Background: an optimization exercise with open tools, aiming at small area and a short achievable clock period. Do not read the settings as production practice.
RTL that was checked went through simulation tests only; none was proved equivalent to the original.
Not every run is shown, and edits may drop behaviour that the tests do not exercise.
Only the layout flow was run in runs 3 to 9; the RTL was not checked for function there.
No activity file was given, so power comes from the tool's default toggle rates.

==> flow/design.v <==
module mac_16bit(out_rounded,md,mr,clk,rst);
output reg [26:0] out_rounded;
input [15:0] md,mr;
input clk,rst;
reg [15:0] MD;
reg [7:0] ONE, TWO, NEG;         
reg [60:0] P;                  
reg [39:0] acc;
reg [8:0] k;       
reg clr;           
reg z1;            
reg r1, z2;        
wire zero = !rst | clr;
wire [16:0] mrx = {mr, 1'b0};
wire [7:0] one_n, two_n, neg_n;
genvar g;
generate for (g = 0; g < 8; g = g + 1) begin : enc
  assign one_n[g] = mrx[2*g+1] ^ mrx[2*g];
  assign two_n[g] = (mrx[2*g+2] & ~mrx[2*g+1] & ~mrx[2*g]) | (~mrx[2*g+2] & mrx[2*g+1] & mrx[2*g]);
  assign neg_n[g] = mrx[2*g+2] & ~(mrx[2*g+1] & mrx[2*g]);
end endgenerate
wire [16:0] pp0 = (({17{ONE[0]}} & {MD[15], MD}) | ({17{TWO[0]}} & {MD, 1'b0})) ^ {17{NEG[0]}};
wire ns0 = ~pp0[16];
wire [16:0] pp1 = (({17{ONE[1]}} & {MD[15], MD}) | ({17{TWO[1]}} & {MD, 1'b0})) ^ {17{NEG[1]}};
wire ns1 = ~pp1[16];
wire [16:0] pp2 = (({17{ONE[2]}} & {MD[15], MD}) | ({17{TWO[2]}} & {MD, 1'b0})) ^ {17{NEG[2]}};
wire ns2 = ~pp2[16];
wire [16:0] pp3 = (({17{ONE[3]}} & {MD[15], MD}) | ({17{TWO[3]}} & {MD, 1'b0})) ^ {17{NEG[3]}};
wire ns3 = ~pp3[16];
wire [16:0] pp4 = (({17{ONE[4]}} & {MD[15], MD}) | ({17{TWO[4]}} & {MD, 1'b0})) ^ {17{NEG[4]}};
wire ns4 = ~pp4[16];
wire [16:0] pp5 = (({17{ONE[5]}} & {MD[15], MD}) | ({17{TWO[5]}} & {MD, 1'b0})) ^ {17{NEG[5]}};
wire ns5 = ~pp5[16];
wire [16:0] pp6 = (({17{ONE[6]}} & {MD[15], MD}) | ({17{TWO[6]}} & {MD, 1'b0})) ^ {17{NEG[6]}};
wire ns6 = ~pp6[16];
wire [16:0] pp7 = (({17{ONE[7]}} & {MD[15], MD}) | ({17{TWO[7]}} & {MD, 1'b0})) ^ {17{NEG[7]}};
wire ns7 = ~pp7[16];
wire as1, ac2; assign {ac2, as1} = {1'b0, pp0[10]} + {1'b0, pp1[8]};
wire as3, ac4; assign {ac4, as3} = {1'b0, pp0[11]} + {1'b0, pp1[9]};
wire as5, ac6; assign {ac6, as5} = {1'b0, pp0[12]} + {1'b0, pp1[10]} + {1'b0, pp2[8]};
wire as7, ac8; assign {ac8, as7} = {1'b0, pp3[6]} + {1'b0, pp4[4]};
wire as9, ac10; assign {ac10, as9} = {1'b0, pp0[13]} + {1'b0, pp1[11]} + {1'b0, pp2[9]};
wire as11, ac12; assign {ac12, as11} = {1'b0, pp3[7]} + {1'b0, pp4[5]};
wire as13, ac14; assign {ac14, as13} = {1'b0, pp0[14]} + {1'b0, pp1[12]} + {1'b0, pp2[10]};
wire as15, ac16; assign {ac16, as15} = {1'b0, pp3[8]} + {1'b0, pp4[6]} + {1'b0, pp5[4]};
wire as17, ac18; assign {ac18, as17} = {1'b0, pp6[2]} + {1'b0, pp7[0]};
wire as19, ac20; assign {ac20, as19} = {1'b0, pp0[15]} + {1'b0, pp1[13]} + {1'b0, pp2[11]};
wire as21, ac22; assign {ac22, as21} = {1'b0, pp3[9]} + {1'b0, pp4[7]} + {1'b0, pp5[5]};
wire as23, ac24; assign {ac24, as23} = {1'b0, pp6[3]} + {1'b0, pp7[1]};
wire as25 = ~(ns0 ^ pp1[14]); wire ac26 = ns0 | pp1[14];
wire as27, ac28; assign {ac28, as27} = {1'b0, pp2[12]} + {1'b0, pp3[10]} + {1'b0, pp4[8]};
wire as29, ac30; assign {ac30, as29} = {1'b0, pp5[6]} + {1'b0, pp6[4]} + {1'b0, pp7[2]};
wire as31 = ~(pp1[15] ^ pp2[13]); wire ac32 = pp1[15] | pp2[13];
wire as33, ac34; assign {ac34, as33} = {1'b0, pp3[11]} + {1'b0, pp4[9]} + {1'b0, pp5[7]};
wire as35, ac36; assign {ac36, as35} = {1'b0, pp6[5]} + {1'b0, pp7[3]};
wire as37, ac38; assign {ac38, as37} = {1'b0, ns1} + {1'b0, pp2[14]} + {1'b0, pp3[12]};
wire as39, ac40; assign {ac40, as39} = {1'b0, pp4[10]} + {1'b0, pp5[8]} + {1'b0, pp6[6]};
wire as41 = ~(pp2[15] ^ pp3[13]); wire ac42 = pp2[15] | pp3[13];
wire as43, ac44; assign {ac44, as43} = {1'b0, pp4[11]} + {1'b0, pp5[9]};
wire as45, ac46; assign {ac46, as45} = {1'b0, ns2} + {1'b0, pp3[14]} + {1'b0, pp4[12]};
wire as47 = ~pp3[15];
wire as48, ac49; assign {ac49, as48} = {1'b0, pp0[6]} + {1'b0, pp1[4]};
wire as50, ac51; assign {ac51, as50} = {1'b0, pp0[7]} + {1'b0, pp1[5]};
wire as52, ac53; assign {ac53, as52} = {1'b0, pp0[8]} + {1'b0, pp1[6]} + {1'b0, pp2[4]};
wire as54, ac55; assign {ac55, as54} = {1'b0, pp3[2]} + {1'b0, pp4[0]};
wire as56, ac57; assign {ac57, as56} = {1'b0, pp0[9]} + {1'b0, pp1[7]} + {1'b0, pp2[5]};
wire as58, ac59; assign {ac59, as58} = {1'b0, pp3[3]} + {1'b0, pp4[1]};
wire as60, ac61; assign {ac61, as60} = {1'b0, as1} + {1'b0, pp2[6]} + {1'b0, pp3[4]};
wire as62, ac63; assign {ac63, as62} = {1'b0, pp4[2]} + {1'b0, pp5[0]} + {1'b0, NEG[5]};
wire as64, ac65; assign {ac65, as64} = {1'b0, as3} + {1'b0, pp2[7]} + {1'b0, pp3[5]};
wire as66, ac67; assign {ac67, as66} = {1'b0, pp4[3]} + {1'b0, pp5[1]} + {1'b0, ac2};
wire as68, ac69; assign {ac69, as68} = {1'b0, as5} + {1'b0, as7} + {1'b0, pp5[2]};
wire as70, ac71; assign {ac71, as70} = {1'b0, pp6[0]} + {1'b0, NEG[6]} + {1'b0, ac4};
wire as72, ac73; assign {ac73, as72} = {1'b0, as9} + {1'b0, as11} + {1'b0, pp5[3]};
wire as74, ac75; assign {ac75, as74} = {1'b0, pp6[1]} + {1'b0, ac6} + {1'b0, ac8};
wire as76, ac77; assign {ac77, as76} = {1'b0, as13} + {1'b0, as15} + {1'b0, as17};
wire as78, ac79; assign {ac79, as78} = {1'b0, NEG[7]} + {1'b0, ac10} + {1'b0, ac12};
wire as80, ac81; assign {ac81, as80} = {1'b0, as19} + {1'b0, as21} + {1'b0, as23};
wire as82, ac83; assign {ac83, as82} = {1'b0, ac14} + {1'b0, ac16} + {1'b0, ac18};
wire as84, ac85; assign {ac85, as84} = {1'b0, as25} + {1'b0, as27} + {1'b0, as29};
wire as86, ac87; assign {ac87, as86} = {1'b0, ac20} + {1'b0, ac22} + {1'b0, ac24};
wire as88, ac89; assign {ac89, as88} = {1'b0, as31} + {1'b0, as33} + {1'b0, as35};
wire as90, ac91; assign {ac91, as90} = {1'b0, ac26} + {1'b0, ac28} + {1'b0, ac30};
wire as92, ac93; assign {ac93, as92} = {1'b0, as37} + {1'b0, as39} + {1'b0, pp7[4]};
wire as94, ac95; assign {ac95, as94} = {1'b0, ac32} + {1'b0, ac34} + {1'b0, ac36};
wire as96, ac97; assign {ac97, as96} = {1'b0, as41} + {1'b0, as43} + {1'b0, pp6[7]};
wire as98, ac99; assign {ac99, as98} = {1'b0, pp7[5]} + {1'b0, ac38} + {1'b0, ac40};
wire as100, ac101; assign {ac101, as100} = {1'b0, as45} + {1'b0, pp5[10]} + {1'b0, pp6[8]};
wire as102, ac103; assign {ac103, as102} = {1'b0, pp7[6]} + {1'b0, ac42} + {1'b0, ac44};
wire as104, ac105; assign {ac105, as104} = {1'b0, as47} + {1'b0, pp4[13]} + {1'b0, pp5[11]};
wire as106, ac107; assign {ac107, as106} = {1'b0, pp6[9]} + {1'b0, pp7[7]} + {1'b0, ac46};
wire as108, ac109; assign {ac109, as108} = {1'b0, ns3} + {1'b0, pp4[14]} + {1'b0, pp5[12]};
wire as110, ac111; assign {ac111, as110} = {1'b0, pp6[10]} + {1'b0, pp7[8]} + {1'b0, pp3[15]};
wire as112 = ~(pp4[15] ^ pp5[13]); wire ac113 = pp4[15] | pp5[13];
wire as114, ac115; assign {ac115, as114} = {1'b0, pp6[11]} + {1'b0, pp7[9]};
wire as116, ac117; assign {ac117, as116} = {1'b0, ns4} + {1'b0, pp5[14]} + {1'b0, pp6[12]};
wire as118 = ~pp5[15];
wire as119, ac120; assign {ac120, as119} = {1'b0, pp0[4]} + {1'b0, pp1[2]};
wire as121, ac122; assign {ac122, as121} = {1'b0, pp0[5]} + {1'b0, pp1[3]};
wire as123, ac124; assign {ac124, as123} = {1'b0, as48} + {1'b0, pp2[2]} + {1'b0, pp3[0]};
wire as125, ac126; assign {ac126, as125} = {1'b0, as50} + {1'b0, pp2[3]} + {1'b0, pp3[1]};
wire as127, ac128; assign {ac128, as127} = {1'b0, as52} + {1'b0, as54} + {1'b0, NEG[4]};
wire as129, ac130; assign {ac130, as129} = {1'b0, as56} + {1'b0, as58} + {1'b0, ac53};
wire as131, ac132; assign {ac132, as131} = {1'b0, as60} + {1'b0, as62} + {1'b0, ac57};
wire as133, ac134; assign {ac134, as133} = {1'b0, as64} + {1'b0, as66} + {1'b0, ac61};
wire as135, ac136; assign {ac136, as135} = {1'b0, as68} + {1'b0, as70} + {1'b0, ac65};
wire as137, ac138; assign {ac138, as137} = {1'b0, as72} + {1'b0, as74} + {1'b0, ac69};
wire as139, ac140; assign {ac140, as139} = {1'b0, as76} + {1'b0, as78} + {1'b0, ac73};
wire as141, ac142; assign {ac142, as141} = {1'b0, as80} + {1'b0, as82} + {1'b0, ac77};
wire as143, ac144; assign {ac144, as143} = {1'b0, as84} + {1'b0, as86} + {1'b0, ac81};
wire as145, ac146; assign {ac146, as145} = {1'b0, as88} + {1'b0, as90} + {1'b0, ac85};
wire as147, ac148; assign {ac148, as147} = {1'b0, as92} + {1'b0, as94} + {1'b0, ac89};
wire as149, ac150; assign {ac150, as149} = {1'b0, as96} + {1'b0, as98} + {1'b0, ac93};
wire as151, ac152; assign {ac152, as151} = {1'b0, as100} + {1'b0, as102} + {1'b0, ac97};
wire as153, ac154; assign {ac154, as153} = {1'b0, as104} + {1'b0, as106} + {1'b0, ac101};
wire as155, ac156; assign {ac156, as155} = {1'b0, as108} + {1'b0, as110} + {1'b0, ac105};
wire as157, ac158; assign {ac158, as157} = {1'b0, as112} + {1'b0, as114} + {1'b0, ac109};
wire as159, ac160; assign {ac160, as159} = {1'b0, as116} + {1'b0, pp7[10]} + {1'b0, ac113};
wire as161, ac162; assign {ac162, as161} = {1'b0, as118} + {1'b0, pp6[13]} + {1'b0, pp7[11]};
wire as163, ac164; assign {ac164, as163} = {1'b0, ns5} + {1'b0, pp6[14]} + {1'b0, pp7[12]};
wire as165 = ~pp6[15];
wire as166, ac167; assign {ac167, as166} = {1'b0, pp0[2]} + {1'b0, pp1[0]};
wire as168, ac169; assign {ac169, as168} = {1'b0, pp0[3]} + {1'b0, pp1[1]};
wire as170, ac171; assign {ac171, as170} = {1'b0, as119} + {1'b0, pp2[0]} + {1'b0, NEG[2]};
wire as172, ac173; assign {ac173, as172} = {1'b0, as121} + {1'b0, pp2[1]} + {1'b0, ac120};
wire as174, ac175; assign {ac175, as174} = {1'b0, as123} + {1'b0, NEG[3]} + {1'b0, ac122};
wire as176, ac177; assign {ac177, as176} = {1'b0, as125} + {1'b0, ac49} + {1'b0, ac124};
wire as178, ac179; assign {ac179, as178} = {1'b0, as127} + {1'b0, ac51} + {1'b0, ac126};
wire as180, ac181; assign {ac181, as180} = {1'b0, as129} + {1'b0, ac55} + {1'b0, ac128};
wire as182, ac183; assign {ac183, as182} = {1'b0, as131} + {1'b0, ac59} + {1'b0, ac130};
wire as184, ac185; assign {ac185, as184} = {1'b0, as133} + {1'b0, ac63} + {1'b0, ac132};
wire as186, ac187; assign {ac187, as186} = {1'b0, as135} + {1'b0, ac67} + {1'b0, ac134};
wire as188, ac189; assign {ac189, as188} = {1'b0, as137} + {1'b0, ac71} + {1'b0, ac136};
wire as190, ac191; assign {ac191, as190} = {1'b0, as139} + {1'b0, ac75} + {1'b0, ac138};
wire as192, ac193; assign {ac193, as192} = {1'b0, as141} + {1'b0, ac79} + {1'b0, ac140};
wire as194, ac195; assign {ac195, as194} = {1'b0, as143} + {1'b0, ac83} + {1'b0, ac142};
wire as196, ac197; assign {ac197, as196} = {1'b0, as145} + {1'b0, ac87} + {1'b0, ac144};
wire as198, ac199; assign {ac199, as198} = {1'b0, as147} + {1'b0, ac91} + {1'b0, ac146};
wire as200, ac201; assign {ac201, as200} = {1'b0, as149} + {1'b0, ac95} + {1'b0, ac148};
wire as202, ac203; assign {ac203, as202} = {1'b0, as151} + {1'b0, ac99} + {1'b0, ac150};
wire as204, ac205; assign {ac205, as204} = {1'b0, as153} + {1'b0, ac103} + {1'b0, ac152};
wire as206, ac207; assign {ac207, as206} = {1'b0, as155} + {1'b0, ac107} + {1'b0, ac154};
wire as208, ac209; assign {ac209, as208} = {1'b0, as157} + {1'b0, ac111} + {1'b0, ac156};
wire as210, ac211; assign {ac211, as210} = {1'b0, as159} + {1'b0, ac115} + {1'b0, ac158};
wire as212, ac213; assign {ac213, as212} = {1'b0, as161} + {1'b0, ac117} + {1'b0, ac160};
wire as214, ac215; assign {ac215, as214} = {1'b0, as163} + {1'b0, pp5[15]} + {1'b0, ac162};
wire as216, ac217; assign {ac217, as216} = {1'b0, as165} + {1'b0, pp7[13]} + {1'b0, ac164};
wire as218, ac219; assign {ac219, as218} = {1'b0, ns6} + {1'b0, pp7[14]} + {1'b0, pp6[15]};
wire as220 = ~pp7[15];
wire [60:0] pnext;
assign pnext[0] = pp0[0];
assign pnext[1] = NEG[0];
assign pnext[2] = pp0[1];
assign pnext[3] = as166;
assign pnext[4] = NEG[1];
assign pnext[5] = as168;
assign pnext[6] = ac167;
assign pnext[7] = as170;
assign pnext[8] = ac169;
assign pnext[9] = as172;
assign pnext[10] = ac171;
assign pnext[11] = as174;
assign pnext[12] = ac173;
assign pnext[13] = as176;
assign pnext[14] = ac175;
assign pnext[15] = as178;
assign pnext[16] = ac177;
assign pnext[17] = as180;
assign pnext[18] = ac179;
assign pnext[19] = as182;
assign pnext[20] = ac181;
assign pnext[21] = as184;
assign pnext[22] = ac183;
assign pnext[23] = as186;
assign pnext[24] = ac185;
assign pnext[25] = as188;
assign pnext[26] = ac187;
assign pnext[27] = as190;
assign pnext[28] = ac189;
assign pnext[29] = as192;
assign pnext[30] = ac191;
assign pnext[31] = as194;
assign pnext[32] = ac193;
assign pnext[33] = as196;
assign pnext[34] = ac195;
assign pnext[35] = as198;
assign pnext[36] = ac197;
assign pnext[37] = as200;
assign pnext[38] = ac199;
assign pnext[39] = as202;
assign pnext[40] = ac201;
assign pnext[41] = as204;
assign pnext[42] = ac203;
assign pnext[43] = as206;
assign pnext[44] = ac205;
assign pnext[45] = as208;
assign pnext[46] = ac207;
assign pnext[47] = as210;
assign pnext[48] = ac209;
assign pnext[49] = as212;
assign pnext[50] = ac211;
assign pnext[51] = as214;
assign pnext[52] = ac213;
assign pnext[53] = as216;
assign pnext[54] = ac215;
assign pnext[55] = as218;
assign pnext[56] = ac217;
assign pnext[57] = as220;
assign pnext[58] = ac219;
assign pnext[59] = ns7;
assign pnext[60] = pp7[15];
wire bs221, bc222; assign {bc222, bs221} = {1'b0, P[0]} + {1'b0, P[1]};
wire bs223, bc224; assign {bc224, bs223} = {1'b0, P[2]} + {1'b0, acc[1]};
wire bs225, bc226; assign {bc226, bs225} = {1'b0, P[3]} + {1'b0, P[4]} + {1'b0, acc[2]};
wire bs227, bc228; assign {bc228, bs227} = {1'b0, P[5]} + {1'b0, P[6]} + {1'b0, acc[3]};
wire bs229, bc230; assign {bc230, bs229} = {1'b0, P[7]} + {1'b0, P[8]} + {1'b0, acc[4]};
wire bs231, bc232; assign {bc232, bs231} = {1'b0, P[9]} + {1'b0, P[10]} + {1'b0, acc[5]};
wire bs233, bc234; assign {bc234, bs233} = {1'b0, P[11]} + {1'b0, P[12]} + {1'b0, acc[6]};
wire bs235, bc236; assign {bc236, bs235} = {1'b0, P[13]} + {1'b0, P[14]} + {1'b0, acc[7]};
wire bs237, bc238; assign {bc238, bs237} = {1'b0, P[15]} + {1'b0, P[16]} + {1'b0, acc[8]};
wire bs239, bc240; assign {bc240, bs239} = {1'b0, P[17]} + {1'b0, P[18]} + {1'b0, acc[9]};
wire bs241, bc242; assign {bc242, bs241} = {1'b0, P[19]} + {1'b0, P[20]} + {1'b0, acc[10]};
wire bs243, bc244; assign {bc244, bs243} = {1'b0, P[21]} + {1'b0, P[22]} + {1'b0, acc[11]};
wire bs245, bc246; assign {bc246, bs245} = {1'b0, P[23]} + {1'b0, P[24]} + {1'b0, acc[12]};
wire bs247, bc248; assign {bc248, bs247} = {1'b0, P[25]} + {1'b0, P[26]} + {1'b0, acc[13]};
wire bs249, bc250; assign {bc250, bs249} = {1'b0, P[27]} + {1'b0, P[28]} + {1'b0, acc[14]};
wire bs251, bc252; assign {bc252, bs251} = {1'b0, P[29]} + {1'b0, P[30]} + {1'b0, acc[15]};
wire bs253, bc254; assign {bc254, bs253} = {1'b0, P[31]} + {1'b0, P[32]} + {1'b0, acc[16]};
wire bs255, bc256; assign {bc256, bs255} = {1'b0, P[33]} + {1'b0, P[34]} + {1'b0, acc[17]};
wire bs257, bc258; assign {bc258, bs257} = {1'b0, P[35]} + {1'b0, P[36]} + {1'b0, acc[18]};
wire bs259, bc260; assign {bc260, bs259} = {1'b0, P[37]} + {1'b0, P[38]} + {1'b0, acc[19]};
wire bs261, bc262; assign {bc262, bs261} = {1'b0, P[39]} + {1'b0, P[40]} + {1'b0, acc[20]};
wire bs263, bc264; assign {bc264, bs263} = {1'b0, P[41]} + {1'b0, P[42]} + {1'b0, acc[21]};
wire bs265, bc266; assign {bc266, bs265} = {1'b0, P[43]} + {1'b0, P[44]} + {1'b0, acc[22]};
wire bs267, bc268; assign {bc268, bs267} = {1'b0, P[45]} + {1'b0, P[46]} + {1'b0, acc[23]};
wire bs269, bc270; assign {bc270, bs269} = {1'b0, P[47]} + {1'b0, P[48]} + {1'b0, acc[24]};
wire bs271, bc272; assign {bc272, bs271} = {1'b0, P[49]} + {1'b0, P[50]} + {1'b0, acc[25]};
wire bs273, bc274; assign {bc274, bs273} = {1'b0, P[51]} + {1'b0, P[52]} + {1'b0, acc[26]};
wire bs275, bc276; assign {bc276, bs275} = {1'b0, P[53]} + {1'b0, P[54]} + {1'b0, acc[27]};
wire bs277, bc278; assign {bc278, bs277} = {1'b0, P[55]} + {1'b0, P[56]} + {1'b0, acc[28]};
wire bs279, bc280; assign {bc280, bs279} = {1'b0, P[57]} + {1'b0, P[58]} + {1'b0, acc[29]};
wire bs281, bc282; assign {bc282, bs281} = {1'b0, P[59]} + {1'b0, P[60]} + {1'b0, acc[30]};
wire bs283 = ~acc[31];
wire [7:0] yhi = 8'd0 + {7'd0, acc[31]} - 8'd1;
wire [39:0] opx = {acc[39:32], bs283, bs281, bs279, bs277, bs275, bs273, bs271, bs269, bs267, bs265, bs263, bs261, bs259, bs257, bs255, bs253, bs251, bs249, bs247, bs245, bs243, bs241, bs239, bs237, bs235, bs233, bs231, bs229, bs227, bs225, bs223, bs221};
wire [39:0] opy = {yhi, bc282, bc280, bc278, bc276, bc274, bc272, bc270, bc268, bc266, bc264, bc262, bc260, bc258, bc256, bc254, bc252, bc250, bc248, bc246, bc244, bc242, bc240, bc238, bc236, bc234, bc232, bc230, bc228, bc226, bc224, bc222, acc[0]};
wire [39:0] g0 = opx & opy;
wire [39:0] p0 = opx ^ opy;
wire G284 = g0[1] | (p0[1] & g0[0]);
wire Q285 = p0[1] & p0[0];
wire G286 = g0[3] | (p0[3] & g0[2]);
wire Q287 = p0[3] & p0[2];
wire G288 = g0[5] | (p0[5] & g0[4]);
wire Q289 = p0[5] & p0[4];
wire G290 = g0[7] | (p0[7] & g0[6]);
wire Q291 = p0[7] & p0[6];
wire G292 = g0[9] | (p0[9] & g0[8]);
wire Q293 = p0[9] & p0[8];
wire G294 = g0[11] | (p0[11] & g0[10]);
wire Q295 = p0[11] & p0[10];
wire G296 = g0[13] | (p0[13] & g0[12]);
wire Q297 = p0[13] & p0[12];
wire G298 = g0[15] | (p0[15] & g0[14]);
wire Q299 = p0[15] & p0[14];
wire G300 = g0[17] | (p0[17] & g0[16]);
wire Q301 = p0[17] & p0[16];
wire G302 = g0[19] | (p0[19] & g0[18]);
wire Q303 = p0[19] & p0[18];
wire G304 = g0[21] | (p0[21] & g0[20]);
wire Q305 = p0[21] & p0[20];
wire G306 = g0[23] | (p0[23] & g0[22]);
wire Q307 = p0[23] & p0[22];
wire G308 = g0[25] | (p0[25] & g0[24]);
wire Q309 = p0[25] & p0[24];
wire G310 = g0[27] | (p0[27] & g0[26]);
wire Q311 = p0[27] & p0[26];
wire G312 = g0[29] | (p0[29] & g0[28]);
wire Q313 = p0[29] & p0[28];
wire G314 = g0[31] | (p0[31] & g0[30]);
wire Q315 = p0[31] & p0[30];
wire G316 = g0[33] | (p0[33] & g0[32]);
wire Q317 = p0[33] & p0[32];
wire G318 = g0[35] | (p0[35] & g0[34]);
wire Q319 = p0[35] & p0[34];
wire G320 = g0[37] | (p0[37] & g0[36]);
wire Q321 = p0[37] & p0[36];
wire G322 = g0[39] | (p0[39] & g0[38]);
wire Q323 = p0[39] & p0[38];
wire G324 = g0[2] | (p0[2] & G284);
wire Q325 = p0[2] & Q285;
wire G326 = G286 | (Q287 & G284);
wire Q327 = Q287 & Q285;
wire G328 = g0[6] | (p0[6] & G288);
wire Q329 = p0[6] & Q289;
wire G330 = G290 | (Q291 & G288);
wire Q331 = Q291 & Q289;
wire G332 = g0[10] | (p0[10] & G292);
wire Q333 = p0[10] & Q293;
wire G334 = G294 | (Q295 & G292);
wire Q335 = Q295 & Q293;
wire G336 = g0[14] | (p0[14] & G296);
wire Q337 = p0[14] & Q297;
wire G338 = G298 | (Q299 & G296);
wire Q339 = Q299 & Q297;
wire G340 = g0[18] | (p0[18] & G300);
wire Q341 = p0[18] & Q301;
wire G342 = G302 | (Q303 & G300);
wire Q343 = Q303 & Q301;
wire G344 = g0[22] | (p0[22] & G304);
wire Q345 = p0[22] & Q305;
wire G346 = G306 | (Q307 & G304);
wire Q347 = Q307 & Q305;
wire G348 = g0[26] | (p0[26] & G308);
wire Q349 = p0[26] & Q309;
wire G350 = G310 | (Q311 & G308);
wire Q351 = Q311 & Q309;
wire G352 = g0[30] | (p0[30] & G312);
wire Q353 = p0[30] & Q313;
wire G354 = G314 | (Q315 & G312);
wire Q355 = Q315 & Q313;
wire G356 = g0[34] | (p0[34] & G316);
wire Q357 = p0[34] & Q317;
wire G358 = G318 | (Q319 & G316);
wire Q359 = Q319 & Q317;
wire G360 = g0[38] | (p0[38] & G320);
wire Q361 = p0[38] & Q321;
wire G362 = G322 | (Q323 & G320);
wire Q363 = Q323 & Q321;
wire G364 = g0[4] | (p0[4] & G326);
wire Q365 = p0[4] & Q327;
wire G366 = G288 | (Q289 & G326);
wire Q367 = Q289 & Q327;
wire G368 = G328 | (Q329 & G326);
wire Q369 = Q329 & Q327;
wire G370 = G330 | (Q331 & G326);
wire Q371 = Q331 & Q327;
wire G372 = g0[12] | (p0[12] & G334);
wire Q373 = p0[12] & Q335;
wire G374 = G296 | (Q297 & G334);
wire Q375 = Q297 & Q335;
wire G376 = G336 | (Q337 & G334);
wire Q377 = Q337 & Q335;
wire G378 = G338 | (Q339 & G334);
wire Q379 = Q339 & Q335;
wire G380 = g0[20] | (p0[20] & G342);
wire Q381 = p0[20] & Q343;
wire G382 = G304 | (Q305 & G342);
wire Q383 = Q305 & Q343;
wire G384 = G344 | (Q345 & G342);
wire Q385 = Q345 & Q343;
wire G386 = G346 | (Q347 & G342);
wire Q387 = Q347 & Q343;
wire G388 = g0[28] | (p0[28] & G350);
wire Q389 = p0[28] & Q351;
wire G390 = G312 | (Q313 & G350);
wire Q391 = Q313 & Q351;
wire G392 = G352 | (Q353 & G350);
wire Q393 = Q353 & Q351;
wire G394 = G354 | (Q355 & G350);
wire Q395 = Q355 & Q351;
wire G396 = g0[36] | (p0[36] & G358);
wire Q397 = p0[36] & Q359;
wire G398 = G320 | (Q321 & G358);
wire Q399 = Q321 & Q359;
wire G400 = G360 | (Q361 & G358);
wire Q401 = Q361 & Q359;
wire G402 = G362 | (Q363 & G358);
wire Q403 = Q363 & Q359;
wire G404 = g0[8] | (p0[8] & G370);
wire Q405 = p0[8] & Q371;
wire G406 = G292 | (Q293 & G370);
wire Q407 = Q293 & Q371;
wire G408 = G332 | (Q333 & G370);
wire Q409 = Q333 & Q371;
wire G410 = G334 | (Q335 & G370);
wire Q411 = Q335 & Q371;
wire G412 = G372 | (Q373 & G370);
wire Q413 = Q373 & Q371;
wire G414 = G374 | (Q375 & G370);
wire Q415 = Q375 & Q371;
wire G416 = G376 | (Q377 & G370);
wire Q417 = Q377 & Q371;
wire G418 = G378 | (Q379 & G370);
wire Q419 = Q379 & Q371;
wire G420 = g0[24] | (p0[24] & G386);
wire Q421 = p0[24] & Q387;
wire G422 = G308 | (Q309 & G386);
wire Q423 = Q309 & Q387;
wire G424 = G348 | (Q349 & G386);
wire Q425 = Q349 & Q387;
wire G426 = G350 | (Q351 & G386);
wire Q427 = Q351 & Q387;
wire G428 = G388 | (Q389 & G386);
wire Q429 = Q389 & Q387;
wire G430 = G390 | (Q391 & G386);
wire Q431 = Q391 & Q387;
wire G432 = G392 | (Q393 & G386);
wire Q433 = Q393 & Q387;
wire G434 = G394 | (Q395 & G386);
wire Q435 = Q395 & Q387;
wire G436 = g0[16] | (p0[16] & G418);
wire Q437 = p0[16] & Q419;
wire G438 = G300 | (Q301 & G418);
wire Q439 = Q301 & Q419;
wire G440 = G340 | (Q341 & G418);
wire Q441 = Q341 & Q419;
wire G442 = G342 | (Q343 & G418);
wire Q443 = Q343 & Q419;
wire G444 = G380 | (Q381 & G418);
wire Q445 = Q381 & Q419;
wire G446 = G382 | (Q383 & G418);
wire Q447 = Q383 & Q419;
wire G448 = G384 | (Q385 & G418);
wire Q449 = Q385 & Q419;
wire G450 = G386 | (Q387 & G418);
wire Q451 = Q387 & Q419;
wire G452 = G420 | (Q421 & G418);
wire Q453 = Q421 & Q419;
wire G454 = G422 | (Q423 & G418);
wire Q455 = Q423 & Q419;
wire G456 = G424 | (Q425 & G418);
wire Q457 = Q425 & Q419;
wire G458 = G426 | (Q427 & G418);
wire Q459 = Q427 & Q419;
wire G460 = G428 | (Q429 & G418);
wire Q461 = Q429 & Q419;
wire G462 = G430 | (Q431 & G418);
wire Q463 = Q431 & Q419;
wire G464 = G432 | (Q433 & G418);
wire Q465 = Q433 & Q419;
wire G466 = G434 | (Q435 & G418);
wire Q467 = Q435 & Q419;
wire G468 = g0[32] | (p0[32] & G466);
wire Q469 = p0[32] & Q467;
wire G470 = G316 | (Q317 & G466);
wire Q471 = Q317 & Q467;
wire G472 = G356 | (Q357 & G466);
wire Q473 = Q357 & Q467;
wire G474 = G358 | (Q359 & G466);
wire Q475 = Q359 & Q467;
wire G476 = G396 | (Q397 & G466);
wire Q477 = Q397 & Q467;
wire G478 = G398 | (Q399 & G466);
wire Q479 = Q399 & Q467;
wire G480 = G400 | (Q401 & G466);
wire Q481 = Q401 & Q467;
wire G482 = G402 | (Q403 & G466);
wire Q483 = Q403 & Q467;
wire [39:0] sum;
assign sum[0] = p0[0];
assign sum[1] = p0[1] ^ g0[0];
assign sum[2] = p0[2] ^ G284;
assign sum[3] = p0[3] ^ G324;
assign sum[4] = p0[4] ^ G326;
assign sum[5] = p0[5] ^ G364;
assign sum[6] = p0[6] ^ G366;
assign sum[7] = p0[7] ^ G368;
assign sum[8] = p0[8] ^ G370;
assign sum[9] = p0[9] ^ G404;
assign sum[10] = p0[10] ^ G406;
assign sum[11] = p0[11] ^ G408;
assign sum[12] = p0[12] ^ G410;
assign sum[13] = p0[13] ^ G412;
assign sum[14] = p0[14] ^ G414;
assign sum[15] = p0[15] ^ G416;
assign sum[16] = p0[16] ^ G418;
assign sum[17] = p0[17] ^ G436;
assign sum[18] = p0[18] ^ G438;
assign sum[19] = p0[19] ^ G440;
assign sum[20] = p0[20] ^ G442;
assign sum[21] = p0[21] ^ G444;
assign sum[22] = p0[22] ^ G446;
assign sum[23] = p0[23] ^ G448;
assign sum[24] = p0[24] ^ G450;
assign sum[25] = p0[25] ^ G452;
assign sum[26] = p0[26] ^ G454;
assign sum[27] = p0[27] ^ G456;
assign sum[28] = p0[28] ^ G458;
assign sum[29] = p0[29] ^ G460;
assign sum[30] = p0[30] ^ G462;
assign sum[31] = p0[31] ^ G464;
assign sum[32] = p0[32] ^ G466;
assign sum[33] = p0[33] ^ G468;
assign sum[34] = p0[34] ^ G470;
assign sum[35] = p0[35] ^ G472;
assign sum[36] = p0[36] ^ G474;
assign sum[37] = p0[37] ^ G476;
assign sum[38] = p0[38] ^ G478;
assign sum[39] = p0[39] ^ G480;
wire up = acc[12] & (acc[13] | (|acc[11:0]));
wire [26:0] rnd = acc[39:13] + {26'd0, up};
always @(posedge clk) begin
  MD <= md;
  ONE <= one_n;
  TWO <= two_n;
  NEG <= neg_n;
  P <= pnext;
  z1 <= zero;
  r1 <= !rst;
  z2 <= r1;
  if (zero | z1 | z2) acc <= 40'd0;
  else acc <= sum;
  out_rounded <= zero ? 27'd0 : rnd;
  if (zero) k <= {8'd0, clr};
  else k <= k + 9'd1;
  clr <= rst & !clr & (k == 9'd258);
end
endmodule
==> flow/run.sh <==
#!/bin/bash
# synth_recipe.tcl (not shown) runs the flow's synth.tcl, then flattens the netlist and writes it again
# the make line also repeats each setting of config.mk as NAME=value (left out here)
make -C /OpenROAD-flow-scripts/flow DESIGN_CONFIG=/design/flow/config.mk WORK_HOME=/design/flow/orfs CLKGATE_MAP_FILE= SYNTH_SCRIPT=/design/flow/synth_recipe.tcl finish
==> flow/config.mk <==
export PLATFORM = sky130hd
export DESIGN_NAME = mac_16bit
export DESIGN_NICKNAME = mac_16bit
export VERILOG_FILES = /design/flow/design.v
export SDC_FILE = /design/flow/constraint.sdc
export NUM_CORES = 4
export LEC_CHECK = 0
export CAP_MARGIN = 20
export CORE_MARGIN = 2
export CORE_UTILIZATION = 40
export SETUP_SLACK_MARGIN = 4.0
export SLEW_MARGIN = 20
==> flow/constraint.sdc <==
create_clock -name core_clock -period 6.9 [get_ports {clk}]
set_input_delay 1.3800 -clock core_clock [delete_from_list [all_inputs] [get_ports {clk}]]
set_output_delay 1.3800 -clock core_clock [all_outputs]
set_load 0.01 [all_outputs]
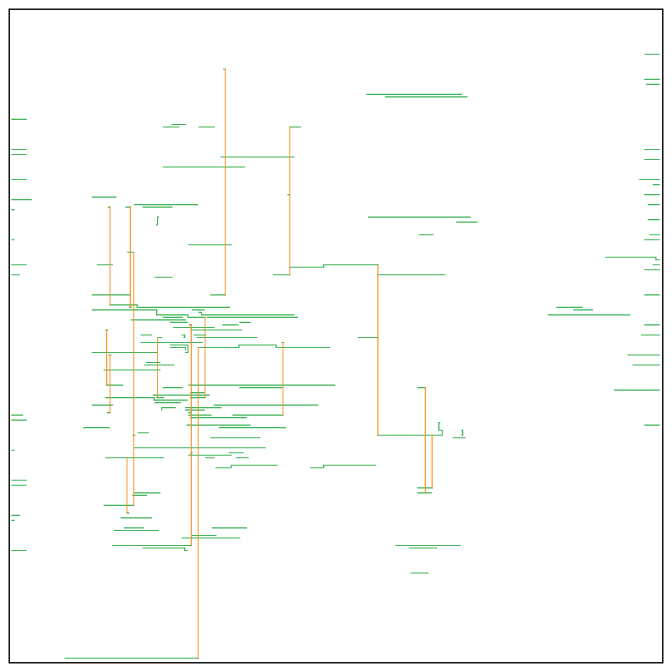
Figure 1: run 1, signal wires by layer.
Two of the layers only.
[met3] green | wire length: 1350 µm
[met4] orange | wire length: 560 µm
vias post-DR: 8743
WL/cell: 16.9 µm
Tot GR Track Use: 18.6%
Post-Route WL: 28800 µm

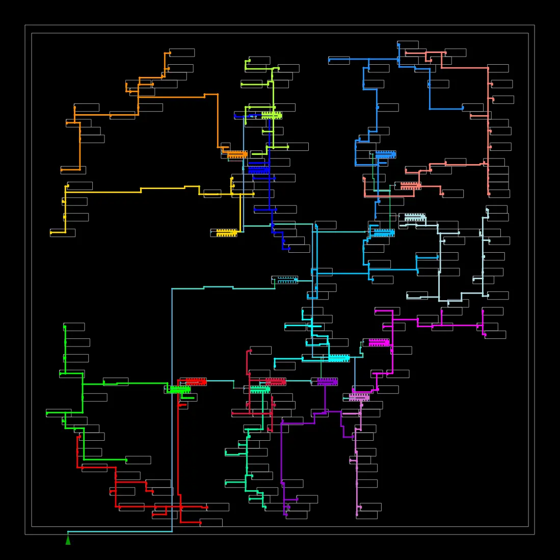
Figure 2: run 1, CTS result over the die.
CTS Sinks: 181
H-tree lvl count: 4
CTS root buf: clkbuf_16
sequential cells: 181
TritonCTS Buffers: 17

==> summary.txt, run 1 <==
share of layout cells above drive strength 1 24.4%; FF/Latch Area roughly 3800 µm²; top cells by area, synth dfxtp_1, fa_1, xnor2_1; Filler cells approximately 2700; most frequent CP cell inv_1; dpl ws between 3000 and 4000 ps; Final setup viols 0; I/O Buffers 60; CTS Hold Bufs 0; DR pass1 iterations 5; dominant combinational cell family by area after synthesis adder cells; Cell Pwr Density approximately 450 nW/µm²; RePlAce Congestion 0.819; Post-synth top cells dfxtp_1, inv_1, a22oi_1, fa_1, xnor2_1; die height 177 µm; worst reg-to-reg path cell count 12; final hold vios 0; complex-gate fraction of the synthesized area about an eighth; Syn Area/Cell ~9.9 µm²; delay-heaviest family, CP adder cells; Cells after DPL 1582; Leakage Power 0.00616 µW; main flop type after synthesis dfxtp_1; Crit Path Max Fanout 4; global-route wire length before repair between 40000 and 50000 µm; mapped cell area approximately 12000 µm²; Initial DRC Count between 500 and 600; max_slew headroom a little under three fifths; total gr overflow 0; post-synthesis mux area share less than 1%; Synth Area in Simple Gates approximately 9.0%; CTS tree yes; XOR/XNOR share of the synthesized area 13.2%; num rows 63; IO Count 61; skew final between 15 and 20 ps; status finished clean; final non-filler cell total 1703; r2r endpoint acc[32]$_SDFF_PP0_; Nets 1525; Critical-path top delay cell fa_1; Worst R2R Start P[13]$_DFF_P_
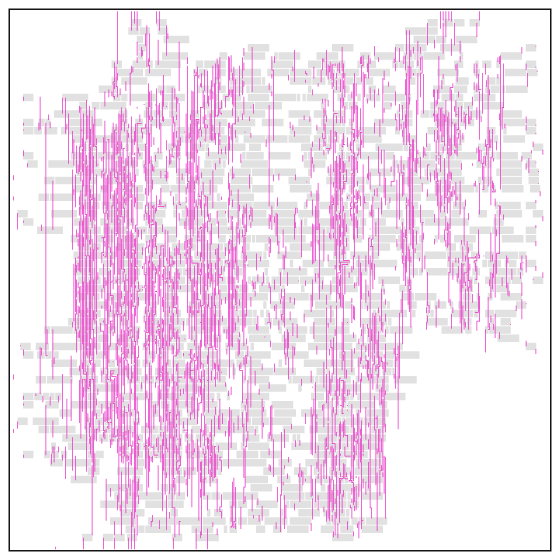
Figure 3: run 1, metal 2.
nets with wire on the layer: 1234
wire length on this layer: 13300 µm
M2 GR Usage: 29.7%

[run 1: metrics by stage]
step,utilization [%],cell area (µm²),power (µW)
5_1_grt,50.7,15000,7460
3_5_place_dp,43.9,13000,5170
4_1_cts,49.0,14500,6510
2_1_floorplan,-,12600,4350
3_3_place_gp,43.9,13000,5050
6_report,50.7,15000,6810
[run 1: cell type report]
class                   count  area share, %
multi-input cells         809           54.6
inverters                 137           3.51
repair buffers            154           9.30
clock inverters            15           1.33
well taps                 390           3.25
clock buffers              17           2.84
flip-flops and latches    181           25.2
[run 1: report_power, final]
part / switching, µW / leakage (µW) / internal (µW)
Clock: 489 / 0.000300 / 498
Sequential: 255 / 0.00152 / 1370
Combinational: 2180 / 0.00434 / 2020
[run 1: logic make-up after synthesis]
group,Yosys count
xor+xnor,180
flops,181
buf+inv,215
simple gates,211
mux,5
compound gates,222
fa+ha+maj,191
[run 1: metal layers]
metal | vias up | track usage (%) | wire length, µm
li1 | 4181 | - | -
met1 | 4266 | 25.6 | 13600
met2 | 258 | 29.7 | 13300
met3 | 38 | 2.73 | 1350
met4 | 0 | 6.85 | 560
met5 | - | 0 | 0
[run 1: what timing repair did]
item,in CTS,in global routing
gates resized for setup,132,99
buffers inserted,69,20
gates cloned,0,0
endpoints found under the setup margin,72,49
pin swaps,33,55
[run 1: worst min-delay path by stage]
stage                     startpoint          to  slack [ps]  cells after the start
final                     r1$_DFF_P_  z2$_DFF_P_         380                      0
after global routing      r1$_DFF_P_  z2$_DFF_P_         380                      0
after CTS                 r1$_DFF_P_  z2$_DFF_P_         370                      0
after detailed placement  r1$_DFF_P_  z2$_DFF_P_         350                      0
after global placement    r1$_DFF_P_  z2$_DFF_P_         360                      0
after floorplan           r1$_DFF_P_  z2$_DFF_P_         310                      0
[run 1: flip-flops by register name, summed over array words and instances (netlist names), 8 cells and up]
| register | count |
|---|---|
| ONE | 8 |
| P | 61 |
| NEG | 8 |
| out_rounded | 27 |
| MD | 16 |
| TWO | 8 |
| k | 9 |
| acc | 40 |
[run 1: cell usage in the layout, fill, tap and decap left out, types with 10 or more instances in the layout]
| cell type | netlist | routed |
|---|---|---|
| a21o_1 | 11 | 11 |
| a21oi_1 | 30 | 22 |
| a22oi_1 | 120 | 81 |
| a22oi_2 | 0 | 39 |
| and3_1 | 12 | 12 |
| buf_4 | 0 | 71 |
| buf_6 | 0 | 20 |
| clkbuf_16 | 0 | 17 |
| clkdlybuf4s50_1 | 0 | 60 |
| dfxtp_1 | 181 | 132 |
| dfxtp_2 | 0 | 11 |
| dfxtp_4 | 0 | 38 |
| fa_1 | 119 | 91 |
| fa_2 | 0 | 28 |
| ha_1 | 72 | 64 |
| inv_1 | 135 | 118 |
| inv_2 | 1 | 18 |
| nand2_1 | 30 | 29 |
| nand2b_1 | 12 | 12 |
| nand3_1 | 23 | 22 |
| nor2_1 | 60 | 60 |
| nor2b_1 | 10 | 10 |
| nor3_1 | 14 | 12 |
| o21ai_0 | 31 | 24 |
| or3_1 | 14 | 12 |
| xnor2_1 | 109 | 97 |
| xnor2_2 | 0 | 12 |
| xor2_1 | 71 | 68 |
--- run 2 (diff from run 1) ---
--- a/flow/config.mk
+++ b/flow/config.mk
@@ -10,3 +10,2 @@
 export CORE_UTILIZATION = 40
-export SETUP_SLACK_MARGIN = 4.0
 export SLEW_MARGIN = 20
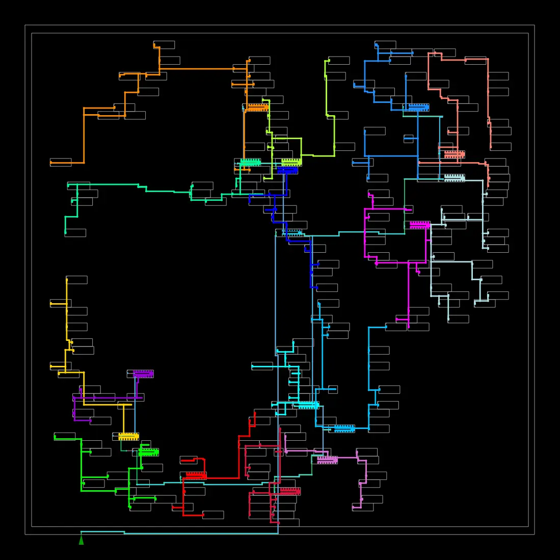
Figure 4: run 2, CTS result over the die.

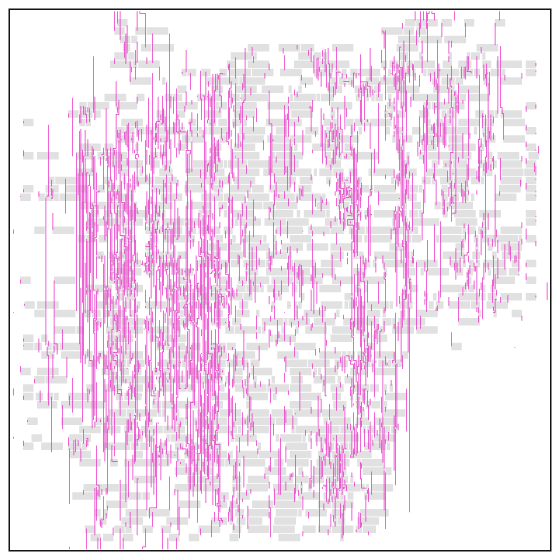
Figure 5: run 2, metal 2.
nets with wire on the layer: 1084
share of all routed wire: 45%
M2 GR Usage: 27.7%
Post-Route WL: 26700 µm
vias post-DR: 8327

==> summary.txt, run 2 <==
Cell Pwr Density 451 nW/µm² (-0.73%); fin crit share a little over half; total setup buffers inserted after CTS 0 (-100%); Power, Total 6050 µW (-11%); worst vdd ir approximately 220 µV; RePlAce Congestion 0.834 (+1.9%); WL/cell 16.5 µm (-2.4%); post-CTS sizing 0 (-100%); DR pass1 iterations 5 (unchanged); share of layout cells above drive strength 1 4.16% (-20 points); status finished clean; most frequent cells in the layout dfxtp_1, inv_1, a22oi_1, fa_1, xnor2_1; CTS Hold Bufs 0 (unchanged); IO Count 61 (unchanged); CTS tree yes; Nets 1438 (-5.7%); Initial DRC Count 591 (-0.34%); Leakage Power 0.00561 µW (-8.9%); hold_sp r1$_DFF_P_; max_slew headroom 43.2% (-13 points); mapped cell area 12000 µm² (unchanged); worst reg-to-reg path cell count 7 (-5); Filler cells 2777 (+3.6%); final hold vios 0 (unchanged); top flop regs P (61), acc (40), out_rounded (27); number of flops mapped to enable cells by yosys 0; total gr overflow 0 (unchanged); Worst R2R Start NEG[3]$_DFF_P_; Worst Hold Depth 0 (unchanged); Largest Register P; global-route wire length before repair 43400 µm (-5.4%); num rows 63 (unchanged); die height 177 µm (unchanged); crit path from NEG[3]$_DFF_P_; Tot GR Track Use 17.7% (-0.88 points); CTS Sinks 181 (unchanged); main flop type after synthesis dfxtp_1; top cells by area, synth dfxtp_1, fa_1, xnor2_1; Crit Path Max Fanout 13 (+9); skew final 11.6 ps (-6.33 ps); I/O Buffers 60 (unchanged); CTS root buf clkbuf_16; Yosys top cell by area dfxtp_1; Syn Area/Cell 9.92 µm² (unchanged); number of flip-flops in the largest register 61 (unchanged); Diodes inserted 0
## run 2: cell counts after synthesis
No cell type changed its count.
## run 2: worst max-delay path, stage by stage (launching register included)
cell and delay, ps:
dfxtp_1 500, clkinv_1 650, xnor2_1 440, fa_1 480
fa_1 520, inv_1 60, fa_1 540, fa_1 430
## run 2: cells by family after synthesis
family / synth area share [%]
adder cells (fa/ha/maj): 27.5
buffers and inverters: 6.75
AND/OR/NAND/NOR: 9.02
AO/OA/AOI/OAI: 12.9
XOR/XNOR: 13.2
multiplexers: 0.439
flip-flops: 30.3
## run 2: report_power, final
part	internal [µW]	switching, µW	leakage (µW)	total (µW)
Clock	508	466	0.000298	974
Combinational	1600	1850	0.00381	3440
Sequential	1360	273	0.00150	1640
## run 2: final cells by class
class	instances	area, µm²	share of cell area (%)
clock buffers	19	453	3.38
clock inverters	13	154	1.15
inverters	137	514	3.83
multi-input cells	809	7530	56.1
flip-flops and latches	181	3620	27.0
well taps	390	488	3.64
repair buffers	67	653	4.87
## run 2: per-layer routing
metal  global-route usage (%)  wire, µm  up-vias
li1                         -         -     4004
met1                     23.9     12500     3992
met2                     27.7     11900      289
met3                     3.95      1710       42
met4                     6.85       631        0
met5                        0         0        -
## run 2: path summary, 6_finish.rpt
check | endpoint | slack (ps)
worst min register to register | z2$_DFF_P_ | 360
worst max-delay path | P[39]$_DFF_P_ | 3160
worst min-delay path | z2$_DFF_P_ | 360
worst max register to register | P[39]$_DFF_P_ | 3160
## run 2: metrics by stage
step / setup slack (ps) / area (µm²) / hold slack (ps) / utilization, % / std cells
2_1_floorplan: 3390 / 12000 / 310 / - / 1205
3_3_place_gp: 3170 / 12800 / 360 / 43.3 / 1584
4_1_cts: 3100 / 13400 / 362 / 45.4 / 1616
6_report: 3160 / 13400 / 364 / 45.4 / 1616
5_1_grt: 3010 / 13400 / 366 / 45.4 / 1616
3_5_place_dp: 3100 / 12800 / 332 / 43.3 / 1584
==> run 3: a larger rewrite; changed files in full <==
==> flow/design.v <==
module mac_16bit(out_rounded,md,mr,clk,rst);
output reg [26:0] out_rounded;
input [15:0] md,mr;
input clk,rst;
reg [15:0] MD;
reg [7:0] ONE, TWO, NEG;         
reg [60:0] P;                  
reg [39:0] acc;
reg [8:0] k;       
reg clr;           
reg z1;            
reg r1, z2;        
wire zero = !rst | clr;
wire [16:0] mrx = {mr, 1'b0};
wire [7:0] one_n, two_n, neg_n;
genvar g;
generate for (g = 0; g < 8; g = g + 1) begin : enc
  assign one_n[g] = mrx[2*g+1] ^ mrx[2*g];
  assign two_n[g] = (mrx[2*g+2] & ~mrx[2*g+1] & ~mrx[2*g]) | (~mrx[2*g+2] & mrx[2*g+1] & mrx[2*g]);
  assign neg_n[g] = mrx[2*g+2] & ~(mrx[2*g+1] & mrx[2*g]);
end endgenerate
wire [16:0] pp0 = (({17{ONE[0]}} & {MD[15], MD}) | ({17{TWO[0]}} & {MD, 1'b0})) ^ {17{NEG[0]}};
wire ns0 = ~pp0[16];
wire [16:0] pp1 = (({17{ONE[1]}} & {MD[15], MD}) | ({17{TWO[1]}} & {MD, 1'b0})) ^ {17{NEG[1]}};
wire ns1 = ~pp1[16];
wire [16:0] pp2 = (({17{ONE[2]}} & {MD[15], MD}) | ({17{TWO[2]}} & {MD, 1'b0})) ^ {17{NEG[2]}};
wire ns2 = ~pp2[16];
wire [16:0] pp3 = (({17{ONE[3]}} & {MD[15], MD}) | ({17{TWO[3]}} & {MD, 1'b0})) ^ {17{NEG[3]}};
wire ns3 = ~pp3[16];
wire [16:0] pp4 = (({17{ONE[4]}} & {MD[15], MD}) | ({17{TWO[4]}} & {MD, 1'b0})) ^ {17{NEG[4]}};
wire ns4 = ~pp4[16];
wire [16:0] pp5 = (({17{ONE[5]}} & {MD[15], MD}) | ({17{TWO[5]}} & {MD, 1'b0})) ^ {17{NEG[5]}};
wire ns5 = ~pp5[16];
wire [16:0] pp6 = (({17{ONE[6]}} & {MD[15], MD}) | ({17{TWO[6]}} & {MD, 1'b0})) ^ {17{NEG[6]}};
wire ns6 = ~pp6[16];
wire [16:0] pp7 = (({17{ONE[7]}} & {MD[15], MD}) | ({17{TWO[7]}} & {MD, 1'b0})) ^ {17{NEG[7]}};
wire ns7 = ~pp7[16];
wire as1, ac2; assign {ac2, as1} = {1'b0, pp0[10]} + {1'b0, pp1[8]};
wire as3, ac4; assign {ac4, as3} = {1'b0, pp0[11]} + {1'b0, pp1[9]};
wire as5, ac6; assign {ac6, as5} = {1'b0, pp0[12]} + {1'b0, pp1[10]} + {1'b0, pp2[8]};
wire as7, ac8; assign {ac8, as7} = {1'b0, pp3[6]} + {1'b0, pp4[4]};
wire as9, ac10; assign {ac10, as9} = {1'b0, pp0[13]} + {1'b0, pp1[11]} + {1'b0, pp2[9]};
wire as11, ac12; assign {ac12, as11} = {1'b0, pp3[7]} + {1'b0, pp4[5]};
wire as13, ac14; assign {ac14, as13} = {1'b0, pp0[14]} + {1'b0, pp1[12]} + {1'b0, pp2[10]};
wire as15, ac16; assign {ac16, as15} = {1'b0, pp3[8]} + {1'b0, pp4[6]} + {1'b0, pp5[4]};
wire as17, ac18; assign {ac18, as17} = {1'b0, pp6[2]} + {1'b0, pp7[0]};
wire as19, ac20; assign {ac20, as19} = {1'b0, pp0[15]} + {1'b0, pp1[13]} + {1'b0, pp2[11]};
wire as21, ac22; assign {ac22, as21} = {1'b0, pp3[9]} + {1'b0, pp4[7]} + {1'b0, pp5[5]};
wire as23, ac24; assign {ac24, as23} = {1'b0, pp6[3]} + {1'b0, pp7[1]};
wire as25 = ~(ns0 ^ pp1[14]); wire ac26 = ns0 | pp1[14];
wire as27, ac28; assign {ac28, as27} = {1'b0, pp2[12]} + {1'b0, pp3[10]} + {1'b0, pp4[8]};
wire as29, ac30; assign {ac30, as29} = {1'b0, pp5[6]} + {1'b0, pp6[4]} + {1'b0, pp7[2]};
wire as31 = ~(pp1[15] ^ pp2[13]); wire ac32 = pp1[15] | pp2[13];
wire as33, ac34; assign {ac34, as33} = {1'b0, pp3[11]} + {1'b0, pp4[9]} + {1'b0, pp5[7]};
wire as35, ac36; assign {ac36, as35} = {1'b0, pp6[5]} + {1'b0, pp7[3]};
wire as37, ac38; assign {ac38, as37} = {1'b0, ns1} + {1'b0, pp2[14]} + {1'b0, pp3[12]};
wire as39, ac40; assign {ac40, as39} = {1'b0, pp4[10]} + {1'b0, pp5[8]} + {1'b0, pp6[6]};
wire as41 = ~(pp2[15] ^ pp3[13]); wire ac42 = pp2[15] | pp3[13];
wire as43, ac44; assign {ac44, as43} = {1'b0, pp4[11]} + {1'b0, pp5[9]};
wire as45, ac46; assign {ac46, as45} = {1'b0, ns2} + {1'b0, pp3[14]} + {1'b0, pp4[12]};
wire as47 = ~pp3[15];
wire as48, ac49; assign {ac49, as48} = {1'b0, pp0[6]} + {1'b0, pp1[4]};
wire as50, ac51; assign {ac51, as50} = {1'b0, pp0[7]} + {1'b0, pp1[5]};
wire as52, ac53; assign {ac53, as52} = {1'b0, pp0[8]} + {1'b0, pp1[6]} + {1'b0, pp2[4]};
wire as54, ac55; assign {ac55, as54} = {1'b0, pp3[2]} + {1'b0, pp4[0]};
wire as56, ac57; assign {ac57, as56} = {1'b0, pp0[9]} + {1'b0, pp1[7]} + {1'b0, pp2[5]};
wire as58, ac59; assign {ac59, as58} = {1'b0, pp3[3]} + {1'b0, pp4[1]};
wire as60, ac61; assign {ac61, as60} = {1'b0, as1} + {1'b0, pp2[6]} + {1'b0, pp3[4]};
wire as62, ac63; assign {ac63, as62} = {1'b0, pp4[2]} + {1'b0, pp5[0]} + {1'b0, NEG[5]};
wire as64, ac65; assign {ac65, as64} = {1'b0, as3} + {1'b0, pp2[7]} + {1'b0, pp3[5]};
wire as66, ac67; assign {ac67, as66} = {1'b0, pp4[3]} + {1'b0, pp5[1]} + {1'b0, ac2};
wire as68, ac69; assign {ac69, as68} = {1'b0, as5} + {1'b0, as7} + {1'b0, pp5[2]};
wire as70, ac71; assign {ac71, as70} = {1'b0, pp6[0]} + {1'b0, NEG[6]} + {1'b0, ac4};
wire as72, ac73; assign {ac73, as72} = {1'b0, as9} + {1'b0, as11} + {1'b0, pp5[3]};
wire as74, ac75; assign {ac75, as74} = {1'b0, pp6[1]} + {1'b0, ac6} + {1'b0, ac8};
wire as76, ac77; assign {ac77, as76} = {1'b0, as13} + {1'b0, as15} + {1'b0, as17};
wire as78, ac79; assign {ac79, as78} = {1'b0, NEG[7]} + {1'b0, ac10} + {1'b0, ac12};
wire as80, ac81; assign {ac81, as80} = {1'b0, as19} + {1'b0, as21} + {1'b0, as23};
wire as82, ac83; assign {ac83, as82} = {1'b0, ac14} + {1'b0, ac16} + {1'b0, ac18};
wire as84, ac85; assign {ac85, as84} = {1'b0, as25} + {1'b0, as27} + {1'b0, as29};
wire as86, ac87; assign {ac87, as86} = {1'b0, ac20} + {1'b0, ac22} + {1'b0, ac24};
wire as88, ac89; assign {ac89, as88} = {1'b0, as31} + {1'b0, as33} + {1'b0, as35};
wire as90, ac91; assign {ac91, as90} = {1'b0, ac26} + {1'b0, ac28} + {1'b0, ac30};
wire as92, ac93; assign {ac93, as92} = {1'b0, as37} + {1'b0, as39} + {1'b0, pp7[4]};
wire as94, ac95; assign {ac95, as94} = {1'b0, ac32} + {1'b0, ac34} + {1'b0, ac36};
wire as96, ac97; assign {ac97, as96} = {1'b0, as41} + {1'b0, as43} + {1'b0, pp6[7]};
wire as98, ac99; assign {ac99, as98} = {1'b0, pp7[5]} + {1'b0, ac38} + {1'b0, ac40};
wire as100, ac101; assign {ac101, as100} = {1'b0, as45} + {1'b0, pp5[10]} + {1'b0, pp6[8]};
wire as102, ac103; assign {ac103, as102} = {1'b0, pp7[6]} + {1'b0, ac42} + {1'b0, ac44};
wire as104, ac105; assign {ac105, as104} = {1'b0, as47} + {1'b0, pp4[13]} + {1'b0, pp5[11]};
wire as106, ac107; assign {ac107, as106} = {1'b0, pp6[9]} + {1'b0, pp7[7]} + {1'b0, ac46};
wire as108, ac109; assign {ac109, as108} = {1'b0, ns3} + {1'b0, pp4[14]} + {1'b0, pp5[12]};
wire as110, ac111; assign {ac111, as110} = {1'b0, pp6[10]} + {1'b0, pp7[8]} + {1'b0, pp3[15]};
wire as112 = ~(pp4[15] ^ pp5[13]); wire ac113 = pp4[15] | pp5[13];
wire as114, ac115; assign {ac115, as114} = {1'b0, pp6[11]} + {1'b0, pp7[9]};
wire as116, ac117; assign {ac117, as116} = {1'b0, ns4} + {1'b0, pp5[14]} + {1'b0, pp6[12]};
wire as118 = ~pp5[15];
wire as119, ac120; assign {ac120, as119} = {1'b0, pp0[4]} + {1'b0, pp1[2]};
wire as121, ac122; assign {ac122, as121} = {1'b0, pp0[5]} + {1'b0, pp1[3]};
wire as123, ac124; assign {ac124, as123} = {1'b0, as48} + {1'b0, pp2[2]} + {1'b0, pp3[0]};
wire as125, ac126; assign {ac126, as125} = {1'b0, as50} + {1'b0, pp2[3]} + {1'b0, pp3[1]};
wire as127, ac128; assign {ac128, as127} = {1'b0, as52} + {1'b0, as54} + {1'b0, NEG[4]};
wire as129, ac130; assign {ac130, as129} = {1'b0, as56} + {1'b0, as58} + {1'b0, ac53};
wire as131, ac132; assign {ac132, as131} = {1'b0, as60} + {1'b0, as62} + {1'b0, ac57};
wire as133, ac134; assign {ac134, as133} = {1'b0, as64} + {1'b0, as66} + {1'b0, ac61};
wire as135, ac136; assign {ac136, as135} = {1'b0, as68} + {1'b0, as70} + {1'b0, ac65};
wire as137, ac138; assign {ac138, as137} = {1'b0, as72} + {1'b0, as74} + {1'b0, ac69};
wire as139, ac140; assign {ac140, as139} = {1'b0, as76} + {1'b0, as78} + {1'b0, ac73};
wire as141, ac142; assign {ac142, as141} = {1'b0, as80} + {1'b0, as82} + {1'b0, ac77};
wire as143, ac144; assign {ac144, as143} = {1'b0, as84} + {1'b0, as86} + {1'b0, ac81};
wire as145, ac146; assign {ac146, as145} = {1'b0, as88} + {1'b0, as90} + {1'b0, ac85};
wire as147, ac148; assign {ac148, as147} = {1'b0, as92} + {1'b0, as94} + {1'b0, ac89};
wire as149, ac150; assign {ac150, as149} = {1'b0, as96} + {1'b0, as98} + {1'b0, ac93};
wire as151, ac152; assign {ac152, as151} = {1'b0, as100} + {1'b0, as102} + {1'b0, ac97};
wire as153, ac154; assign {ac154, as153} = {1'b0, as104} + {1'b0, as106} + {1'b0, ac101};
wire as155, ac156; assign {ac156, as155} = {1'b0, as108} + {1'b0, as110} + {1'b0, ac105};
wire as157, ac158; assign {ac158, as157} = {1'b0, as112} + {1'b0, as114} + {1'b0, ac109};
wire as159, ac160; assign {ac160, as159} = {1'b0, as116} + {1'b0, pp7[10]} + {1'b0, ac113};
wire as161, ac162; assign {ac162, as161} = {1'b0, as118} + {1'b0, pp6[13]} + {1'b0, pp7[11]};
wire as163, ac164; assign {ac164, as163} = {1'b0, ns5} + {1'b0, pp6[14]} + {1'b0, pp7[12]};
wire as165 = ~pp6[15];
wire as166, ac167; assign {ac167, as166} = {1'b0, pp0[2]} + {1'b0, pp1[0]};
wire as168, ac169; assign {ac169, as168} = {1'b0, pp0[3]} + {1'b0, pp1[1]};
wire as170, ac171; assign {ac171, as170} = {1'b0, as119} + {1'b0, pp2[0]} + {1'b0, NEG[2]};
wire as172, ac173; assign {ac173, as172} = {1'b0, as121} + {1'b0, pp2[1]} + {1'b0, ac120};
wire as174, ac175; assign {ac175, as174} = {1'b0, as123} + {1'b0, NEG[3]} + {1'b0, ac122};
wire as176, ac177; assign {ac177, as176} = {1'b0, as125} + {1'b0, ac49} + {1'b0, ac124};
wire as178, ac179; assign {ac179, as178} = {1'b0, as127} + {1'b0, ac51} + {1'b0, ac126};
wire as180, ac181; assign {ac181, as180} = {1'b0, as129} + {1'b0, ac55} + {1'b0, ac128};
wire as182, ac183; assign {ac183, as182} = {1'b0, as131} + {1'b0, ac59} + {1'b0, ac130};
wire as184, ac185; assign {ac185, as184} = {1'b0, as133} + {1'b0, ac63} + {1'b0, ac132};
wire as186, ac187; assign {ac187, as186} = {1'b0, as135} + {1'b0, ac67} + {1'b0, ac134};
wire as188, ac189; assign {ac189, as188} = {1'b0, as137} + {1'b0, ac71} + {1'b0, ac136};
wire as190, ac191; assign {ac191, as190} = {1'b0, as139} + {1'b0, ac75} + {1'b0, ac138};
wire as192, ac193; assign {ac193, as192} = {1'b0, as141} + {1'b0, ac79} + {1'b0, ac140};
wire as194, ac195; assign {ac195, as194} = {1'b0, as143} + {1'b0, ac83} + {1'b0, ac142};
wire as196, ac197; assign {ac197, as196} = {1'b0, as145} + {1'b0, ac87} + {1'b0, ac144};
wire as198, ac199; assign {ac199, as198} = {1'b0, as147} + {1'b0, ac91} + {1'b0, ac146};
wire as200, ac201; assign {ac201, as200} = {1'b0, as149} + {1'b0, ac95} + {1'b0, ac148};
wire as202, ac203; assign {ac203, as202} = {1'b0, as151} + {1'b0, ac99} + {1'b0, ac150};
wire as204, ac205; assign {ac205, as204} = {1'b0, as153} + {1'b0, ac103} + {1'b0, ac152};
wire as206, ac207; assign {ac207, as206} = {1'b0, as155} + {1'b0, ac107} + {1'b0, ac154};
wire as208, ac209; assign {ac209, as208} = {1'b0, as157} + {1'b0, ac111} + {1'b0, ac156};
wire as210, ac211; assign {ac211, as210} = {1'b0, as159} + {1'b0, ac115} + {1'b0, ac158};
wire as212, ac213; assign {ac213, as212} = {1'b0, as161} + {1'b0, ac117} + {1'b0, ac160};
wire as214, ac215; assign {ac215, as214} = {1'b0, as163} + {1'b0, pp5[15]} + {1'b0, ac162};
wire as216, ac217; assign {ac217, as216} = {1'b0, as165} + {1'b0, pp7[13]} + {1'b0, ac164};
wire as218, ac219; assign {ac219, as218} = {1'b0, ns6} + {1'b0, pp7[14]} + {1'b0, pp6[15]};
wire as220 = ~pp7[15];
wire [60:0] pnext;
assign pnext[0] = pp0[0];
assign pnext[1] = NEG[0];
assign pnext[2] = pp0[1];
assign pnext[3] = as166;
assign pnext[4] = NEG[1];
assign pnext[5] = as168;
assign pnext[6] = ac167;
assign pnext[7] = as170;
assign pnext[8] = ac169;
assign pnext[9] = as172;
assign pnext[10] = ac171;
assign pnext[11] = as174;
assign pnext[12] = ac173;
assign pnext[13] = as176;
assign pnext[14] = ac175;
assign pnext[15] = as178;
assign pnext[16] = ac177;
assign pnext[17] = as180;
assign pnext[18] = ac179;
assign pnext[19] = as182;
assign pnext[20] = ac181;
assign pnext[21] = as184;
assign pnext[22] = ac183;
assign pnext[23] = as186;
assign pnext[24] = ac185;
assign pnext[25] = as188;
assign pnext[26] = ac187;
assign pnext[27] = as190;
assign pnext[28] = ac189;
assign pnext[29] = as192;
assign pnext[30] = ac191;
assign pnext[31] = as194;
assign pnext[32] = ac193;
assign pnext[33] = as196;
assign pnext[34] = ac195;
assign pnext[35] = as198;
assign pnext[36] = ac197;
assign pnext[37] = as200;
assign pnext[38] = ac199;
assign pnext[39] = as202;
assign pnext[40] = ac201;
assign pnext[41] = as204;
assign pnext[42] = ac203;
assign pnext[43] = as206;
assign pnext[44] = ac205;
assign pnext[45] = as208;
assign pnext[46] = ac207;
assign pnext[47] = as210;
assign pnext[48] = ac209;
assign pnext[49] = as212;
assign pnext[50] = ac211;
assign pnext[51] = as214;
assign pnext[52] = ac213;
assign pnext[53] = as216;
assign pnext[54] = ac215;
assign pnext[55] = as218;
assign pnext[56] = ac217;
assign pnext[57] = as220;
assign pnext[58] = ac219;
assign pnext[59] = ns7;
assign pnext[60] = pp7[15];
wire bs221, bc222; assign {bc222, bs221} = {1'b0, P[0]} + {1'b0, P[1]};
wire bs223, bc224; assign {bc224, bs223} = {1'b0, P[2]} + {1'b0, acc[1]};
wire bx227 = P[3] ^ P[4]; wire bs225 = bx227 ^ acc[2]; wire bc226 = bx227 ? acc[2] : P[3];
wire bx230 = P[5] ^ P[6]; wire bs228 = bx230 ^ acc[3]; wire bc229 = bx230 ? acc[3] : P[5];
wire bx233 = P[7] ^ P[8]; wire bs231 = bx233 ^ acc[4]; wire bc232 = bx233 ? acc[4] : P[7];
wire bx236 = P[9] ^ P[10]; wire bs234 = bx236 ^ acc[5]; wire bc235 = bx236 ? acc[5] : P[9];
wire bx239 = P[11] ^ P[12]; wire bs237 = bx239 ^ acc[6]; wire bc238 = bx239 ? acc[6] : P[11];
wire bx242 = P[13] ^ P[14]; wire bs240 = bx242 ^ acc[7]; wire bc241 = bx242 ? acc[7] : P[13];
wire bx245 = P[15] ^ P[16]; wire bs243 = bx245 ^ acc[8]; wire bc244 = bx245 ? acc[8] : P[15];
wire bx248 = P[17] ^ P[18]; wire bs246 = bx248 ^ acc[9]; wire bc247 = bx248 ? acc[9] : P[17];
wire bx251 = P[19] ^ P[20]; wire bs249 = bx251 ^ acc[10]; wire bc250 = bx251 ? acc[10] : P[19];
wire bx254 = P[21] ^ P[22]; wire bs252 = bx254 ^ acc[11]; wire bc253 = bx254 ? acc[11] : P[21];
wire bx257 = P[23] ^ P[24]; wire bs255 = bx257 ^ acc[12]; wire bc256 = bx257 ? acc[12] : P[23];
wire bx260 = P[25] ^ P[26]; wire bs258 = bx260 ^ acc[13]; wire bc259 = bx260 ? acc[13] : P[25];
wire bx263 = P[27] ^ P[28]; wire bs261 = bx263 ^ acc[14]; wire bc262 = bx263 ? acc[14] : P[27];
wire bx266 = P[29] ^ P[30]; wire bs264 = bx266 ^ acc[15]; wire bc265 = bx266 ? acc[15] : P[29];
wire bx269 = P[31] ^ P[32]; wire bs267 = bx269 ^ acc[16]; wire bc268 = bx269 ? acc[16] : P[31];
wire bx272 = P[33] ^ P[34]; wire bs270 = bx272 ^ acc[17]; wire bc271 = bx272 ? acc[17] : P[33];
wire bx275 = P[35] ^ P[36]; wire bs273 = bx275 ^ acc[18]; wire bc274 = bx275 ? acc[18] : P[35];
wire bx278 = P[37] ^ P[38]; wire bs276 = bx278 ^ acc[19]; wire bc277 = bx278 ? acc[19] : P[37];
wire bx281 = P[39] ^ P[40]; wire bs279 = bx281 ^ acc[20]; wire bc280 = bx281 ? acc[20] : P[39];
wire bx284 = P[41] ^ P[42]; wire bs282 = bx284 ^ acc[21]; wire bc283 = bx284 ? acc[21] : P[41];
wire bx287 = P[43] ^ P[44]; wire bs285 = bx287 ^ acc[22]; wire bc286 = bx287 ? acc[22] : P[43];
wire bx290 = P[45] ^ P[46]; wire bs288 = bx290 ^ acc[23]; wire bc289 = bx290 ? acc[23] : P[45];
wire bx293 = P[47] ^ P[48]; wire bs291 = bx293 ^ acc[24]; wire bc292 = bx293 ? acc[24] : P[47];
wire bx296 = P[49] ^ P[50]; wire bs294 = bx296 ^ acc[25]; wire bc295 = bx296 ? acc[25] : P[49];
wire bx299 = P[51] ^ P[52]; wire bs297 = bx299 ^ acc[26]; wire bc298 = bx299 ? acc[26] : P[51];
wire bx302 = P[53] ^ P[54]; wire bs300 = bx302 ^ acc[27]; wire bc301 = bx302 ? acc[27] : P[53];
wire bx305 = P[55] ^ P[56]; wire bs303 = bx305 ^ acc[28]; wire bc304 = bx305 ? acc[28] : P[55];
wire bx308 = P[57] ^ P[58]; wire bs306 = bx308 ^ acc[29]; wire bc307 = bx308 ? acc[29] : P[57];
wire bx311 = P[59] ^ P[60]; wire bs309 = bx311 ^ acc[30]; wire bc310 = bx311 ? acc[30] : P[59];
wire bs312 = ~acc[31];
wire [7:0] yhi = 8'd0 + {7'd0, acc[31]} - 8'd1;
wire [39:0] opx = {acc[39:32], bs312, bs309, bs306, bs303, bs300, bs297, bs294, bs291, bs288, bs285, bs282, bs279, bs276, bs273, bs270, bs267, bs264, bs261, bs258, bs255, bs252, bs249, bs246, bs243, bs240, bs237, bs234, bs231, bs228, bs225, bs223, bs221};
wire [39:0] opy = {yhi, bc310, bc307, bc304, bc301, bc298, bc295, bc292, bc289, bc286, bc283, bc280, bc277, bc274, bc271, bc268, bc265, bc262, bc259, bc256, bc253, bc250, bc247, bc244, bc241, bc238, bc235, bc232, bc229, bc226, bc224, bc222, acc[0]};
wire [39:0] g0 = opx & opy;
wire [39:0] p0 = opx ^ opy;
wire G313 = p0[1] ? g0[0] : g0[1];
wire Q314 = p0[1] & p0[0];
wire G315 = p0[3] ? g0[2] : g0[3];
wire Q316 = p0[3] & p0[2];
wire G317 = p0[5] ? g0[4] : g0[5];
wire Q318 = p0[5] & p0[4];
wire G319 = p0[7] ? g0[6] : g0[7];
wire Q320 = p0[7] & p0[6];
wire G321 = p0[9] ? g0[8] : g0[9];
wire Q322 = p0[9] & p0[8];
wire G323 = p0[11] ? g0[10] : g0[11];
wire Q324 = p0[11] & p0[10];
wire G325 = p0[13] ? g0[12] : g0[13];
wire Q326 = p0[13] & p0[12];
wire G327 = p0[15] ? g0[14] : g0[15];
wire Q328 = p0[15] & p0[14];
wire G329 = p0[17] ? g0[16] : g0[17];
wire Q330 = p0[17] & p0[16];
wire G331 = p0[19] ? g0[18] : g0[19];
wire Q332 = p0[19] & p0[18];
wire G333 = p0[21] ? g0[20] : g0[21];
wire Q334 = p0[21] & p0[20];
wire G335 = p0[23] ? g0[22] : g0[23];
wire Q336 = p0[23] & p0[22];
wire G337 = p0[25] ? g0[24] : g0[25];
wire Q338 = p0[25] & p0[24];
wire G339 = p0[27] ? g0[26] : g0[27];
wire Q340 = p0[27] & p0[26];
wire G341 = p0[29] ? g0[28] : g0[29];
wire Q342 = p0[29] & p0[28];
wire G343 = p0[31] ? g0[30] : g0[31];
wire Q344 = p0[31] & p0[30];
wire G345 = p0[33] ? g0[32] : g0[33];
wire Q346 = p0[33] & p0[32];
wire G347 = p0[35] ? g0[34] : g0[35];
wire Q348 = p0[35] & p0[34];
wire G349 = p0[37] ? g0[36] : g0[37];
wire Q350 = p0[37] & p0[36];
wire G351 = p0[39] ? g0[38] : g0[39];
wire Q352 = p0[39] & p0[38];
wire G353 = p0[2] ? G313 : g0[2];
wire Q354 = p0[2] & Q314;
wire G355 = Q316 ? G313 : G315;
wire Q356 = Q316 & Q314;
wire G357 = p0[6] ? G317 : g0[6];
wire Q358 = p0[6] & Q318;
wire G359 = Q320 ? G317 : G319;
wire Q360 = Q320 & Q318;
wire G361 = p0[10] ? G321 : g0[10];
wire Q362 = p0[10] & Q322;
wire G363 = Q324 ? G321 : G323;
wire Q364 = Q324 & Q322;
wire G365 = p0[14] ? G325 : g0[14];
wire Q366 = p0[14] & Q326;
wire G367 = Q328 ? G325 : G327;
wire Q368 = Q328 & Q326;
wire G369 = p0[18] ? G329 : g0[18];
wire Q370 = p0[18] & Q330;
wire G371 = Q332 ? G329 : G331;
wire Q372 = Q332 & Q330;
wire G373 = p0[22] ? G333 : g0[22];
wire Q374 = p0[22] & Q334;
wire G375 = Q336 ? G333 : G335;
wire Q376 = Q336 & Q334;
wire G377 = p0[26] ? G337 : g0[26];
wire Q378 = p0[26] & Q338;
wire G379 = Q340 ? G337 : G339;
wire Q380 = Q340 & Q338;
wire G381 = p0[30] ? G341 : g0[30];
wire Q382 = p0[30] & Q342;
wire G383 = Q344 ? G341 : G343;
wire Q384 = Q344 & Q342;
wire G385 = p0[34] ? G345 : g0[34];
wire Q386 = p0[34] & Q346;
wire G387 = Q348 ? G345 : G347;
wire Q388 = Q348 & Q346;
wire G389 = p0[38] ? G349 : g0[38];
wire Q390 = p0[38] & Q350;
wire G391 = Q352 ? G349 : G351;
wire Q392 = Q352 & Q350;
wire G393 = p0[4] ? G355 : g0[4];
wire Q394 = p0[4] & Q356;
wire G395 = Q318 ? G355 : G317;
wire Q396 = Q318 & Q356;
wire G397 = Q358 ? G355 : G357;
wire Q398 = Q358 & Q356;
wire G399 = Q360 ? G355 : G359;
wire Q400 = Q360 & Q356;
wire G401 = p0[12] ? G363 : g0[12];
wire Q402 = p0[12] & Q364;
wire G403 = Q326 ? G363 : G325;
wire Q404 = Q326 & Q364;
wire G405 = Q366 ? G363 : G365;
wire Q406 = Q366 & Q364;
wire G407 = Q368 ? G363 : G367;
wire Q408 = Q368 & Q364;
wire G409 = p0[20] ? G371 : g0[20];
wire Q410 = p0[20] & Q372;
wire G411 = Q334 ? G371 : G333;
wire Q412 = Q334 & Q372;
wire G413 = Q374 ? G371 : G373;
wire Q414 = Q374 & Q372;
wire G415 = Q376 ? G371 : G375;
wire Q416 = Q376 & Q372;
wire G417 = p0[28] ? G379 : g0[28];
wire Q418 = p0[28] & Q380;
wire G419 = Q342 ? G379 : G341;
wire Q420 = Q342 & Q380;
wire G421 = Q382 ? G379 : G381;
wire Q422 = Q382 & Q380;
wire G423 = Q384 ? G379 : G383;
wire Q424 = Q384 & Q380;
wire G425 = p0[36] ? G387 : g0[36];
wire Q426 = p0[36] & Q388;
wire G427 = Q350 ? G387 : G349;
wire Q428 = Q350 & Q388;
wire G429 = Q390 ? G387 : G389;
wire Q430 = Q390 & Q388;
wire G431 = Q392 ? G387 : G391;
wire Q432 = Q392 & Q388;
wire G433 = p0[8] ? G399 : g0[8];
wire Q434 = p0[8] & Q400;
wire G435 = Q322 ? G399 : G321;
wire Q436 = Q322 & Q400;
wire G437 = Q362 ? G399 : G361;
wire Q438 = Q362 & Q400;
wire G439 = Q364 ? G399 : G363;
wire Q440 = Q364 & Q400;
wire G441 = Q402 ? G399 : G401;
wire Q442 = Q402 & Q400;
wire G443 = Q404 ? G399 : G403;
wire Q444 = Q404 & Q400;
wire G445 = Q406 ? G399 : G405;
wire Q446 = Q406 & Q400;
wire G447 = Q408 ? G399 : G407;
wire Q448 = Q408 & Q400;
wire G449 = p0[24] ? G415 : g0[24];
wire Q450 = p0[24] & Q416;
wire G451 = Q338 ? G415 : G337;
wire Q452 = Q338 & Q416;
wire G453 = Q378 ? G415 : G377;
wire Q454 = Q378 & Q416;
wire G455 = Q380 ? G415 : G379;
wire Q456 = Q380 & Q416;
wire G457 = Q418 ? G415 : G417;
wire Q458 = Q418 & Q416;
wire G459 = Q420 ? G415 : G419;
wire Q460 = Q420 & Q416;
wire G461 = Q422 ? G415 : G421;
wire Q462 = Q422 & Q416;
wire G463 = Q424 ? G415 : G423;
wire Q464 = Q424 & Q416;
wire G465 = p0[16] ? G447 : g0[16];
wire Q466 = p0[16] & Q448;
wire G467 = Q330 ? G447 : G329;
wire Q468 = Q330 & Q448;
wire G469 = Q370 ? G447 : G369;
wire Q470 = Q370 & Q448;
wire G471 = Q372 ? G447 : G371;
wire Q472 = Q372 & Q448;
wire G473 = Q410 ? G447 : G409;
wire Q474 = Q410 & Q448;
wire G475 = Q412 ? G447 : G411;
wire Q476 = Q412 & Q448;
wire G477 = Q414 ? G447 : G413;
wire Q478 = Q414 & Q448;
wire G479 = Q416 ? G447 : G415;
wire Q480 = Q416 & Q448;
wire G481 = Q450 ? G447 : G449;
wire Q482 = Q450 & Q448;
wire G483 = Q452 ? G447 : G451;
wire Q484 = Q452 & Q448;
wire G485 = Q454 ? G447 : G453;
wire Q486 = Q454 & Q448;
wire G487 = Q456 ? G447 : G455;
wire Q488 = Q456 & Q448;
wire G489 = Q458 ? G447 : G457;
wire Q490 = Q458 & Q448;
wire G491 = Q460 ? G447 : G459;
wire Q492 = Q460 & Q448;
wire G493 = Q462 ? G447 : G461;
wire Q494 = Q462 & Q448;
wire G495 = Q464 ? G447 : G463;
wire Q496 = Q464 & Q448;
wire G497 = p0[32] ? G495 : g0[32];
wire Q498 = p0[32] & Q496;
wire G499 = Q346 ? G495 : G345;
wire Q500 = Q346 & Q496;
wire G501 = Q386 ? G495 : G385;
wire Q502 = Q386 & Q496;
wire G503 = Q388 ? G495 : G387;
wire Q504 = Q388 & Q496;
wire G505 = Q426 ? G495 : G425;
wire Q506 = Q426 & Q496;
wire G507 = Q428 ? G495 : G427;
wire Q508 = Q428 & Q496;
wire G509 = Q430 ? G495 : G429;
wire Q510 = Q430 & Q496;
wire G511 = Q432 ? G495 : G431;
wire Q512 = Q432 & Q496;
wire [39:0] sum;
assign sum[0] = p0[0];
assign sum[1] = p0[1] ^ g0[0];
assign sum[2] = p0[2] ^ G313;
assign sum[3] = p0[3] ^ G353;
assign sum[4] = p0[4] ^ G355;
assign sum[5] = p0[5] ^ G393;
assign sum[6] = p0[6] ^ G395;
assign sum[7] = p0[7] ^ G397;
assign sum[8] = p0[8] ^ G399;
assign sum[9] = p0[9] ^ G433;
assign sum[10] = p0[10] ^ G435;
assign sum[11] = p0[11] ^ G437;
assign sum[12] = p0[12] ^ G439;
assign sum[13] = p0[13] ^ G441;
assign sum[14] = p0[14] ^ G443;
assign sum[15] = p0[15] ^ G445;
assign sum[16] = p0[16] ^ G447;
assign sum[17] = p0[17] ^ G465;
assign sum[18] = p0[18] ^ G467;
assign sum[19] = p0[19] ^ G469;
assign sum[20] = p0[20] ^ G471;
assign sum[21] = p0[21] ^ G473;
assign sum[22] = p0[22] ^ G475;
assign sum[23] = p0[23] ^ G477;
assign sum[24] = p0[24] ^ G479;
assign sum[25] = p0[25] ^ G481;
assign sum[26] = p0[26] ^ G483;
assign sum[27] = p0[27] ^ G485;
assign sum[28] = p0[28] ^ G487;
assign sum[29] = p0[29] ^ G489;
assign sum[30] = p0[30] ^ G491;
assign sum[31] = p0[31] ^ G493;
assign sum[32] = p0[32] ^ G495;
assign sum[33] = p0[33] ^ G497;
assign sum[34] = p0[34] ^ G499;
assign sum[35] = p0[35] ^ G501;
assign sum[36] = p0[36] ^ G503;
assign sum[37] = p0[37] ^ G505;
assign sum[38] = p0[38] ^ G507;
assign sum[39] = p0[39] ^ G509;
wire up = acc[12] & (acc[13] | (|acc[11:0]));
wire [26:0] rnd = acc[39:13] + {26'd0, up};
always @(posedge clk) begin
  MD <= md;
  ONE <= one_n;
  TWO <= two_n;
  NEG <= neg_n;
  P <= pnext;
  z1 <= zero;
  r1 <= !rst;
  z2 <= r1;
  if (zero | z1 | z2) acc <= 40'd0;
  else acc <= sum;
  out_rounded <= zero ? 27'd0 : rnd;
  if (zero) k <= {8'd0, clr};
  else k <= k + 9'd1;
  clr <= rst & !clr & (k == 9'd258);
end
endmodule
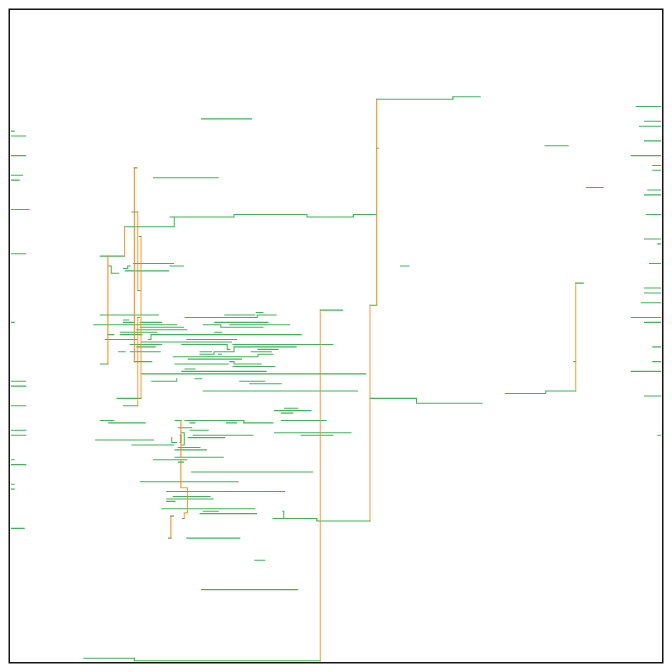
Figure 6: run 3, signal wires by layer.
Two of the layers only.
[met4] orange | wire length: 462 µm
[met3] green | wire length: 1560 µm
Tot GR Track Use: 17.4%
WL/cell: 16.2 µm
Post-Route WL: 27600 µm
vias post-DR: 8797

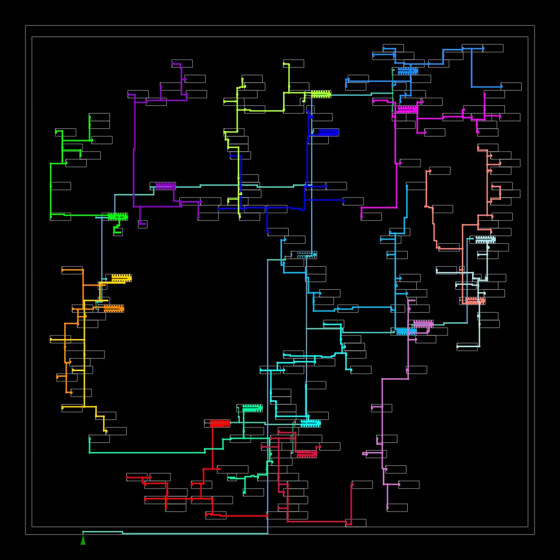
Figure 7: run 3, CTS result over the die.

==> summary.txt, run 3 <==
Power, Total 7230 µW (+19%); Hold EP z2$_DFF_P_; main flop type after synthesis dfxtp_1; total setup buffers inserted after CTS 0 (unchanged); hold_sp r1$_DFF_P_; CTS Hold Bufs 0 (unchanged); Post-route DRC 0; WP buf/inv 2 (unchanged); Worst R2R Start NEG[3]$_DFF_P_; Cell Pwr Density 519 nW/µm² (+15%); CP Depth 7 (unchanged); worst vdd ir 262 µV (+19%); fin crit share 53.9% (-0.32 points); global-route wire length before repair 45800 µm (+5.6%); final hold vios 0 (unchanged); Critical-path top delay cell clkinv_1; CTS tree yes; CTS root buf clkbuf_16; R2R setup slack 3180 ps (+20 ps); crit path from NEG[3]$_DFF_P_; mapped cell area 12500 µm² (+4.6%); top cells by area, synth dfxtp_1, fa_1, xnor2_1; number of flops mapped to enable cells by yosys 0 (unchanged); RePlAce Congestion 0.845 (+1.3%); kind of critical path reg2reg; total gr overflow 0 (unchanged); skew final 10.3 ps (-1.35 ps); r2r endpoint P[35]$_DFF_P_; Worst Hold Depth 0 (unchanged); Initial DRC Count 646 (+9.3%); status finished clean; Yosys top cell by area dfxtp_1; most frequent CP cell fa_1; Crit Path Max Fanout 13 (unchanged); I/O Buffers 60 (unchanged); Syn Area/Cell 9.68 µm² (-2.5%); max incr delay on CP 660 ps (about the same); dpl ws 3170 ps (+69.0 ps); Post-synth top cells dfxtp_1, xnor2_1, a22oi_1, inv_1, fa_1; post-CTS sizing 0 (unchanged); DR pass1 iterations 5 (unchanged); Diodes inserted 0 (unchanged); num rows 64 (+1.6%); max_slew headroom 27.4% (-16 points); share of layout cells above drive strength 1 4.82% (+0.66 points); PnR worst setup slack 3180 ps (+21.9 ps); CTS Sinks 181 (unchanged); Nets 1489 (+3.5%); die height 181 µm (+2.2%); delay-heaviest family, CP adder cells; worst reg-to-reg path cell count 7 (unchanged); top flop regs P (61), acc (40), out_rounded (27); IO Count 61 (unchanged); Leakage Power 0.00556 µW (-0.92%); Tightest Hold Check Type reg2reg; most frequent cells in the layout dfxtp_1, xnor2_1, a22oi_1, inv_1, fa_1; largest net degree at the start of global routing 40; critical-path cell list clkinv_1 > xnor2_1 > fa_1 > fa_1 > inv_1 > fa_1 > fa_1
-- run 3: through the flow --
step / utilization, % / hold slack (ps) / area, µm² / instances
floorplan: - / 310 / 12500 / 1292
global placement: 43.4 / 315 / 13300 / 1670
detailed placement: 43.4 / 316 / 13300 / 1670
CTS: 45.4 / 350 / 13900 / 1702
global route: 45.4 / 354 / 13900 / 1702
finish: 45.4 / 354 / 13900 / 1702
-- run 3: how the worst max path moves through the flow --
stage	slack [ps]	endpoint
after global placement	3240	P[35]$_DFF_P_
after floorplan	3470	P[35]$_DFF_P_
final	3180	P[35]$_DFF_P_
after global routing	3030	P[39]$_DFF_P_
after detailed placement	3170	P[35]$_DFF_P_
after CTS	3170	P[35]$_DFF_P_
-- run 3: cell families after synthesis --
kind of cell / count (synthesis) / synth area share (%)
simple gates: 239 / 9.78
fa+ha+maj: 191 / 23.9
xor+xnor: 240 / 16.8
compound gates: 227 / 13.1
flops: 181 / 29.0
mux: 17 / 1.42
buf+inv: 197 / 5.99
-- run 3: final cells by class --
class | count | area [µm²]
flip-flops and latches | 181 | 3620
clock buffers | 21 | 470
fillers | 2947 | 16700
clock inverters | 11 | 136
repair buffers | 65 | 638
multi-input cells | 914 | 8140
inverters | 114 | 428
well taps | 396 | 495
-- run 3: where the power goes --
part           total [µW]  switching (µW)  internal [µW]  leakage [µW]
Clock                1010             444            570      0.000297
Combinational        4510            2380           2120       0.00376
Sequential           1710             344           1370       0.00150
Total                7230            3170           4060       0.00556
-- run 3: routing by layer --
metal | vias to the layer above | wire [µm] | GRT usage, %
li1 | 4330 | - | -
met1 | 4170 | 13600 | 24.4
met2 | 265 | 12000 | 26.8
met3 | 32 | 1560 | 3.53
met4 | 0 | 462 | 5.74
met5 | - | 0 | 0
==> run 4: too many edits to list; what changed since run 3 <==
flow/design.v: 508 -> 532 lines; modules unchanged: 0
  mac_16bit: edited, 508 -> 532 lines
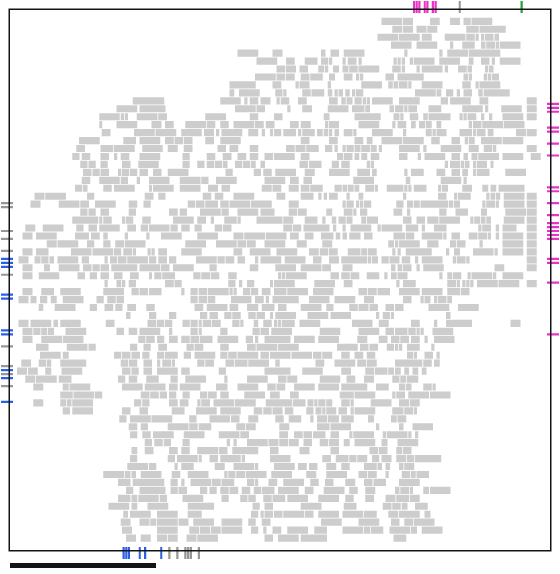
Figure 8: run 4, I/O pins on the die edge.
Scale bar: 50 µm. Pins as bars across the die edge, other pins in grey.
[mr] blue | pins: 16 | direction: input | edge: 10 left, 6 bottom
[clk] green | pins: 1 | direction: input | edge: top
[out_rounded] magenta | pins: 27 | direction: output | edge: 20 right, 7 top
die width: 185 µm
I/O Buffers: 60
die height: 185 µm

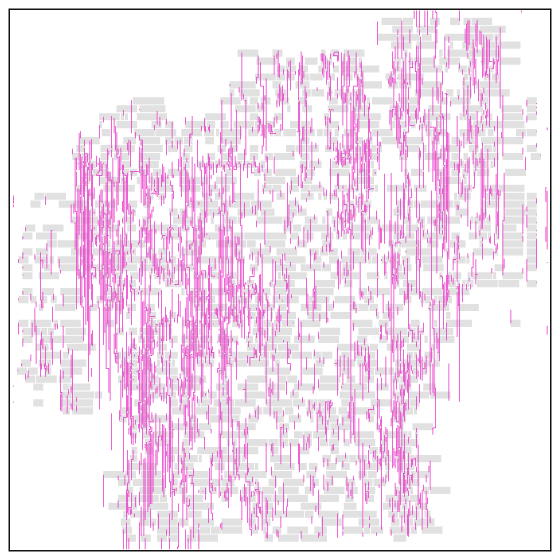
Figure 9: run 4, metal 2.
main direction: vertical
nets with wire on the layer: 1158
vias post-DR: 9039
M2 GR Usage: 26.5%

==> summary.txt, run 4 <==
num rows 66 (+3.1%); sw frac 43.3% (-0.54 points); final hold vios 0 (unchanged); crit path from P[10]$_DFF_P_; global-route wire length before repair 46700 µm (+2.0%); final instance area 14700 µm² (+5.8%); Yosys top cell by area dfxtp_1; Nets 1498 (+0.60%); total gr overflow 0 (unchanged); Critical-path top delay cell a2111o_1; clock network power share 15.9% (+1.9 points); Diodes inserted 0 (unchanged); PnR worst setup slack 3390 ps (+209 ps); Sw Pwr 3620 µW (+14%); Tightest Hold Check Type reg2reg; sequential share of power 21.1% (-2.6 points); Leakage Power 0.00568 µW (+2.1%); most frequent cells in the layout xnor2_1, dfxtp_1, a22oi_1, xor2_1, nor2_1; Worst R2R Start P[10]$_DFF_P_; worst reg-to-reg path cell count 11 (+4); Cell Pwr Density 567 nW/µm² (+9.3%); post-CTS sizing 0 (unchanged); top cells by area, synth dfxtp_1, xnor2_1, fa_1; CTS tree yes; kind of critical path reg2reg; Post-Route WL 28800 µm (+4.1%); hold_sp r1$_DFF_P_; main flop type after synthesis dfxtp_1; skew final 12.2 ps (+1.97 ps); number of flops mapped to enable cells by yosys 0 (unchanged); CTS root buf clkbuf_16; max incr delay on CP 520 ps (-140 ps); Syn Area/Cell 9.85 µm² (+1.8%); Worst Hold Depth 0 (unchanged); Post-route DRC 0 (unchanged); RePlAce Congestion 0.815 (-3.5%); dpl ws 2970 ps (-201 ps); combinational power share 63.0% (+0.7 points); total setup buffers inserted after CTS 0 (unchanged); WL/cell 16.1 µm (-0.75%); cell area after placement 13900 µm² (+4.2%); mapped cell area 13100 µm² (+4.5%); status finished clean; Pint 4740 µW (+17%); largest net degree at the start of global routing 40 (unchanged); top flop regs P (85), acc (40), out_rounded (27)
==> run 4: kinds of logic after synthesis <==
kind of cell / Yosys count / synth area share (%)
AO/OA/AOI/OAI: 211 / 11.7
buffers and inverters: 160 / 4.83
XOR/XNOR: 301 / 20.2
multiplexers: 19 / 1.51
adder cells (fa/ha/maj): 187 / 20.8
flip-flops: 205 / 31.4
AND/OR/NAND/NOR: 244 / 9.57
==> run 4: final timing paths <==
kind	to	slack (ps)
max	acc[33]$_SDFF_PP0_	3390
min	z2$_DFF_P_	340
max reg2reg	acc[33]$_SDFF_PP0_	3390
min reg2reg	z2$_DFF_P_	340
==> run 4: power by group through the flow <==
stage / registers (µW) / logic, µW / clock network (µW)
after floorplan: 1660 / 4480 / 0
after global placement: 1780 / 5170 / 0
after detailed placement: 1790 / 5230 / 0
after CTS: 1760 / 5270 / 1360
after global routing: 1800 / 5930 / 1410
final: 1760 / 5260 / 1330
==> run 4: final cells by class <==
type	instances	area, µm²
well taps	442	553
multi-input cells	962	8330
fillers	3155	17600
repair buffers	66	646
flip-flops and latches	205	4100
clock inverters	11	143
clock buffers	32	702
inverters	67	251
==> run 4: metrics by stage <==
stage	instances	hold slack [ps]	util, %
after floorplan	1327	310	-
final	1785	337	45.5
after global placement	1742	321	42.9
after detailed placement	1742	320	42.9
after global routing	1785	346	45.5
after CTS	1785	341	45.5
==> run 4: worst max-delay path, delay by kind of cell (launching register included) <==
| kind | cells | cell delay [ps] |
|---|---|---|
| adders and majority gates | 4 | 1540 |
| DFF | 1 | 320 |
| xor gates and xnor gates | 1 | 150 |
| and+or+nand+nor | 3 | 270 |
| AOI/OAI and AO/OA | 3 | 1100 |
==> run 4: metal layers <==
layer,wire [µm],up-vias,track usage [%]
li1,-,4476,-
met1,14200,4256,24.4
met2,12500,261,26.5
met3,1580,46,2.77
met4,499,0,4.48
met5,0,-,0
--- run 5 (diff from run 4) ---
--- a/flow/config.mk
+++ b/flow/config.mk
@@ -10,2 +10,3 @@
 export CORE_UTILIZATION = 40
+export SETUP_SLACK_MARGIN = 3.6
 export SLEW_MARGIN = 20
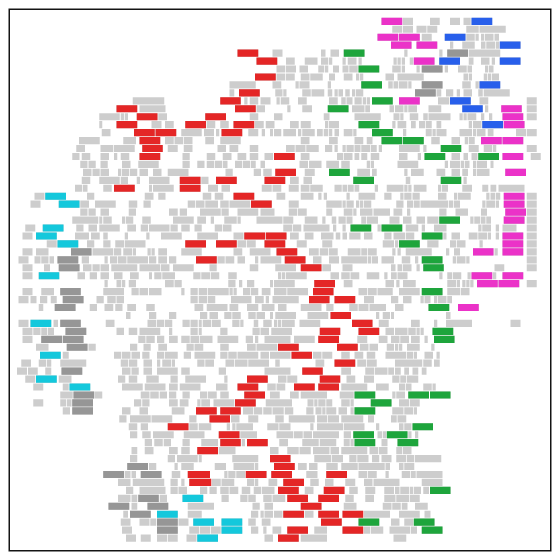
Figure 10: run 5, sequential cells grouped by signal name.
Other sequential cells in the stronger grey, the rest of the logic in the fainter grey.
[out_rounded] magenta | placed flops: 27
[P] red | placed flops: 85
[k] blue | placed flops: 9 | where: top right
[acc] green | placed flops: 40 | where: a vertical strip on the right
[MD] cyan | placed flops: 16
post-layout util: 46.7%
register fraction of the total cell area: 27.2%

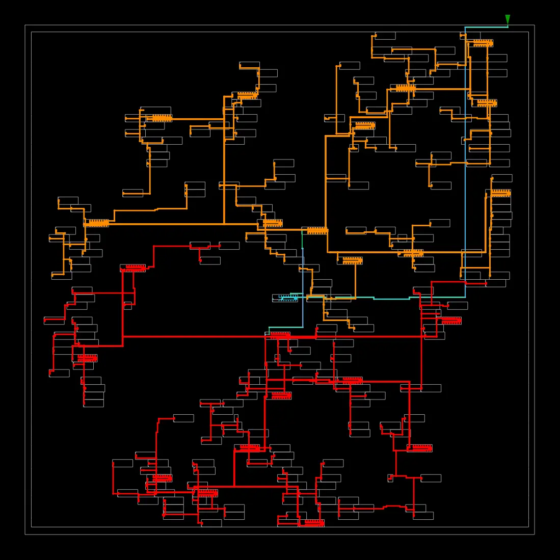
Figure 11: run 5, CTS result over the die.
H-tree lvl count: 1
TritonCTS Buffers: 24

==> summary.txt, run 5 <==
final hold vios 0 (unchanged); RePlAce Congestion 0.815 (unchanged); combinational power share 65.4% (+2.4 points); main flop type after synthesis dfxtp_1; top cells by area, synth dfxtp_1, xnor2_1, fa_1; status finished clean; Sw Pwr 3840 µW (+6.2%); Synth Area in Simple Gates 9.57% (unchanged); dominant combinational cell family by area after synthesis adder cells; Post-Synth Adder-Cell Area 20.8% (unchanged); area growth from synthesis to layout 15.6%; complex-gate fraction of the synthesized area 11.7% (unchanged); Tightest Hold Check Type reg2reg; Nets 1508 (+0.67%); die width 185 µm (unchanged); post-synthesis mux area share 1.51% (unchanged); Diodes inserted 0 (unchanged); largest net degree at the start of global routing 40 (unchanged); num rows 66 (unchanged); Yosys top cell by area dfxtp_1; die height 185 µm (unchanged); cell area after placement 13900 µm² (unchanged); top flop regs P (85), acc (40), out_rounded (27); total gr overflow 0 (unchanged); Cell Pwr Density 594 nW/µm² (+4.7%); sw frac 42.8% (-0.49 points); number of flops mapped to enable cells by yosys 0 (unchanged); most frequent cells in the layout dfxtp_1, xnor2_1, a22oi_1, xor2_1, nor2_1; CTS tree yes; clock network power share 14.8% (-1.1 points); Leakage Power 0.00581 µW (+2.3%); mapped cell area 13100 µm² (unchanged); WL/cell 16.2 µm (+0.73%); final instance area 15100 µm² (+2.5%); kind of critical path reg2reg; sequential share of power 19.8% (-1.3 points); skew final 11.7 ps (-0.541 ps); CTS root buf clkbuf_16; Post-route DRC 0 (unchanged); initial core utilization between 40% and 50%; XOR/XNOR share of the synthesized area 20.2% (unchanged); I/O Buffers 60 (unchanged); global-route wire length before repair 47100 µm (+0.90%)
==> run 5: cell counts after synthesis <==
Identical to the previous run, type by type.
==> run 5: path summary, 6_finish.rpt <==
check / startpoint / to / cells after the start
max: P[10]$_DFF_P_ / acc[31]$_SDFF_PP0_ / 12
min: r1$_DFF_P_ / z2$_DFF_P_ / 0
max reg2reg: P[10]$_DFF_P_ / acc[31]$_SDFF_PP0_ / 12
min reg2reg: r1$_DFF_P_ / z2$_DFF_P_ / 0
==> run 5: through the flow <==
step,worst slack [ps],power (µW),hold slack [ps],std cells,utilization [%]
6_report,3710,8980,337,1795,46.7
3_3_place_gp,2990,6950,321,1742,42.9
2_1_floorplan,3680,6140,310,1327,-
3_5_place_dp,2970,7020,320,1742,42.9
4_1_cts,3580,8620,341,1790,45.9
5_1_grt,3560,9780,346,1795,46.7
==> run 5: area by class of cell <==
cell class	instances	area (µm²)	area share (%)
clock inverter	11	143	0.944
sequential	205	4110	27.2
multi-input combinational	962	8600	57.0
timing repair buffer	76	746	4.94
tap	442	553	3.66
inverter	67	251	1.67
clock buffer	32	702	4.65
==> run 5: cells by family after synthesis <==
group / count (synthesis)
muxes: 19
adders and majority gates: 187
AOI/OAI and AO/OA: 211
DFF: 205
buffers and inverters: 160
xor gates and xnor gates: 301
and+or+nand+nor: 244
==> run 5: worst max-delay path: stages, from the launching register on <==
cell      delay, ps
dfxtp_1         320
maj3_1          390
xnor2_1         150
xnor2_1         230
ha_4            260
nor3b_1         140
o211a_1         230
a2111o_1        490
buf_4           210
nand4_2         110
nor2_1           70
or4_1           460
nand2_1          70
==> run 5: metal layers <==
metal,routed length (µm),GRT usage [%],vias to the layer above,share of wire (%)
li1,-,-,4511,-
met1,14200,24.6,4298,49
met2,12800,26.9,258,44
met3,1650,2.77,41,5.7
met4,479,4.48,0,1.6
met5,0,0,-,0
==> run 5: power by group through the flow <==
stage	Clock (µW)	Combinational (µW)	Sequential [µW]
2_1_floorplan	0	4480	1660
3_3_place_gp	0	5170	1780
3_5_place_dp	0	5230	1790
4_1_cts	1360	5500	1760
5_1_grt	1410	6560	1810
6_report	1330	5870	1770
==> run 5: repair_timing <==
action                                  CTS  global route
gates resized for setup                  12            37
buffers inserted                          5             5
pin swaps                                 7            13
endpoints found under the setup margin   13            18
## Run 6: large edit since run 5, in outline
flow/design.v: 532 -> 748 lines; modules unchanged: 0
  mac_16bit: edited, 532 -> 748 lines
--- a/flow/config.mk
+++ b/flow/config.mk
@@ -9,4 +9,4 @@
 export CORE_MARGIN = 2
 export CORE_UTILIZATION = 40
-export SETUP_SLACK_MARGIN = 3.6
+export SETUP_SLACK_MARGIN = 4.3
 export SLEW_MARGIN = 20
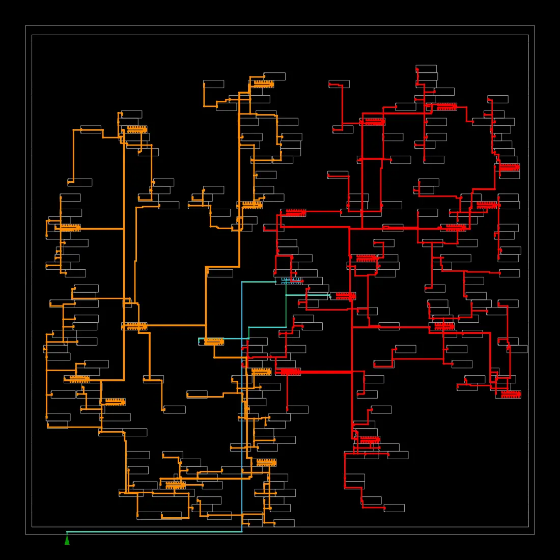
Figure 12: run 6, CTS result over the die.
sequential cells: 209
CTS Sinks: 209

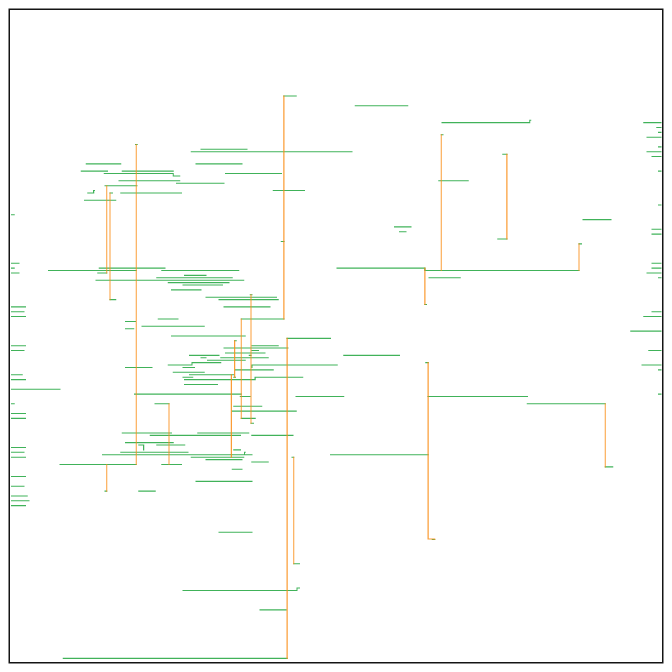
Figure 13: run 6, signal wires by layer.
Two of the layers only.
[met4] orange | wire length: 597 µm
[met3] green | wire length: 1530 µm
Post-Route WL: 27800 µm
vias post-DR: 8600
WL/cell: 15.8 µm
Tot GR Track Use: 17.0%

==> summary.txt, run 6 <==
status finished clean; CTS Hold Bufs 0; CTS root buf clkbuf_16; Syn Area/Cell a little under 10 µm²; skew final 16.7 ps (+5.02 ps); Nets 1574 (+4.4%); Tightest Hold Check Type reg2reg; max_slew headroom about 47%; global-route wire length before repair 45700 µm (-3.1%); final hold vios 0 (unchanged); max incr delay on CP 520 ps (+30 ps); Cell Pwr Density 508 nW/µm² (-14%); number of flops mapped to enable cells by yosys 0 (unchanged); top flop regs P (85), A (40), out_rounded (27); post-layout util 48.0% (+1.4 points); main flop type after synthesis dfxtp_1; die width 183 µm (-1.0%); PnR worst setup slack 3940 ps (+232 ps); I/O Buffers 60 (unchanged); Post-route DRC 0 (unchanged); largest net degree at the start of global routing 38 (-5.0%); H-tree lvl count 1 (unchanged); initial core utilization 40.6% (+0.20 points); Largest Register P; Async S/R FF share, synth 0%; top cells by area, synth dfxtp_1, fa_1, xnor2_1; Post-Synthesis Cells 1302; total gr overflow 0 (unchanged); Leakage Power 0.00656 µW (+13%); Critical-path top delay cell fa_1; Worst Setup End Kind flop; kind of critical path reg2reg; Yosys top cell by area dfxtp_1; share of layout cells above drive strength 1 between 10% and 20%; Cells after DPL 1692 (-2.9%); area growth from synthesis to layout 18.4%; die height 183 µm (-1.0%); synth unique cells between 40 and 50; num rows 65 (-1.5%); dpl ws 3790 ps (+813 ps); Syn Nets 1533; final non-filler cell total 1763 (-1.8%); most frequent cells in the layout inv_1, dfxtp_1, xnor2_1, a22oi_1, fa_1; cell area after placement 13700 µm² (-1.4%); critical path arrival ~3300 ps; critical-path cell list inv_2 > fa_1 > fa_1 > fa_2 > inv_2 > fa_2 > a21o_1 > a21oi_2 > o21bai_1 > a21oi_2 > o21bai_1 > a21oi_1 > nor2_1; CTS tree yes; Diodes inserted 0 (unchanged); RePlAce Congestion 0.803 (-1.5%); mapped cell area 12800 µm² (-2.0%)
[run 6: repair_timing]
item	in CTS	in global routing
setup endpoints to repair	78	52
pin swaps	20	27
resized for setup	122	56
setup buffers	17	10
hold endpoints to repair	0	0
[run 6: metal layers]
metal,global-route usage (%),wire (µm)
met2,27.3,12500
met5,0,0
met1,23.9,13200
met4,5.15,596
met3,2.46,1530
[run 6: per-stage QoR]
| stage | hold WS, ps | power (µW) |
|---|---|---|
| floorplan | 310 | 4720 |
| global placement | 312 | 5420 |
| detailed placement | 334 | 5520 |
| CTS | 342 | 7510 |
| global route | 353 | 8450 |
| finish | 335 | 7700 |
[run 6: area by class of cell]
class	count	area, µm²
tap	402	503
inverter	220	826
clock buffer	33	706
fill	2928	16400
multi-input combinational	793	7780
clock inverter	11	170
timing repair buffer	95	863
sequential	209	4310
[run 6: final timing paths]
path / startpoint / endpoint / cells after the start
setup / recovery: P[68]$_DFF_P_ / CB[3]$_SDFF_PP0_ / 13
hold / removal: r1$_DFF_P_ / z2$_DFF_P_ / 0
setup reg to reg: P[68]$_DFF_P_ / CB[3]$_SDFF_PP0_ / 13
hold reg to reg: r1$_DFF_P_ / z2$_DFF_P_ / 0
[run 6: kinds of logic after synthesis]
kind of cell	Yosys count	synth area share [%]
buf+inv	300	8.83
flops	209	32.7
simple gates	201	7.74
compound gates	199	10.8
fa+ha+maj	197	26.5
xor+xnor	194	13.3
mux	2	0.176
[run 6: worst max-delay path: cells and delay by family, from the launching register on]
family,cells,cell delay [ps]
AOI/OAI and AO/OA,6,800
adders and majority gates,4,1560
buffers and inverters,2,70
DFF,1,320
and+or+nand+nor,1,50
[run 6: power breakdown]
part,internal (µW),switching [µW]
clock,866,520
sequential,1520,213
combinational,2300,2280
--- run 7 (diff from run 6) ---
--- a/flow/config.mk
+++ b/flow/config.mk
@@ -10,3 +10,3 @@
 export CORE_UTILIZATION = 40
-export SETUP_SLACK_MARGIN = 4.3
+export SETUP_SLACK_MARGIN = 4.0
 export SLEW_MARGIN = 20
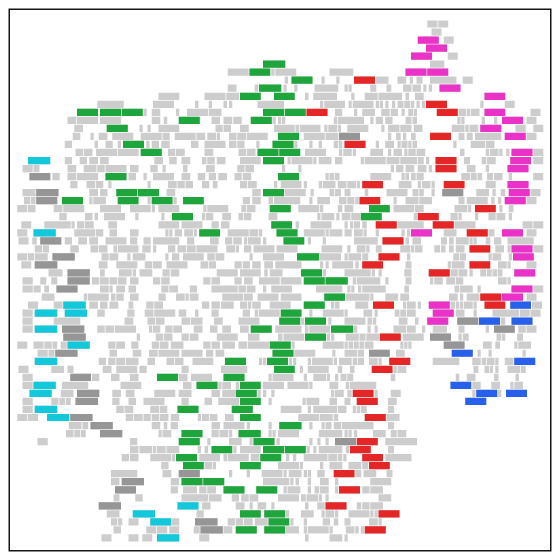
Figure 14: run 7, sequential cells grouped by signal name.
Other sequential cells in the stronger grey, the rest of the logic in the fainter grey.
[out_rounded] magenta | placed flops: 27
[P] green | placed flops: 85
[k] blue | placed flops: 9
[MD] cyan | placed flops: 16
[A] red | placed flops: 40
register fraction of the total cell area: 28.9%
Seq. pwr: 1740 µW
post-layout util: 46.4%

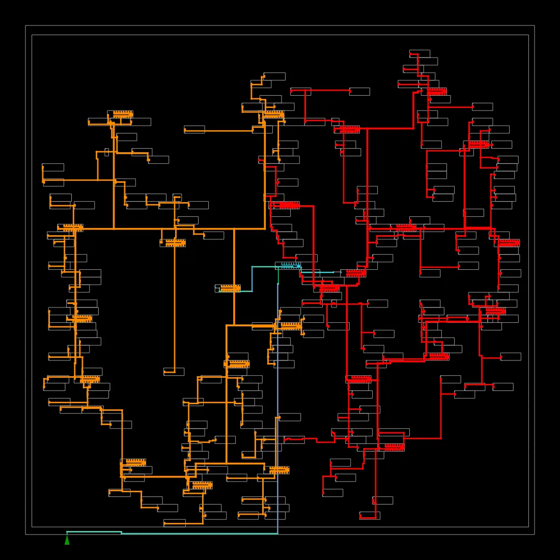
Figure 15: run 7, CTS result over the die.
TritonCTS Buffers: 25

==> summary.txt, run 7 <==
status finished clean; CTS Hold Bufs 0 (unchanged); crit path from P[70]$_DFF_P_; synth unique cells 43 (unchanged); Nets 1552 (-1.4%); max incr delay on CP 540 ps (+20 ps); Post-Synthesis Cells 1302 (unchanged); Post-Route WL 27200 µm (-2.4%); Worst Setup End Kind flop; cell area after placement 13700 µm² (-0.23%); largest net degree at the start of global routing 38 (unchanged); Yosys top cell by area dfxtp_1; Tot GR Track Use 16.8% (-0.16 points); Cells after DPL 1690 (-0.12%); Leakage Power 0.00626 µW (-4.5%); CTS Sinks 209 (unchanged); Post-route DRC 0 (unchanged); Largest Register P; CTS root buf clkbuf_16; WL/cell 15.6 µm (-1.0%); critical-path cell list inv_2 > fa_1 > fa_1 > fa_2 > inv_2 > fa_2 > a21o_1 > a21oi_2 > o21bai_1 > a21oi_2 > o21bai_1 > a21oi_1 > nor2_1; mapped cell area 12800 µm² (unchanged); max_slew headroom 48.4% (+1.2 points); sw frac 39.4% (+0.31 points); vias post-DR 8449 (-1.8%); area growth from synthesis to layout 14.4%; H-tree lvl count 1 (unchanged); die width 183 µm (unchanged); Critical-path top delay cell fa_1; RePlAce Congestion 0.835 (+4.0%); CTS tree yes; Diodes inserted 0 (unchanged); share of layout cells above drive strength 1 10.4% (-4.4 points); Cell Pwr Density 479 nW/µm² (-5.7%); Syn Area/Cell 9.83 µm² (unchanged)
==> run 7: worst paths after layout <==
| kind | endpoint | slack, ps | depth (start not counted) |
|---|---|---|---|
| min reg2reg | z2$_DFF_P_ | 330 | 0 |
| min | z2$_DFF_P_ | 330 | 0 |
| max | CB[3]$_SDFF_PP0_ | 3900 | 13 |
| max reg2reg | CB[3]$_SDFF_PP0_ | 3900 | 13 |
==> run 7: kinds of logic after synthesis <==
| group | synth area share [%] |
|---|---|
| fa+ha+maj | 26.5 |
| compound gates | 10.8 |
| flops | 32.7 |
| simple gates | 7.74 |
| mux | 0.176 |
| buf+inv | 8.83 |
| xor+xnor | 13.3 |
==> run 7: layer usage <==
layer | GRT usage (%) | part of all wire (%) | up-vias
li1 | - | - | 4149
met1 | 23.6 | 49 | 4033
met2 | 27.1 | 44 | 210
met3 | 2.36 | 4.5 | 57
met4 | 5.15 | 3.0 | 0
met5 | 0 | 0 | -
==> run 7: layout make-up <==
class	instances	area [µm²]
multi-input combinational	793	7580
inverter	220	826
fill	2941	16900
clock buffer	32	702
tap	402	503
sequential	209	4230
clock inverter	10	114
timing repair buffer	72	694
==> run 7: worst max-delay path, delay by kind of cell, from the launching register on <==
kind | cells | cell delay, ps
adders and majority gates | 4 | 1610
buffers and inverters | 2 | 70
and+or+nand+nor | 1 | 50
AOI/OAI and AO/OA | 6 | 810
DFF | 1 | 320
==> run 7: metrics by stage <==
stage	setup WS, ps	power [µW]	hold slack (ps)
final	3900	7020	327
after global routing	3760	7750	340
after CTS	3890	6930	329
after global placement	3830	5390	311
after detailed placement	3790	5470	316
after floorplan	3980	4690	310
==> run 7: power groups by stage <==
stage | Clock, µW | Sequential (µW) | Combinational [µW]
2_1_floorplan | 0 | 1640 | 3050
3_3_place_gp | 0 | 1750 | 3650
3_5_place_dp | 0 | 1750 | 3720
4_1_cts | 1330 | 1730 | 3870
5_1_grt | 1380 | 1770 | 4600
6_report | 1300 | 1740 | 3990
==> run 7: repair_timing <==
| item | CTS | global route |
|---|---|---|
| setup endpoints to repair | 17 | 34 |
| pin swaps | 6 | 16 |
| resized for setup | 35 | 46 |
| buffers inserted | 4 | 2 |
| gates cloned | 0 | 0 |
==> run 8: too many edits to list; what changed since run 7 <==
flow/design.v: 748 -> 698 lines; modules unchanged: 0
  mac_16bit: edited, 748 -> 698 lines
--- a/flow/config.mk
+++ b/flow/config.mk
@@ -9,4 +9,4 @@
 export CORE_MARGIN = 2
 export CORE_UTILIZATION = 40
-export SETUP_SLACK_MARGIN = 4.0
+export SETUP_SLACK_MARGIN = 3.6
 export SLEW_MARGIN = 20
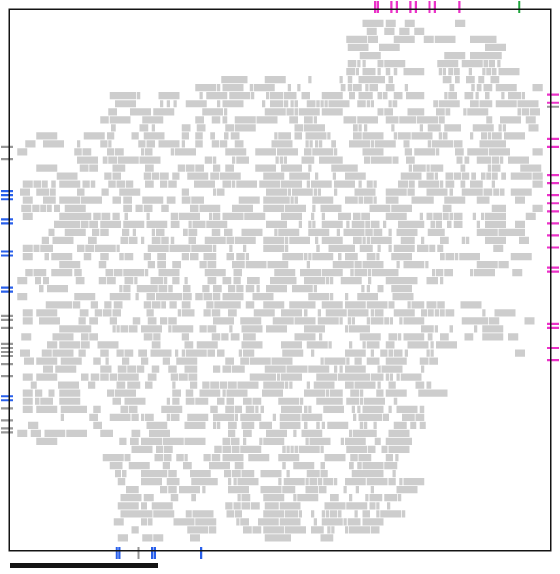
Figure 16: run 8, I/O pins on the die edge.
Scale bar: 50 µm. Pins as bars across the die edge, other pins in grey.
[clk] green | pins: 1 | direction: input | edge: top
[out_rounded] magenta | pins: 27 | direction: output | edge: 18 right, 9 top
[mr] blue | pins: 16 | direction: input | edge: 11 left, 5 bottom
die width: 183 µm
die height: 183 µm

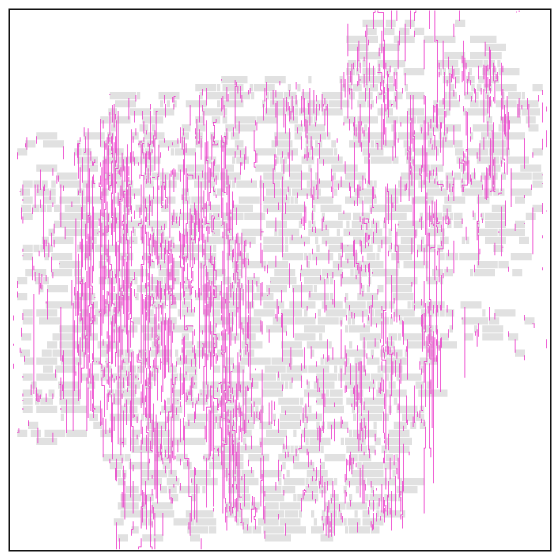
Figure 17: run 8, metal 2.
main direction: vertical
share of all routed wire: 43%
nets with wire on the layer: 1148
Post-Route WL: 26700 µm
M2 GR Usage: 25.3%
vias post-DR: 8282

==> summary.txt, run 8 <==
status finished clean; r2r endpoint A[28]$_SDFF_PP0_; Worst Setup End Kind flop; synth unique cells 49 (+14%); unrepaired setup endpoints after global routing false; area growth from synthesis to layout 14.3%; crit path from P[68]$_DFF_P_; Syn Nets between 1000 and 1500; Hold Slack 335 ps (+7.99 ps); Post-route DRC 0 (unchanged); final antenna-violating net count 0; Tot GR Track Use 16.6% (-0.27 points); worst vdd ir 198 µV; critical-path cell list inv_1 > fa_1 > fa_1 > inv_1 > fa_1 > fa_2 > a21o_1 > a21o_1 > inv_1 > fa_1 > nor2_1; worst reg-to-reg path cell count 11 (-2); Worst R2R Start P[68]$_DFF_P_; Post-Synthesis Cells 1252 (-3.8%); Worst Hold Depth 0 (unchanged); sw frac 37.6% (-1.8 points); RePlAce Congestion 0.841 (+0.77%); Largest Register P; mapped cell area 12800 µm² (-0.25%); Yosys top cell by area dfxtp_1; H-tree lvl count 1 (unchanged); PnR worst setup slack 3740 ps (-155 ps); largest net degree at the start of global routing 39 (+2.6%); Syn Area/Cell 10.2 µm² (+3.7%); TritonCTS Buffers 25 (unchanged); WL/cell 15.9 µm (+1.5%); share of layout cells above drive strength 1 6.00% (-4.4 points); Critical-path top delay cell fa_1; max incr delay on CP 500 ps (-40 ps); post-synth top area share about a third; CTS root buf clkbuf_16; CTS tree yes; clock network power share approximately a quarter; Hold EP z2$_DFF_P_; R2R setup slack 3740 ps (-160 ps); Worst-Skew Late Latency 530 ps; max_slew headroom 24.3% (-24 points); Leakage Power 0.00630 µW (+0.57%); fin crit share between 40 and 50%; Nets 1501 (-3.3%); Cell Pwr Density 436 nW/µm² (-9.1%); Synth warnings 1; dpl ws 3010 ps (-780 ps); Diodes inserted 0 (unchanged)
## run 8: changes by cell type in the layout (fill, tap and decap cells not counted), moves of 8 or more
cell     previous run  this run
nor2_1             79        64
o21a_1              2        10
xor2_1             62        71
fa_1              112       131
fa_2               12         3
dfxtp_1           171       209
xnor2_1           131       109
dfxtp_2            38         0
nor2b_1            19        10
inv_2              13         1
## run 8: worst max-delay path by stage
| stage | slack, ps | endpoint | depth (start not counted) |
|---|---|---|---|
| global placement | 3100 | A[32]$_SDFF_PP0_ | 6 |
| detailed placement | 3010 | A[9]$_SDFF_PP0_ | 6 |
| CTS | 3610 | A[6]$_SDFF_PP0_ | 7 |
| global route | 3590 | A[28]$_SDFF_PP0_ | 11 |
| floorplan | 3800 | CB[1]$_SDFF_PP0_ | 12 |
| finish | 3740 | A[28]$_SDFF_PP0_ | 11 |
## run 8: layout make-up
cell class              count  area, µm²
fillers                  2907      16900
multi-input cells         754       7520
flip-flops and latches    209       4180
inverters                 207        777
clock buffers              32        702
repair buffers             68        661
well taps                 402        503
clock inverters            13        248
## run 8: timing repair
action	in CTS	in global routing
hold buffers	0	0
gates resized for setup	2	7
setup endpoints to repair	11	11
pin swaps	0	3
endpoints found under the hold margin	0	0
setup buffers	0	1
## run 8: per-stage QoR
step	total power, µW	cell area [µm²]	std cells	utilization (%)
finish	6350	14600	1685	46.4
global route	7030	14600	1685	46.4
CTS	6380	14600	1684	46.3
detailed placement	4840	13600	1639	43.2
global placement	4770	13600	1639	43.2
floorplan	4090	12800	1252	-
## run 8: kinds of logic (layout without fill, tap and decap cells)
| kind of cell | after synthesis | count (layout) | synth area share, % |
|---|---|---|---|
| buffers and inverters | 289 | 320 | 8.58 |
| muxes | 3 | 3 | 0.255 |
| adders and majority gates | 202 | 202 | 27.7 |
| DFF | 209 | 209 | 32.8 |
| xor gates and xnor gates | 181 | 181 | 12.6 |
| AOI/OAI and AO/OA | 192 | 192 | 11.0 |
| and+or+nand+nor | 176 | 176 | 7.14 |
## run 8: worst max-delay path, delay by kind of cell, from the launching register on
kind,cells,cell delay (ps)
DFF,1,300
and+or+nand+nor,1,100
buffers and inverters,3,180
AOI/OAI and AO/OA,2,380
adders and majority gates,5,2130
## run 8: per-layer routing
| metal | global-route usage [%] | part of all wire, % | vias to the layer above |
|---|---|---|---|
| met3 | 3.59 | 6.9 | 35 |
| met1 | 23.8 | 49 | 3984 |
| met4 | 4.48 | 1.9 | 0 |
| met5 | 0 | 0 | - |
| met2 | 25.3 | 43 | 247 |
| li1 | - | - | 4016 |
## run 8: power groups by stage
stage | clock (µW) | sequential, µW | combinational, µW
finish | 1490 | 1690 | 3180
global route | 1570 | 1730 | 3740
CTS | 1530 | 1690 | 3160
detailed placement | 0 | 1720 | 3130
global placement | 0 | 1710 | 3060
floorplan | 0 | 1620 | 2470
--- run 9 (diff from run 8) ---
--- a/flow/config.mk
+++ b/flow/config.mk
@@ -10,3 +10,3 @@
 export CORE_UTILIZATION = 40
-export SETUP_SLACK_MARGIN = 3.6
+export SETUP_SLACK_MARGIN = 4.2
 export SLEW_MARGIN = 20
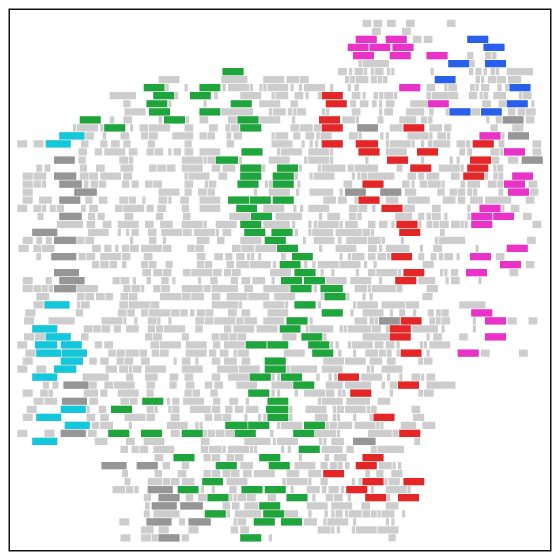
Figure 18: run 9, sequential cells grouped by signal name.
Other sequential cells in the stronger grey, the rest of the logic in the fainter grey.
[k] blue | placed flops: 9 | where: top right
[P] green | placed flops: 85
[MD] cyan | placed flops: 16
[A] red | placed flops: 40 | where: a vertical strip on the right
[out_rounded] magenta | placed flops: 27
not coloured: 32
post-layout util: 46.5%
register fraction of the total cell area: 29.3%
Seq. pwr: 1700 µW
FF/Latch Area: 4290 µm²

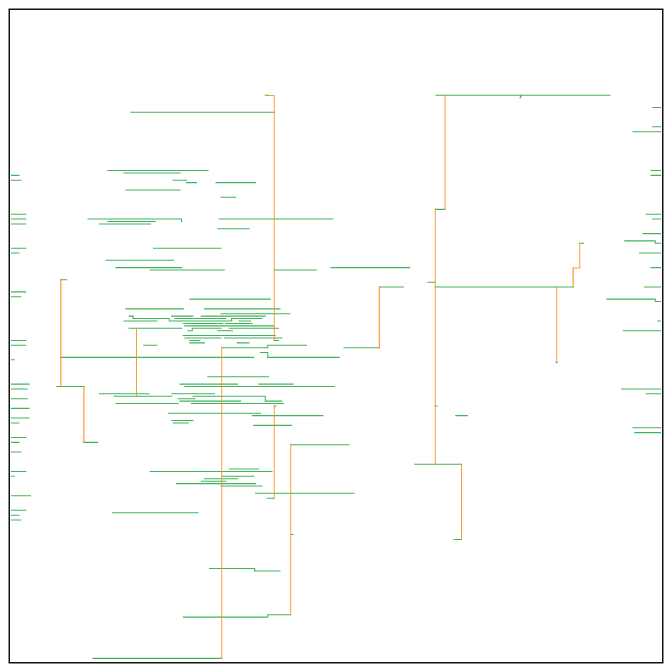
Figure 19: run 9, signal wires by layer.
Two of the layers only.
[met4] orange | wire length: 472 µm
[met3] green | wire length: 1630 µm
Tot GR Track Use: 16.4%
WL/cell: 15.9 µm
Post-Route WL: 26800 µm

==> summary.txt, run 9 <==
synth unique cells 49 (unchanged); Syn Nets 1488 (unchanged); final instance area 14600 µm² (+0.38%); Nets 1507 (+0.40%); vias post-DR 8196 (-1.0%); Post-route DRC 0 (unchanged); die height 183 µm (unchanged); max_slew headroom 56.7% (+32 points); share of layout cells above drive strength 1 11.1% (+5.1 points); CTS Sinks roughly 210; final non-filler cell total 1689 (+0.24%); Diodes inserted 0 (unchanged); CTS tree yes; Worst Hold Depth 0 (unchanged); Filler cells 2964 (+2.0%); Async S/R FF share, synth 0%; Cell Pwr Density 425 nW/µm² (-2.4%); Post-Synthesis Cells 1252 (unchanged); Hold EP z2$_DFF_P_; r2r endpoint CB[1]$_SDFF_PP0_; R2R setup slack 3790 ps (+40 ps); number of flip-flops in the largest register 85; worst reg-to-reg path cell count 12 (+1); Pint roughly 3800 µW; core area ~31000 µm²; Post-synth top cells dfxtp_1, inv_1, fa_1, a22oi_1, xnor2_1; CTS root buf clkbuf_16; skew final about 32 ps; mapped cell area 12800 µm² (unchanged); clock network power share 19.7% (-3.7 points); Leakage Power 0.00637 µW (+1.0%); PnR worst setup slack 3790 ps (+43.4 ps); Setup TNS Final 0 ps; H-tree lvl count 1 (unchanged); dpl ws 2940 ps (-65.7 ps); status finished clean; die area ~33000 µm²; Synth warnings 1 (unchanged); CTS Hold Bufs 0 (unchanged); post-synth top area share 32.8% (unchanged); area growth from synthesis to layout 14.7%; Largest Register P; unrepaired setup endpoints after global routing true; Worst-Skew Late Latency 530 ps (about the same); area occupied by multi-input gates 7600 µm² (+1.2%); Cells after DPL 1638 (-0.061%); Yosys top cell by area dfxtp_1; largest net degree at the start of global routing 29 (-26%); sw frac 38.8% (+1.2 points); cell area after placement 13600 µm² (+0.11%); Worst R2R Start P[22]$_DFF_P_; die width 183 µm (unchanged); RePlAce Congestion 0.838 (-0.43%); fin crit share 45.1% (-0.63 points); I/O Buffers 60; final antenna-violating net count 0 (unchanged); TritonCTS Buffers 24 (-4.0%); Worst Setup End Kind flop
==> run 9: per-layer routing <==
layer / GRT usage (%) / routed length (µm)
met1: 24.3 / 13300
met2: 25.0 / 11400
met4: 4.10 / 472
met5: 0 / 0
met3: 2.49 / 1630
==> run 9: worst max-delay path by stage <==
| stage | startpoint | to | slack (ps) | cells past startpoint |
|---|---|---|---|---|
| global placement | rst | A[17]$_SDFF_PP0_ | 3050 | 6 |
| CTS | P[70]$_DFF_P_ | A[28]$_SDFF_PP0_ | 3770 | 11 |
| floorplan | P[68]$_DFF_P_ | A[28]$_SDFF_PP0_ | 3950 | 11 |
| global route | P[22]$_DFF_P_ | A[14]$_SDFF_PP0_ | 3620 | 12 |
| finish | P[22]$_DFF_P_ | CB[1]$_SDFF_PP0_ | 3790 | 12 |
| detailed placement | rst | A[25]$_SDFF_PP0_ | 2940 | 6 |
==> run 9: repair_timing <==
action                                  CTS  global route
endpoints found under the hold margin     0             0
buffers inserted                          4             4
cloned                                    1             0
gates resized for setup                  83            40
endpoints found under the setup margin   96            54
pin swaps                                14            24
==> run 9: critical path, cell delays in order (launching register included) <==
cell and delay, ps:
dfxtp_2 320, inv_2 30, fa_1 510, fa_1 490
inv_1 50, fa_2 330, fa_2 350, a21o_1 220
a21oi_4 160, o21bai_1 110, a31o_2 230, a21oi_1 140
nor2_1 50
==> run 9: through the flow <==
stage | total power [µW] | hold slack (ps)
after floorplan | 4130 | 310
after global placement | 4800 | 338
after detailed placement | 4870 | 326
after CTS | 6180 | 336
after global routing | 6900 | 342
final | 6220 | 330
==> run 9: kinds of logic (layout without fill, tap and decap cells) <==
| logic type | Yosys count | in the layout | synth area share [%] |
|---|---|---|---|
| and+or+nand+nor | 176 | 176 | 7.14 |
| AOI/OAI and AO/OA | 192 | 192 | 11.0 |
| xor gates and xnor gates | 181 | 181 | 12.6 |
| buffers and inverters | 289 | 324 | 8.58 |
| DFF | 209 | 209 | 32.8 |
| adders and majority gates | 202 | 202 | 27.7 |
| muxes | 3 | 3 | 0.255 |
==> run 9: power groups by stage <==
stage / sequential, µW / combinational, µW / clock (µW)
floorplan: 1620 / 2510 / 0
global placement: 1720 / 3080 / 0
detailed placement: 1720 / 3150 / 0
CTS: 1700 / 3220 / 1270
global route: 1730 / 3850 / 1310
finish: 1700 / 3300 / 1230
==> run 9: cell type report <==
class / count / share of cell area, %
clock buffers: 35 / 4.87
clock inverters: 7 / 0.453
inverters: 207 / 5.33
multi-input cells: 754 / 51.9
flip-flops and latches: 209 / 29.3
well taps: 402 / 3.43
repair buffers: 74 / 4.64
repair inverters: 1 / 0.0513
==> run 10: too many edits to list; what changed since run 9 <==
flow/design.v: 698 -> 674 lines; modules unchanged: 0
  mac_16bit: edited, 698 -> 674 lines
--- a/flow/config.mk
+++ b/flow/config.mk
@@ -9,4 +9,4 @@
 export CORE_MARGIN = 2
 export CORE_UTILIZATION = 40
-export SETUP_SLACK_MARGIN = 4.2
+export SETUP_SLACK_MARGIN = 3.6
 export SLEW_MARGIN = 20
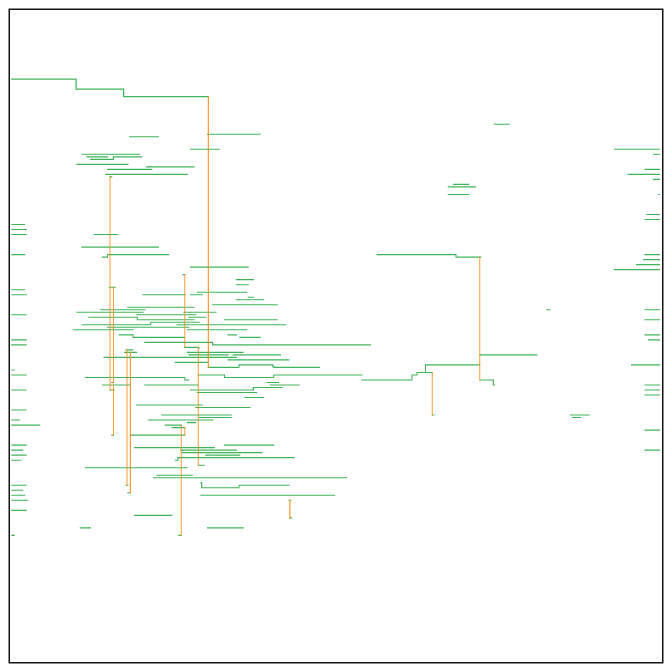
Figure 20: run 10, signal wires by layer.
Two of the layers only.
[met3] green | wire length: 1630 µm
[met4] orange | wire length: 379 µm
vias post-DR: 7845
Post-Route WL: 26300 µm
WL/cell: 16.9 µm

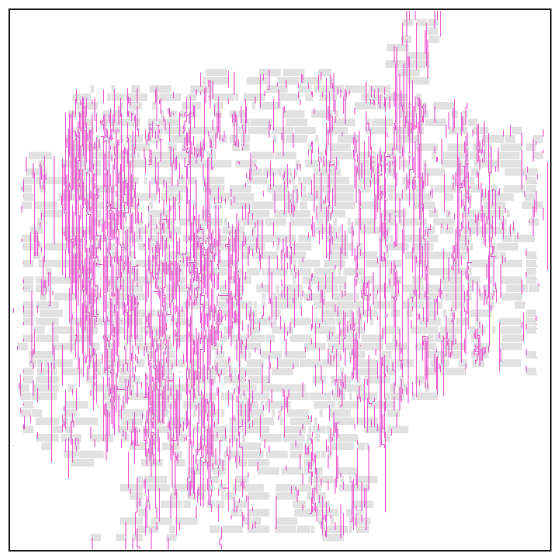
Figure 21: run 10, metal 2.
share of all routed wire: 45%
longest straight run: 68.0 µm
main direction: vertical
M2 GR Usage: 27.9%

==> summary.txt, run 10 <==
status finished clean; CTS tree yes; share of layout cells above drive strength 1 7.70% (-3.4 points); H-tree lvl count 4 (+3); CTS Sinks 185 (-11%); Post-synth top cells dfxtp_1, inv_1, fa_1, a22oi_1, xnor2_1; Synth warnings 1 (unchanged); Diodes inserted 0 (unchanged); unrepaired setup endpoints after global routing false; max incr delay on CP 530 ps (+20 ps); core area 29600 µm² (-6.1%); layer with the highest usage met2; RePlAce Congestion 0.824 (-1.7%); number of flip-flops in the largest register 61 (-28%); Hold Slack 344 ps (+13.7 ps); area growth from synthesis to layout 12.8%; Post-Synthesis Cells 1154 (-7.8%); Largest Register P; skew final 15.8 ps (-16.1 ps); area occupied by multi-input gates 7430 µm² (-2.4%); most frequent CP cell fa_1; I/O Buffers 60 (unchanged); Async S/R FF share, synth 0% (unchanged); Tot GR Track Use 17.8% (+1.4 points); critical-path cell list inv_2 > xnor2_1 > fa_1 > fa_1 > inv_1 > fa_1 > fa_1; Worst Setup End Kind flop; Yosys top cell by area dfxtp_1; met1 GRT Util 24.9% (+0.59 points); Filler cells 2793 (-5.8%); synth unique cells 47 (-4.1%)
run 10: cell types whose count changed after synthesis, sizes merged, moves of 7 or more:
cell,previous run,this run
dfxtp,209,185
inv,207,143
nor3,15,5
o21ai,20,27
xnor2,110,102
xor2,71,78
run 10: cell families (layout without fill, tap and decap cells):
logic type / after synthesis / count (layout) / share of synthesized area [%]
and+or+nand+nor: 164 / 164 / 7.09
AOI/OAI and AO/OA: 198 / 198 / 11.9
buffers and inverters: 223 / 238 / 7.08
xor gates and xnor gates: 180 / 180 / 13.3
muxes: 3 / 3 / 0.283
DFF: 185 / 185 / 31.0
adders and majority gates: 201 / 201 / 29.4
run 10: what timing repair did:
action                                 4_1_cts  5_1_grt
resized for setup                           38        8
endpoints found under the hold margin        0        0
setup endpoints to repair                   22        6
run 10: report_power, final:
group          internal, µW  switching (µW)
combinational          1320            1450
clock                   514             538
sequential             1380             295
total                  3220            2280
run 10: worst max-delay path: cells and delay by family, from the launching register on:
kind | cells | cell delay [ps]
flip-flops | 1 | 530
buffers and inverters | 2 | 300
adder cells (fa/ha/maj) | 4 | 1910
XOR/XNOR | 1 | 380
run 10: per-layer routing:
metal / up-vias / part of all wire [%] / wire, µm
met5: - / 0 / 0
met4: 0 / 1.4 / 378
met3: 32 / 6.2 / 1630
met2: 251 / 45 / 11800
met1: 3807 / 47 / 12500
li1: 3755 / - / -
run 10: final cells by class:
| class | count | area share (%) |
|---|---|---|
| Inverter | 144 | 4.05 |
| Clock inverter | 15 | 1.65 |
| Multi-Input combinational cell | 746 | 55.1 |
| Clock buffer | 17 | 3.15 |
| Tap cell | 390 | 3.62 |
| Sequential cell | 185 | 27.9 |
| Timing Repair Buffer | 62 | 4.57 |
run 10: worst paths after layout:
| check | start | end | slack, ps | depth (start not counted) |
|---|---|---|---|---|
| worst max register to register | NEG[4]$_DFF_P_ | P[31]$_DFF_P_ | 3660 | 7 |
| worst min register to register | r1$_DFF_P_ | z2$_DFF_P_ | 340 | 0 |
| worst min-delay path | r1$_DFF_P_ | z2$_DFF_P_ | 340 | 0 |
| worst max-delay path | NEG[4]$_DFF_P_ | P[31]$_DFF_P_ | 3660 | 7 |
run 10: per-stage QoR:
stage | std cells | utilization [%] | cell area, µm² | power (µW) | worst slack, ps
floorplan | 1154 | - | 12000 | 3730 | 3590
global placement | 1527 | 43.1 | 12700 | 4380 | 3190
detailed placement | 1527 | 43.1 | 12800 | 4490 | 3180
CTS | 1559 | 45.5 | 13500 | 5570 | 3650
global route | 1559 | 45.6 | 13500 | 6100 | 3600
finish | 1559 | 45.6 | 13500 | 5500 | 3660

-- static timing again, ports no longer ideal --
No port has a modelled driver above. Below, the same layouts with a new extraction and two added sets of constraints. Step 1: set_driving_cell puts a clkbuf_16 on clk and a buf_2 on each other input, an assumption about the parent block. Step 2 times the ports against the registers' clock, not the clock port: input delays grow and output delays shrink by t, the midpoint of the rising clock arrivals with the driver on. Three values: no drivers, after step 1, after step 2; two values: the first two.
run	shift t [ns]	setup slack, ns	hold slack, ns
run 1	0.477	3.612 / 3.612 / 3.571	0.376 / 0.376 / 0.376
run 2	0.484	3.161 / 3.161 / 3.161	0.364 / 0.364 / 0.364
run 3	0.490	3.183 / 3.183 / 3.183	0.354 / 0.354 / 0.354
run 4	0.572	3.392 / 3.392 / 2.979	0.337 / 0.337 / 0.337
run 5	0.573	3.708 / 3.708 / 3.235	0.337 / 0.337 / 0.337
run 6	0.568	3.940 / 3.940 / 3.790	0.335 / 0.335 / 0.335
run 7	0.565	3.900 / 3.900 / 3.804	0.327 / 0.327 / 0.327
run 8	0.565	3.745 / 3.745 / 3.370	0.335 / 0.335 / 0.335
run 9	0.558	3.788 / 3.788 / 3.770	0.330 / 0.330 / 0.330
run 10	0.489	3.656 / 3.656 / 3.526	0.344 / 0.344 / 0.344
After both steps every run listed still meets setup and hold. The setup slack of run 5, which loses most, moves by 0.000 ns with the drivers and by -0.473 ns with both steps.
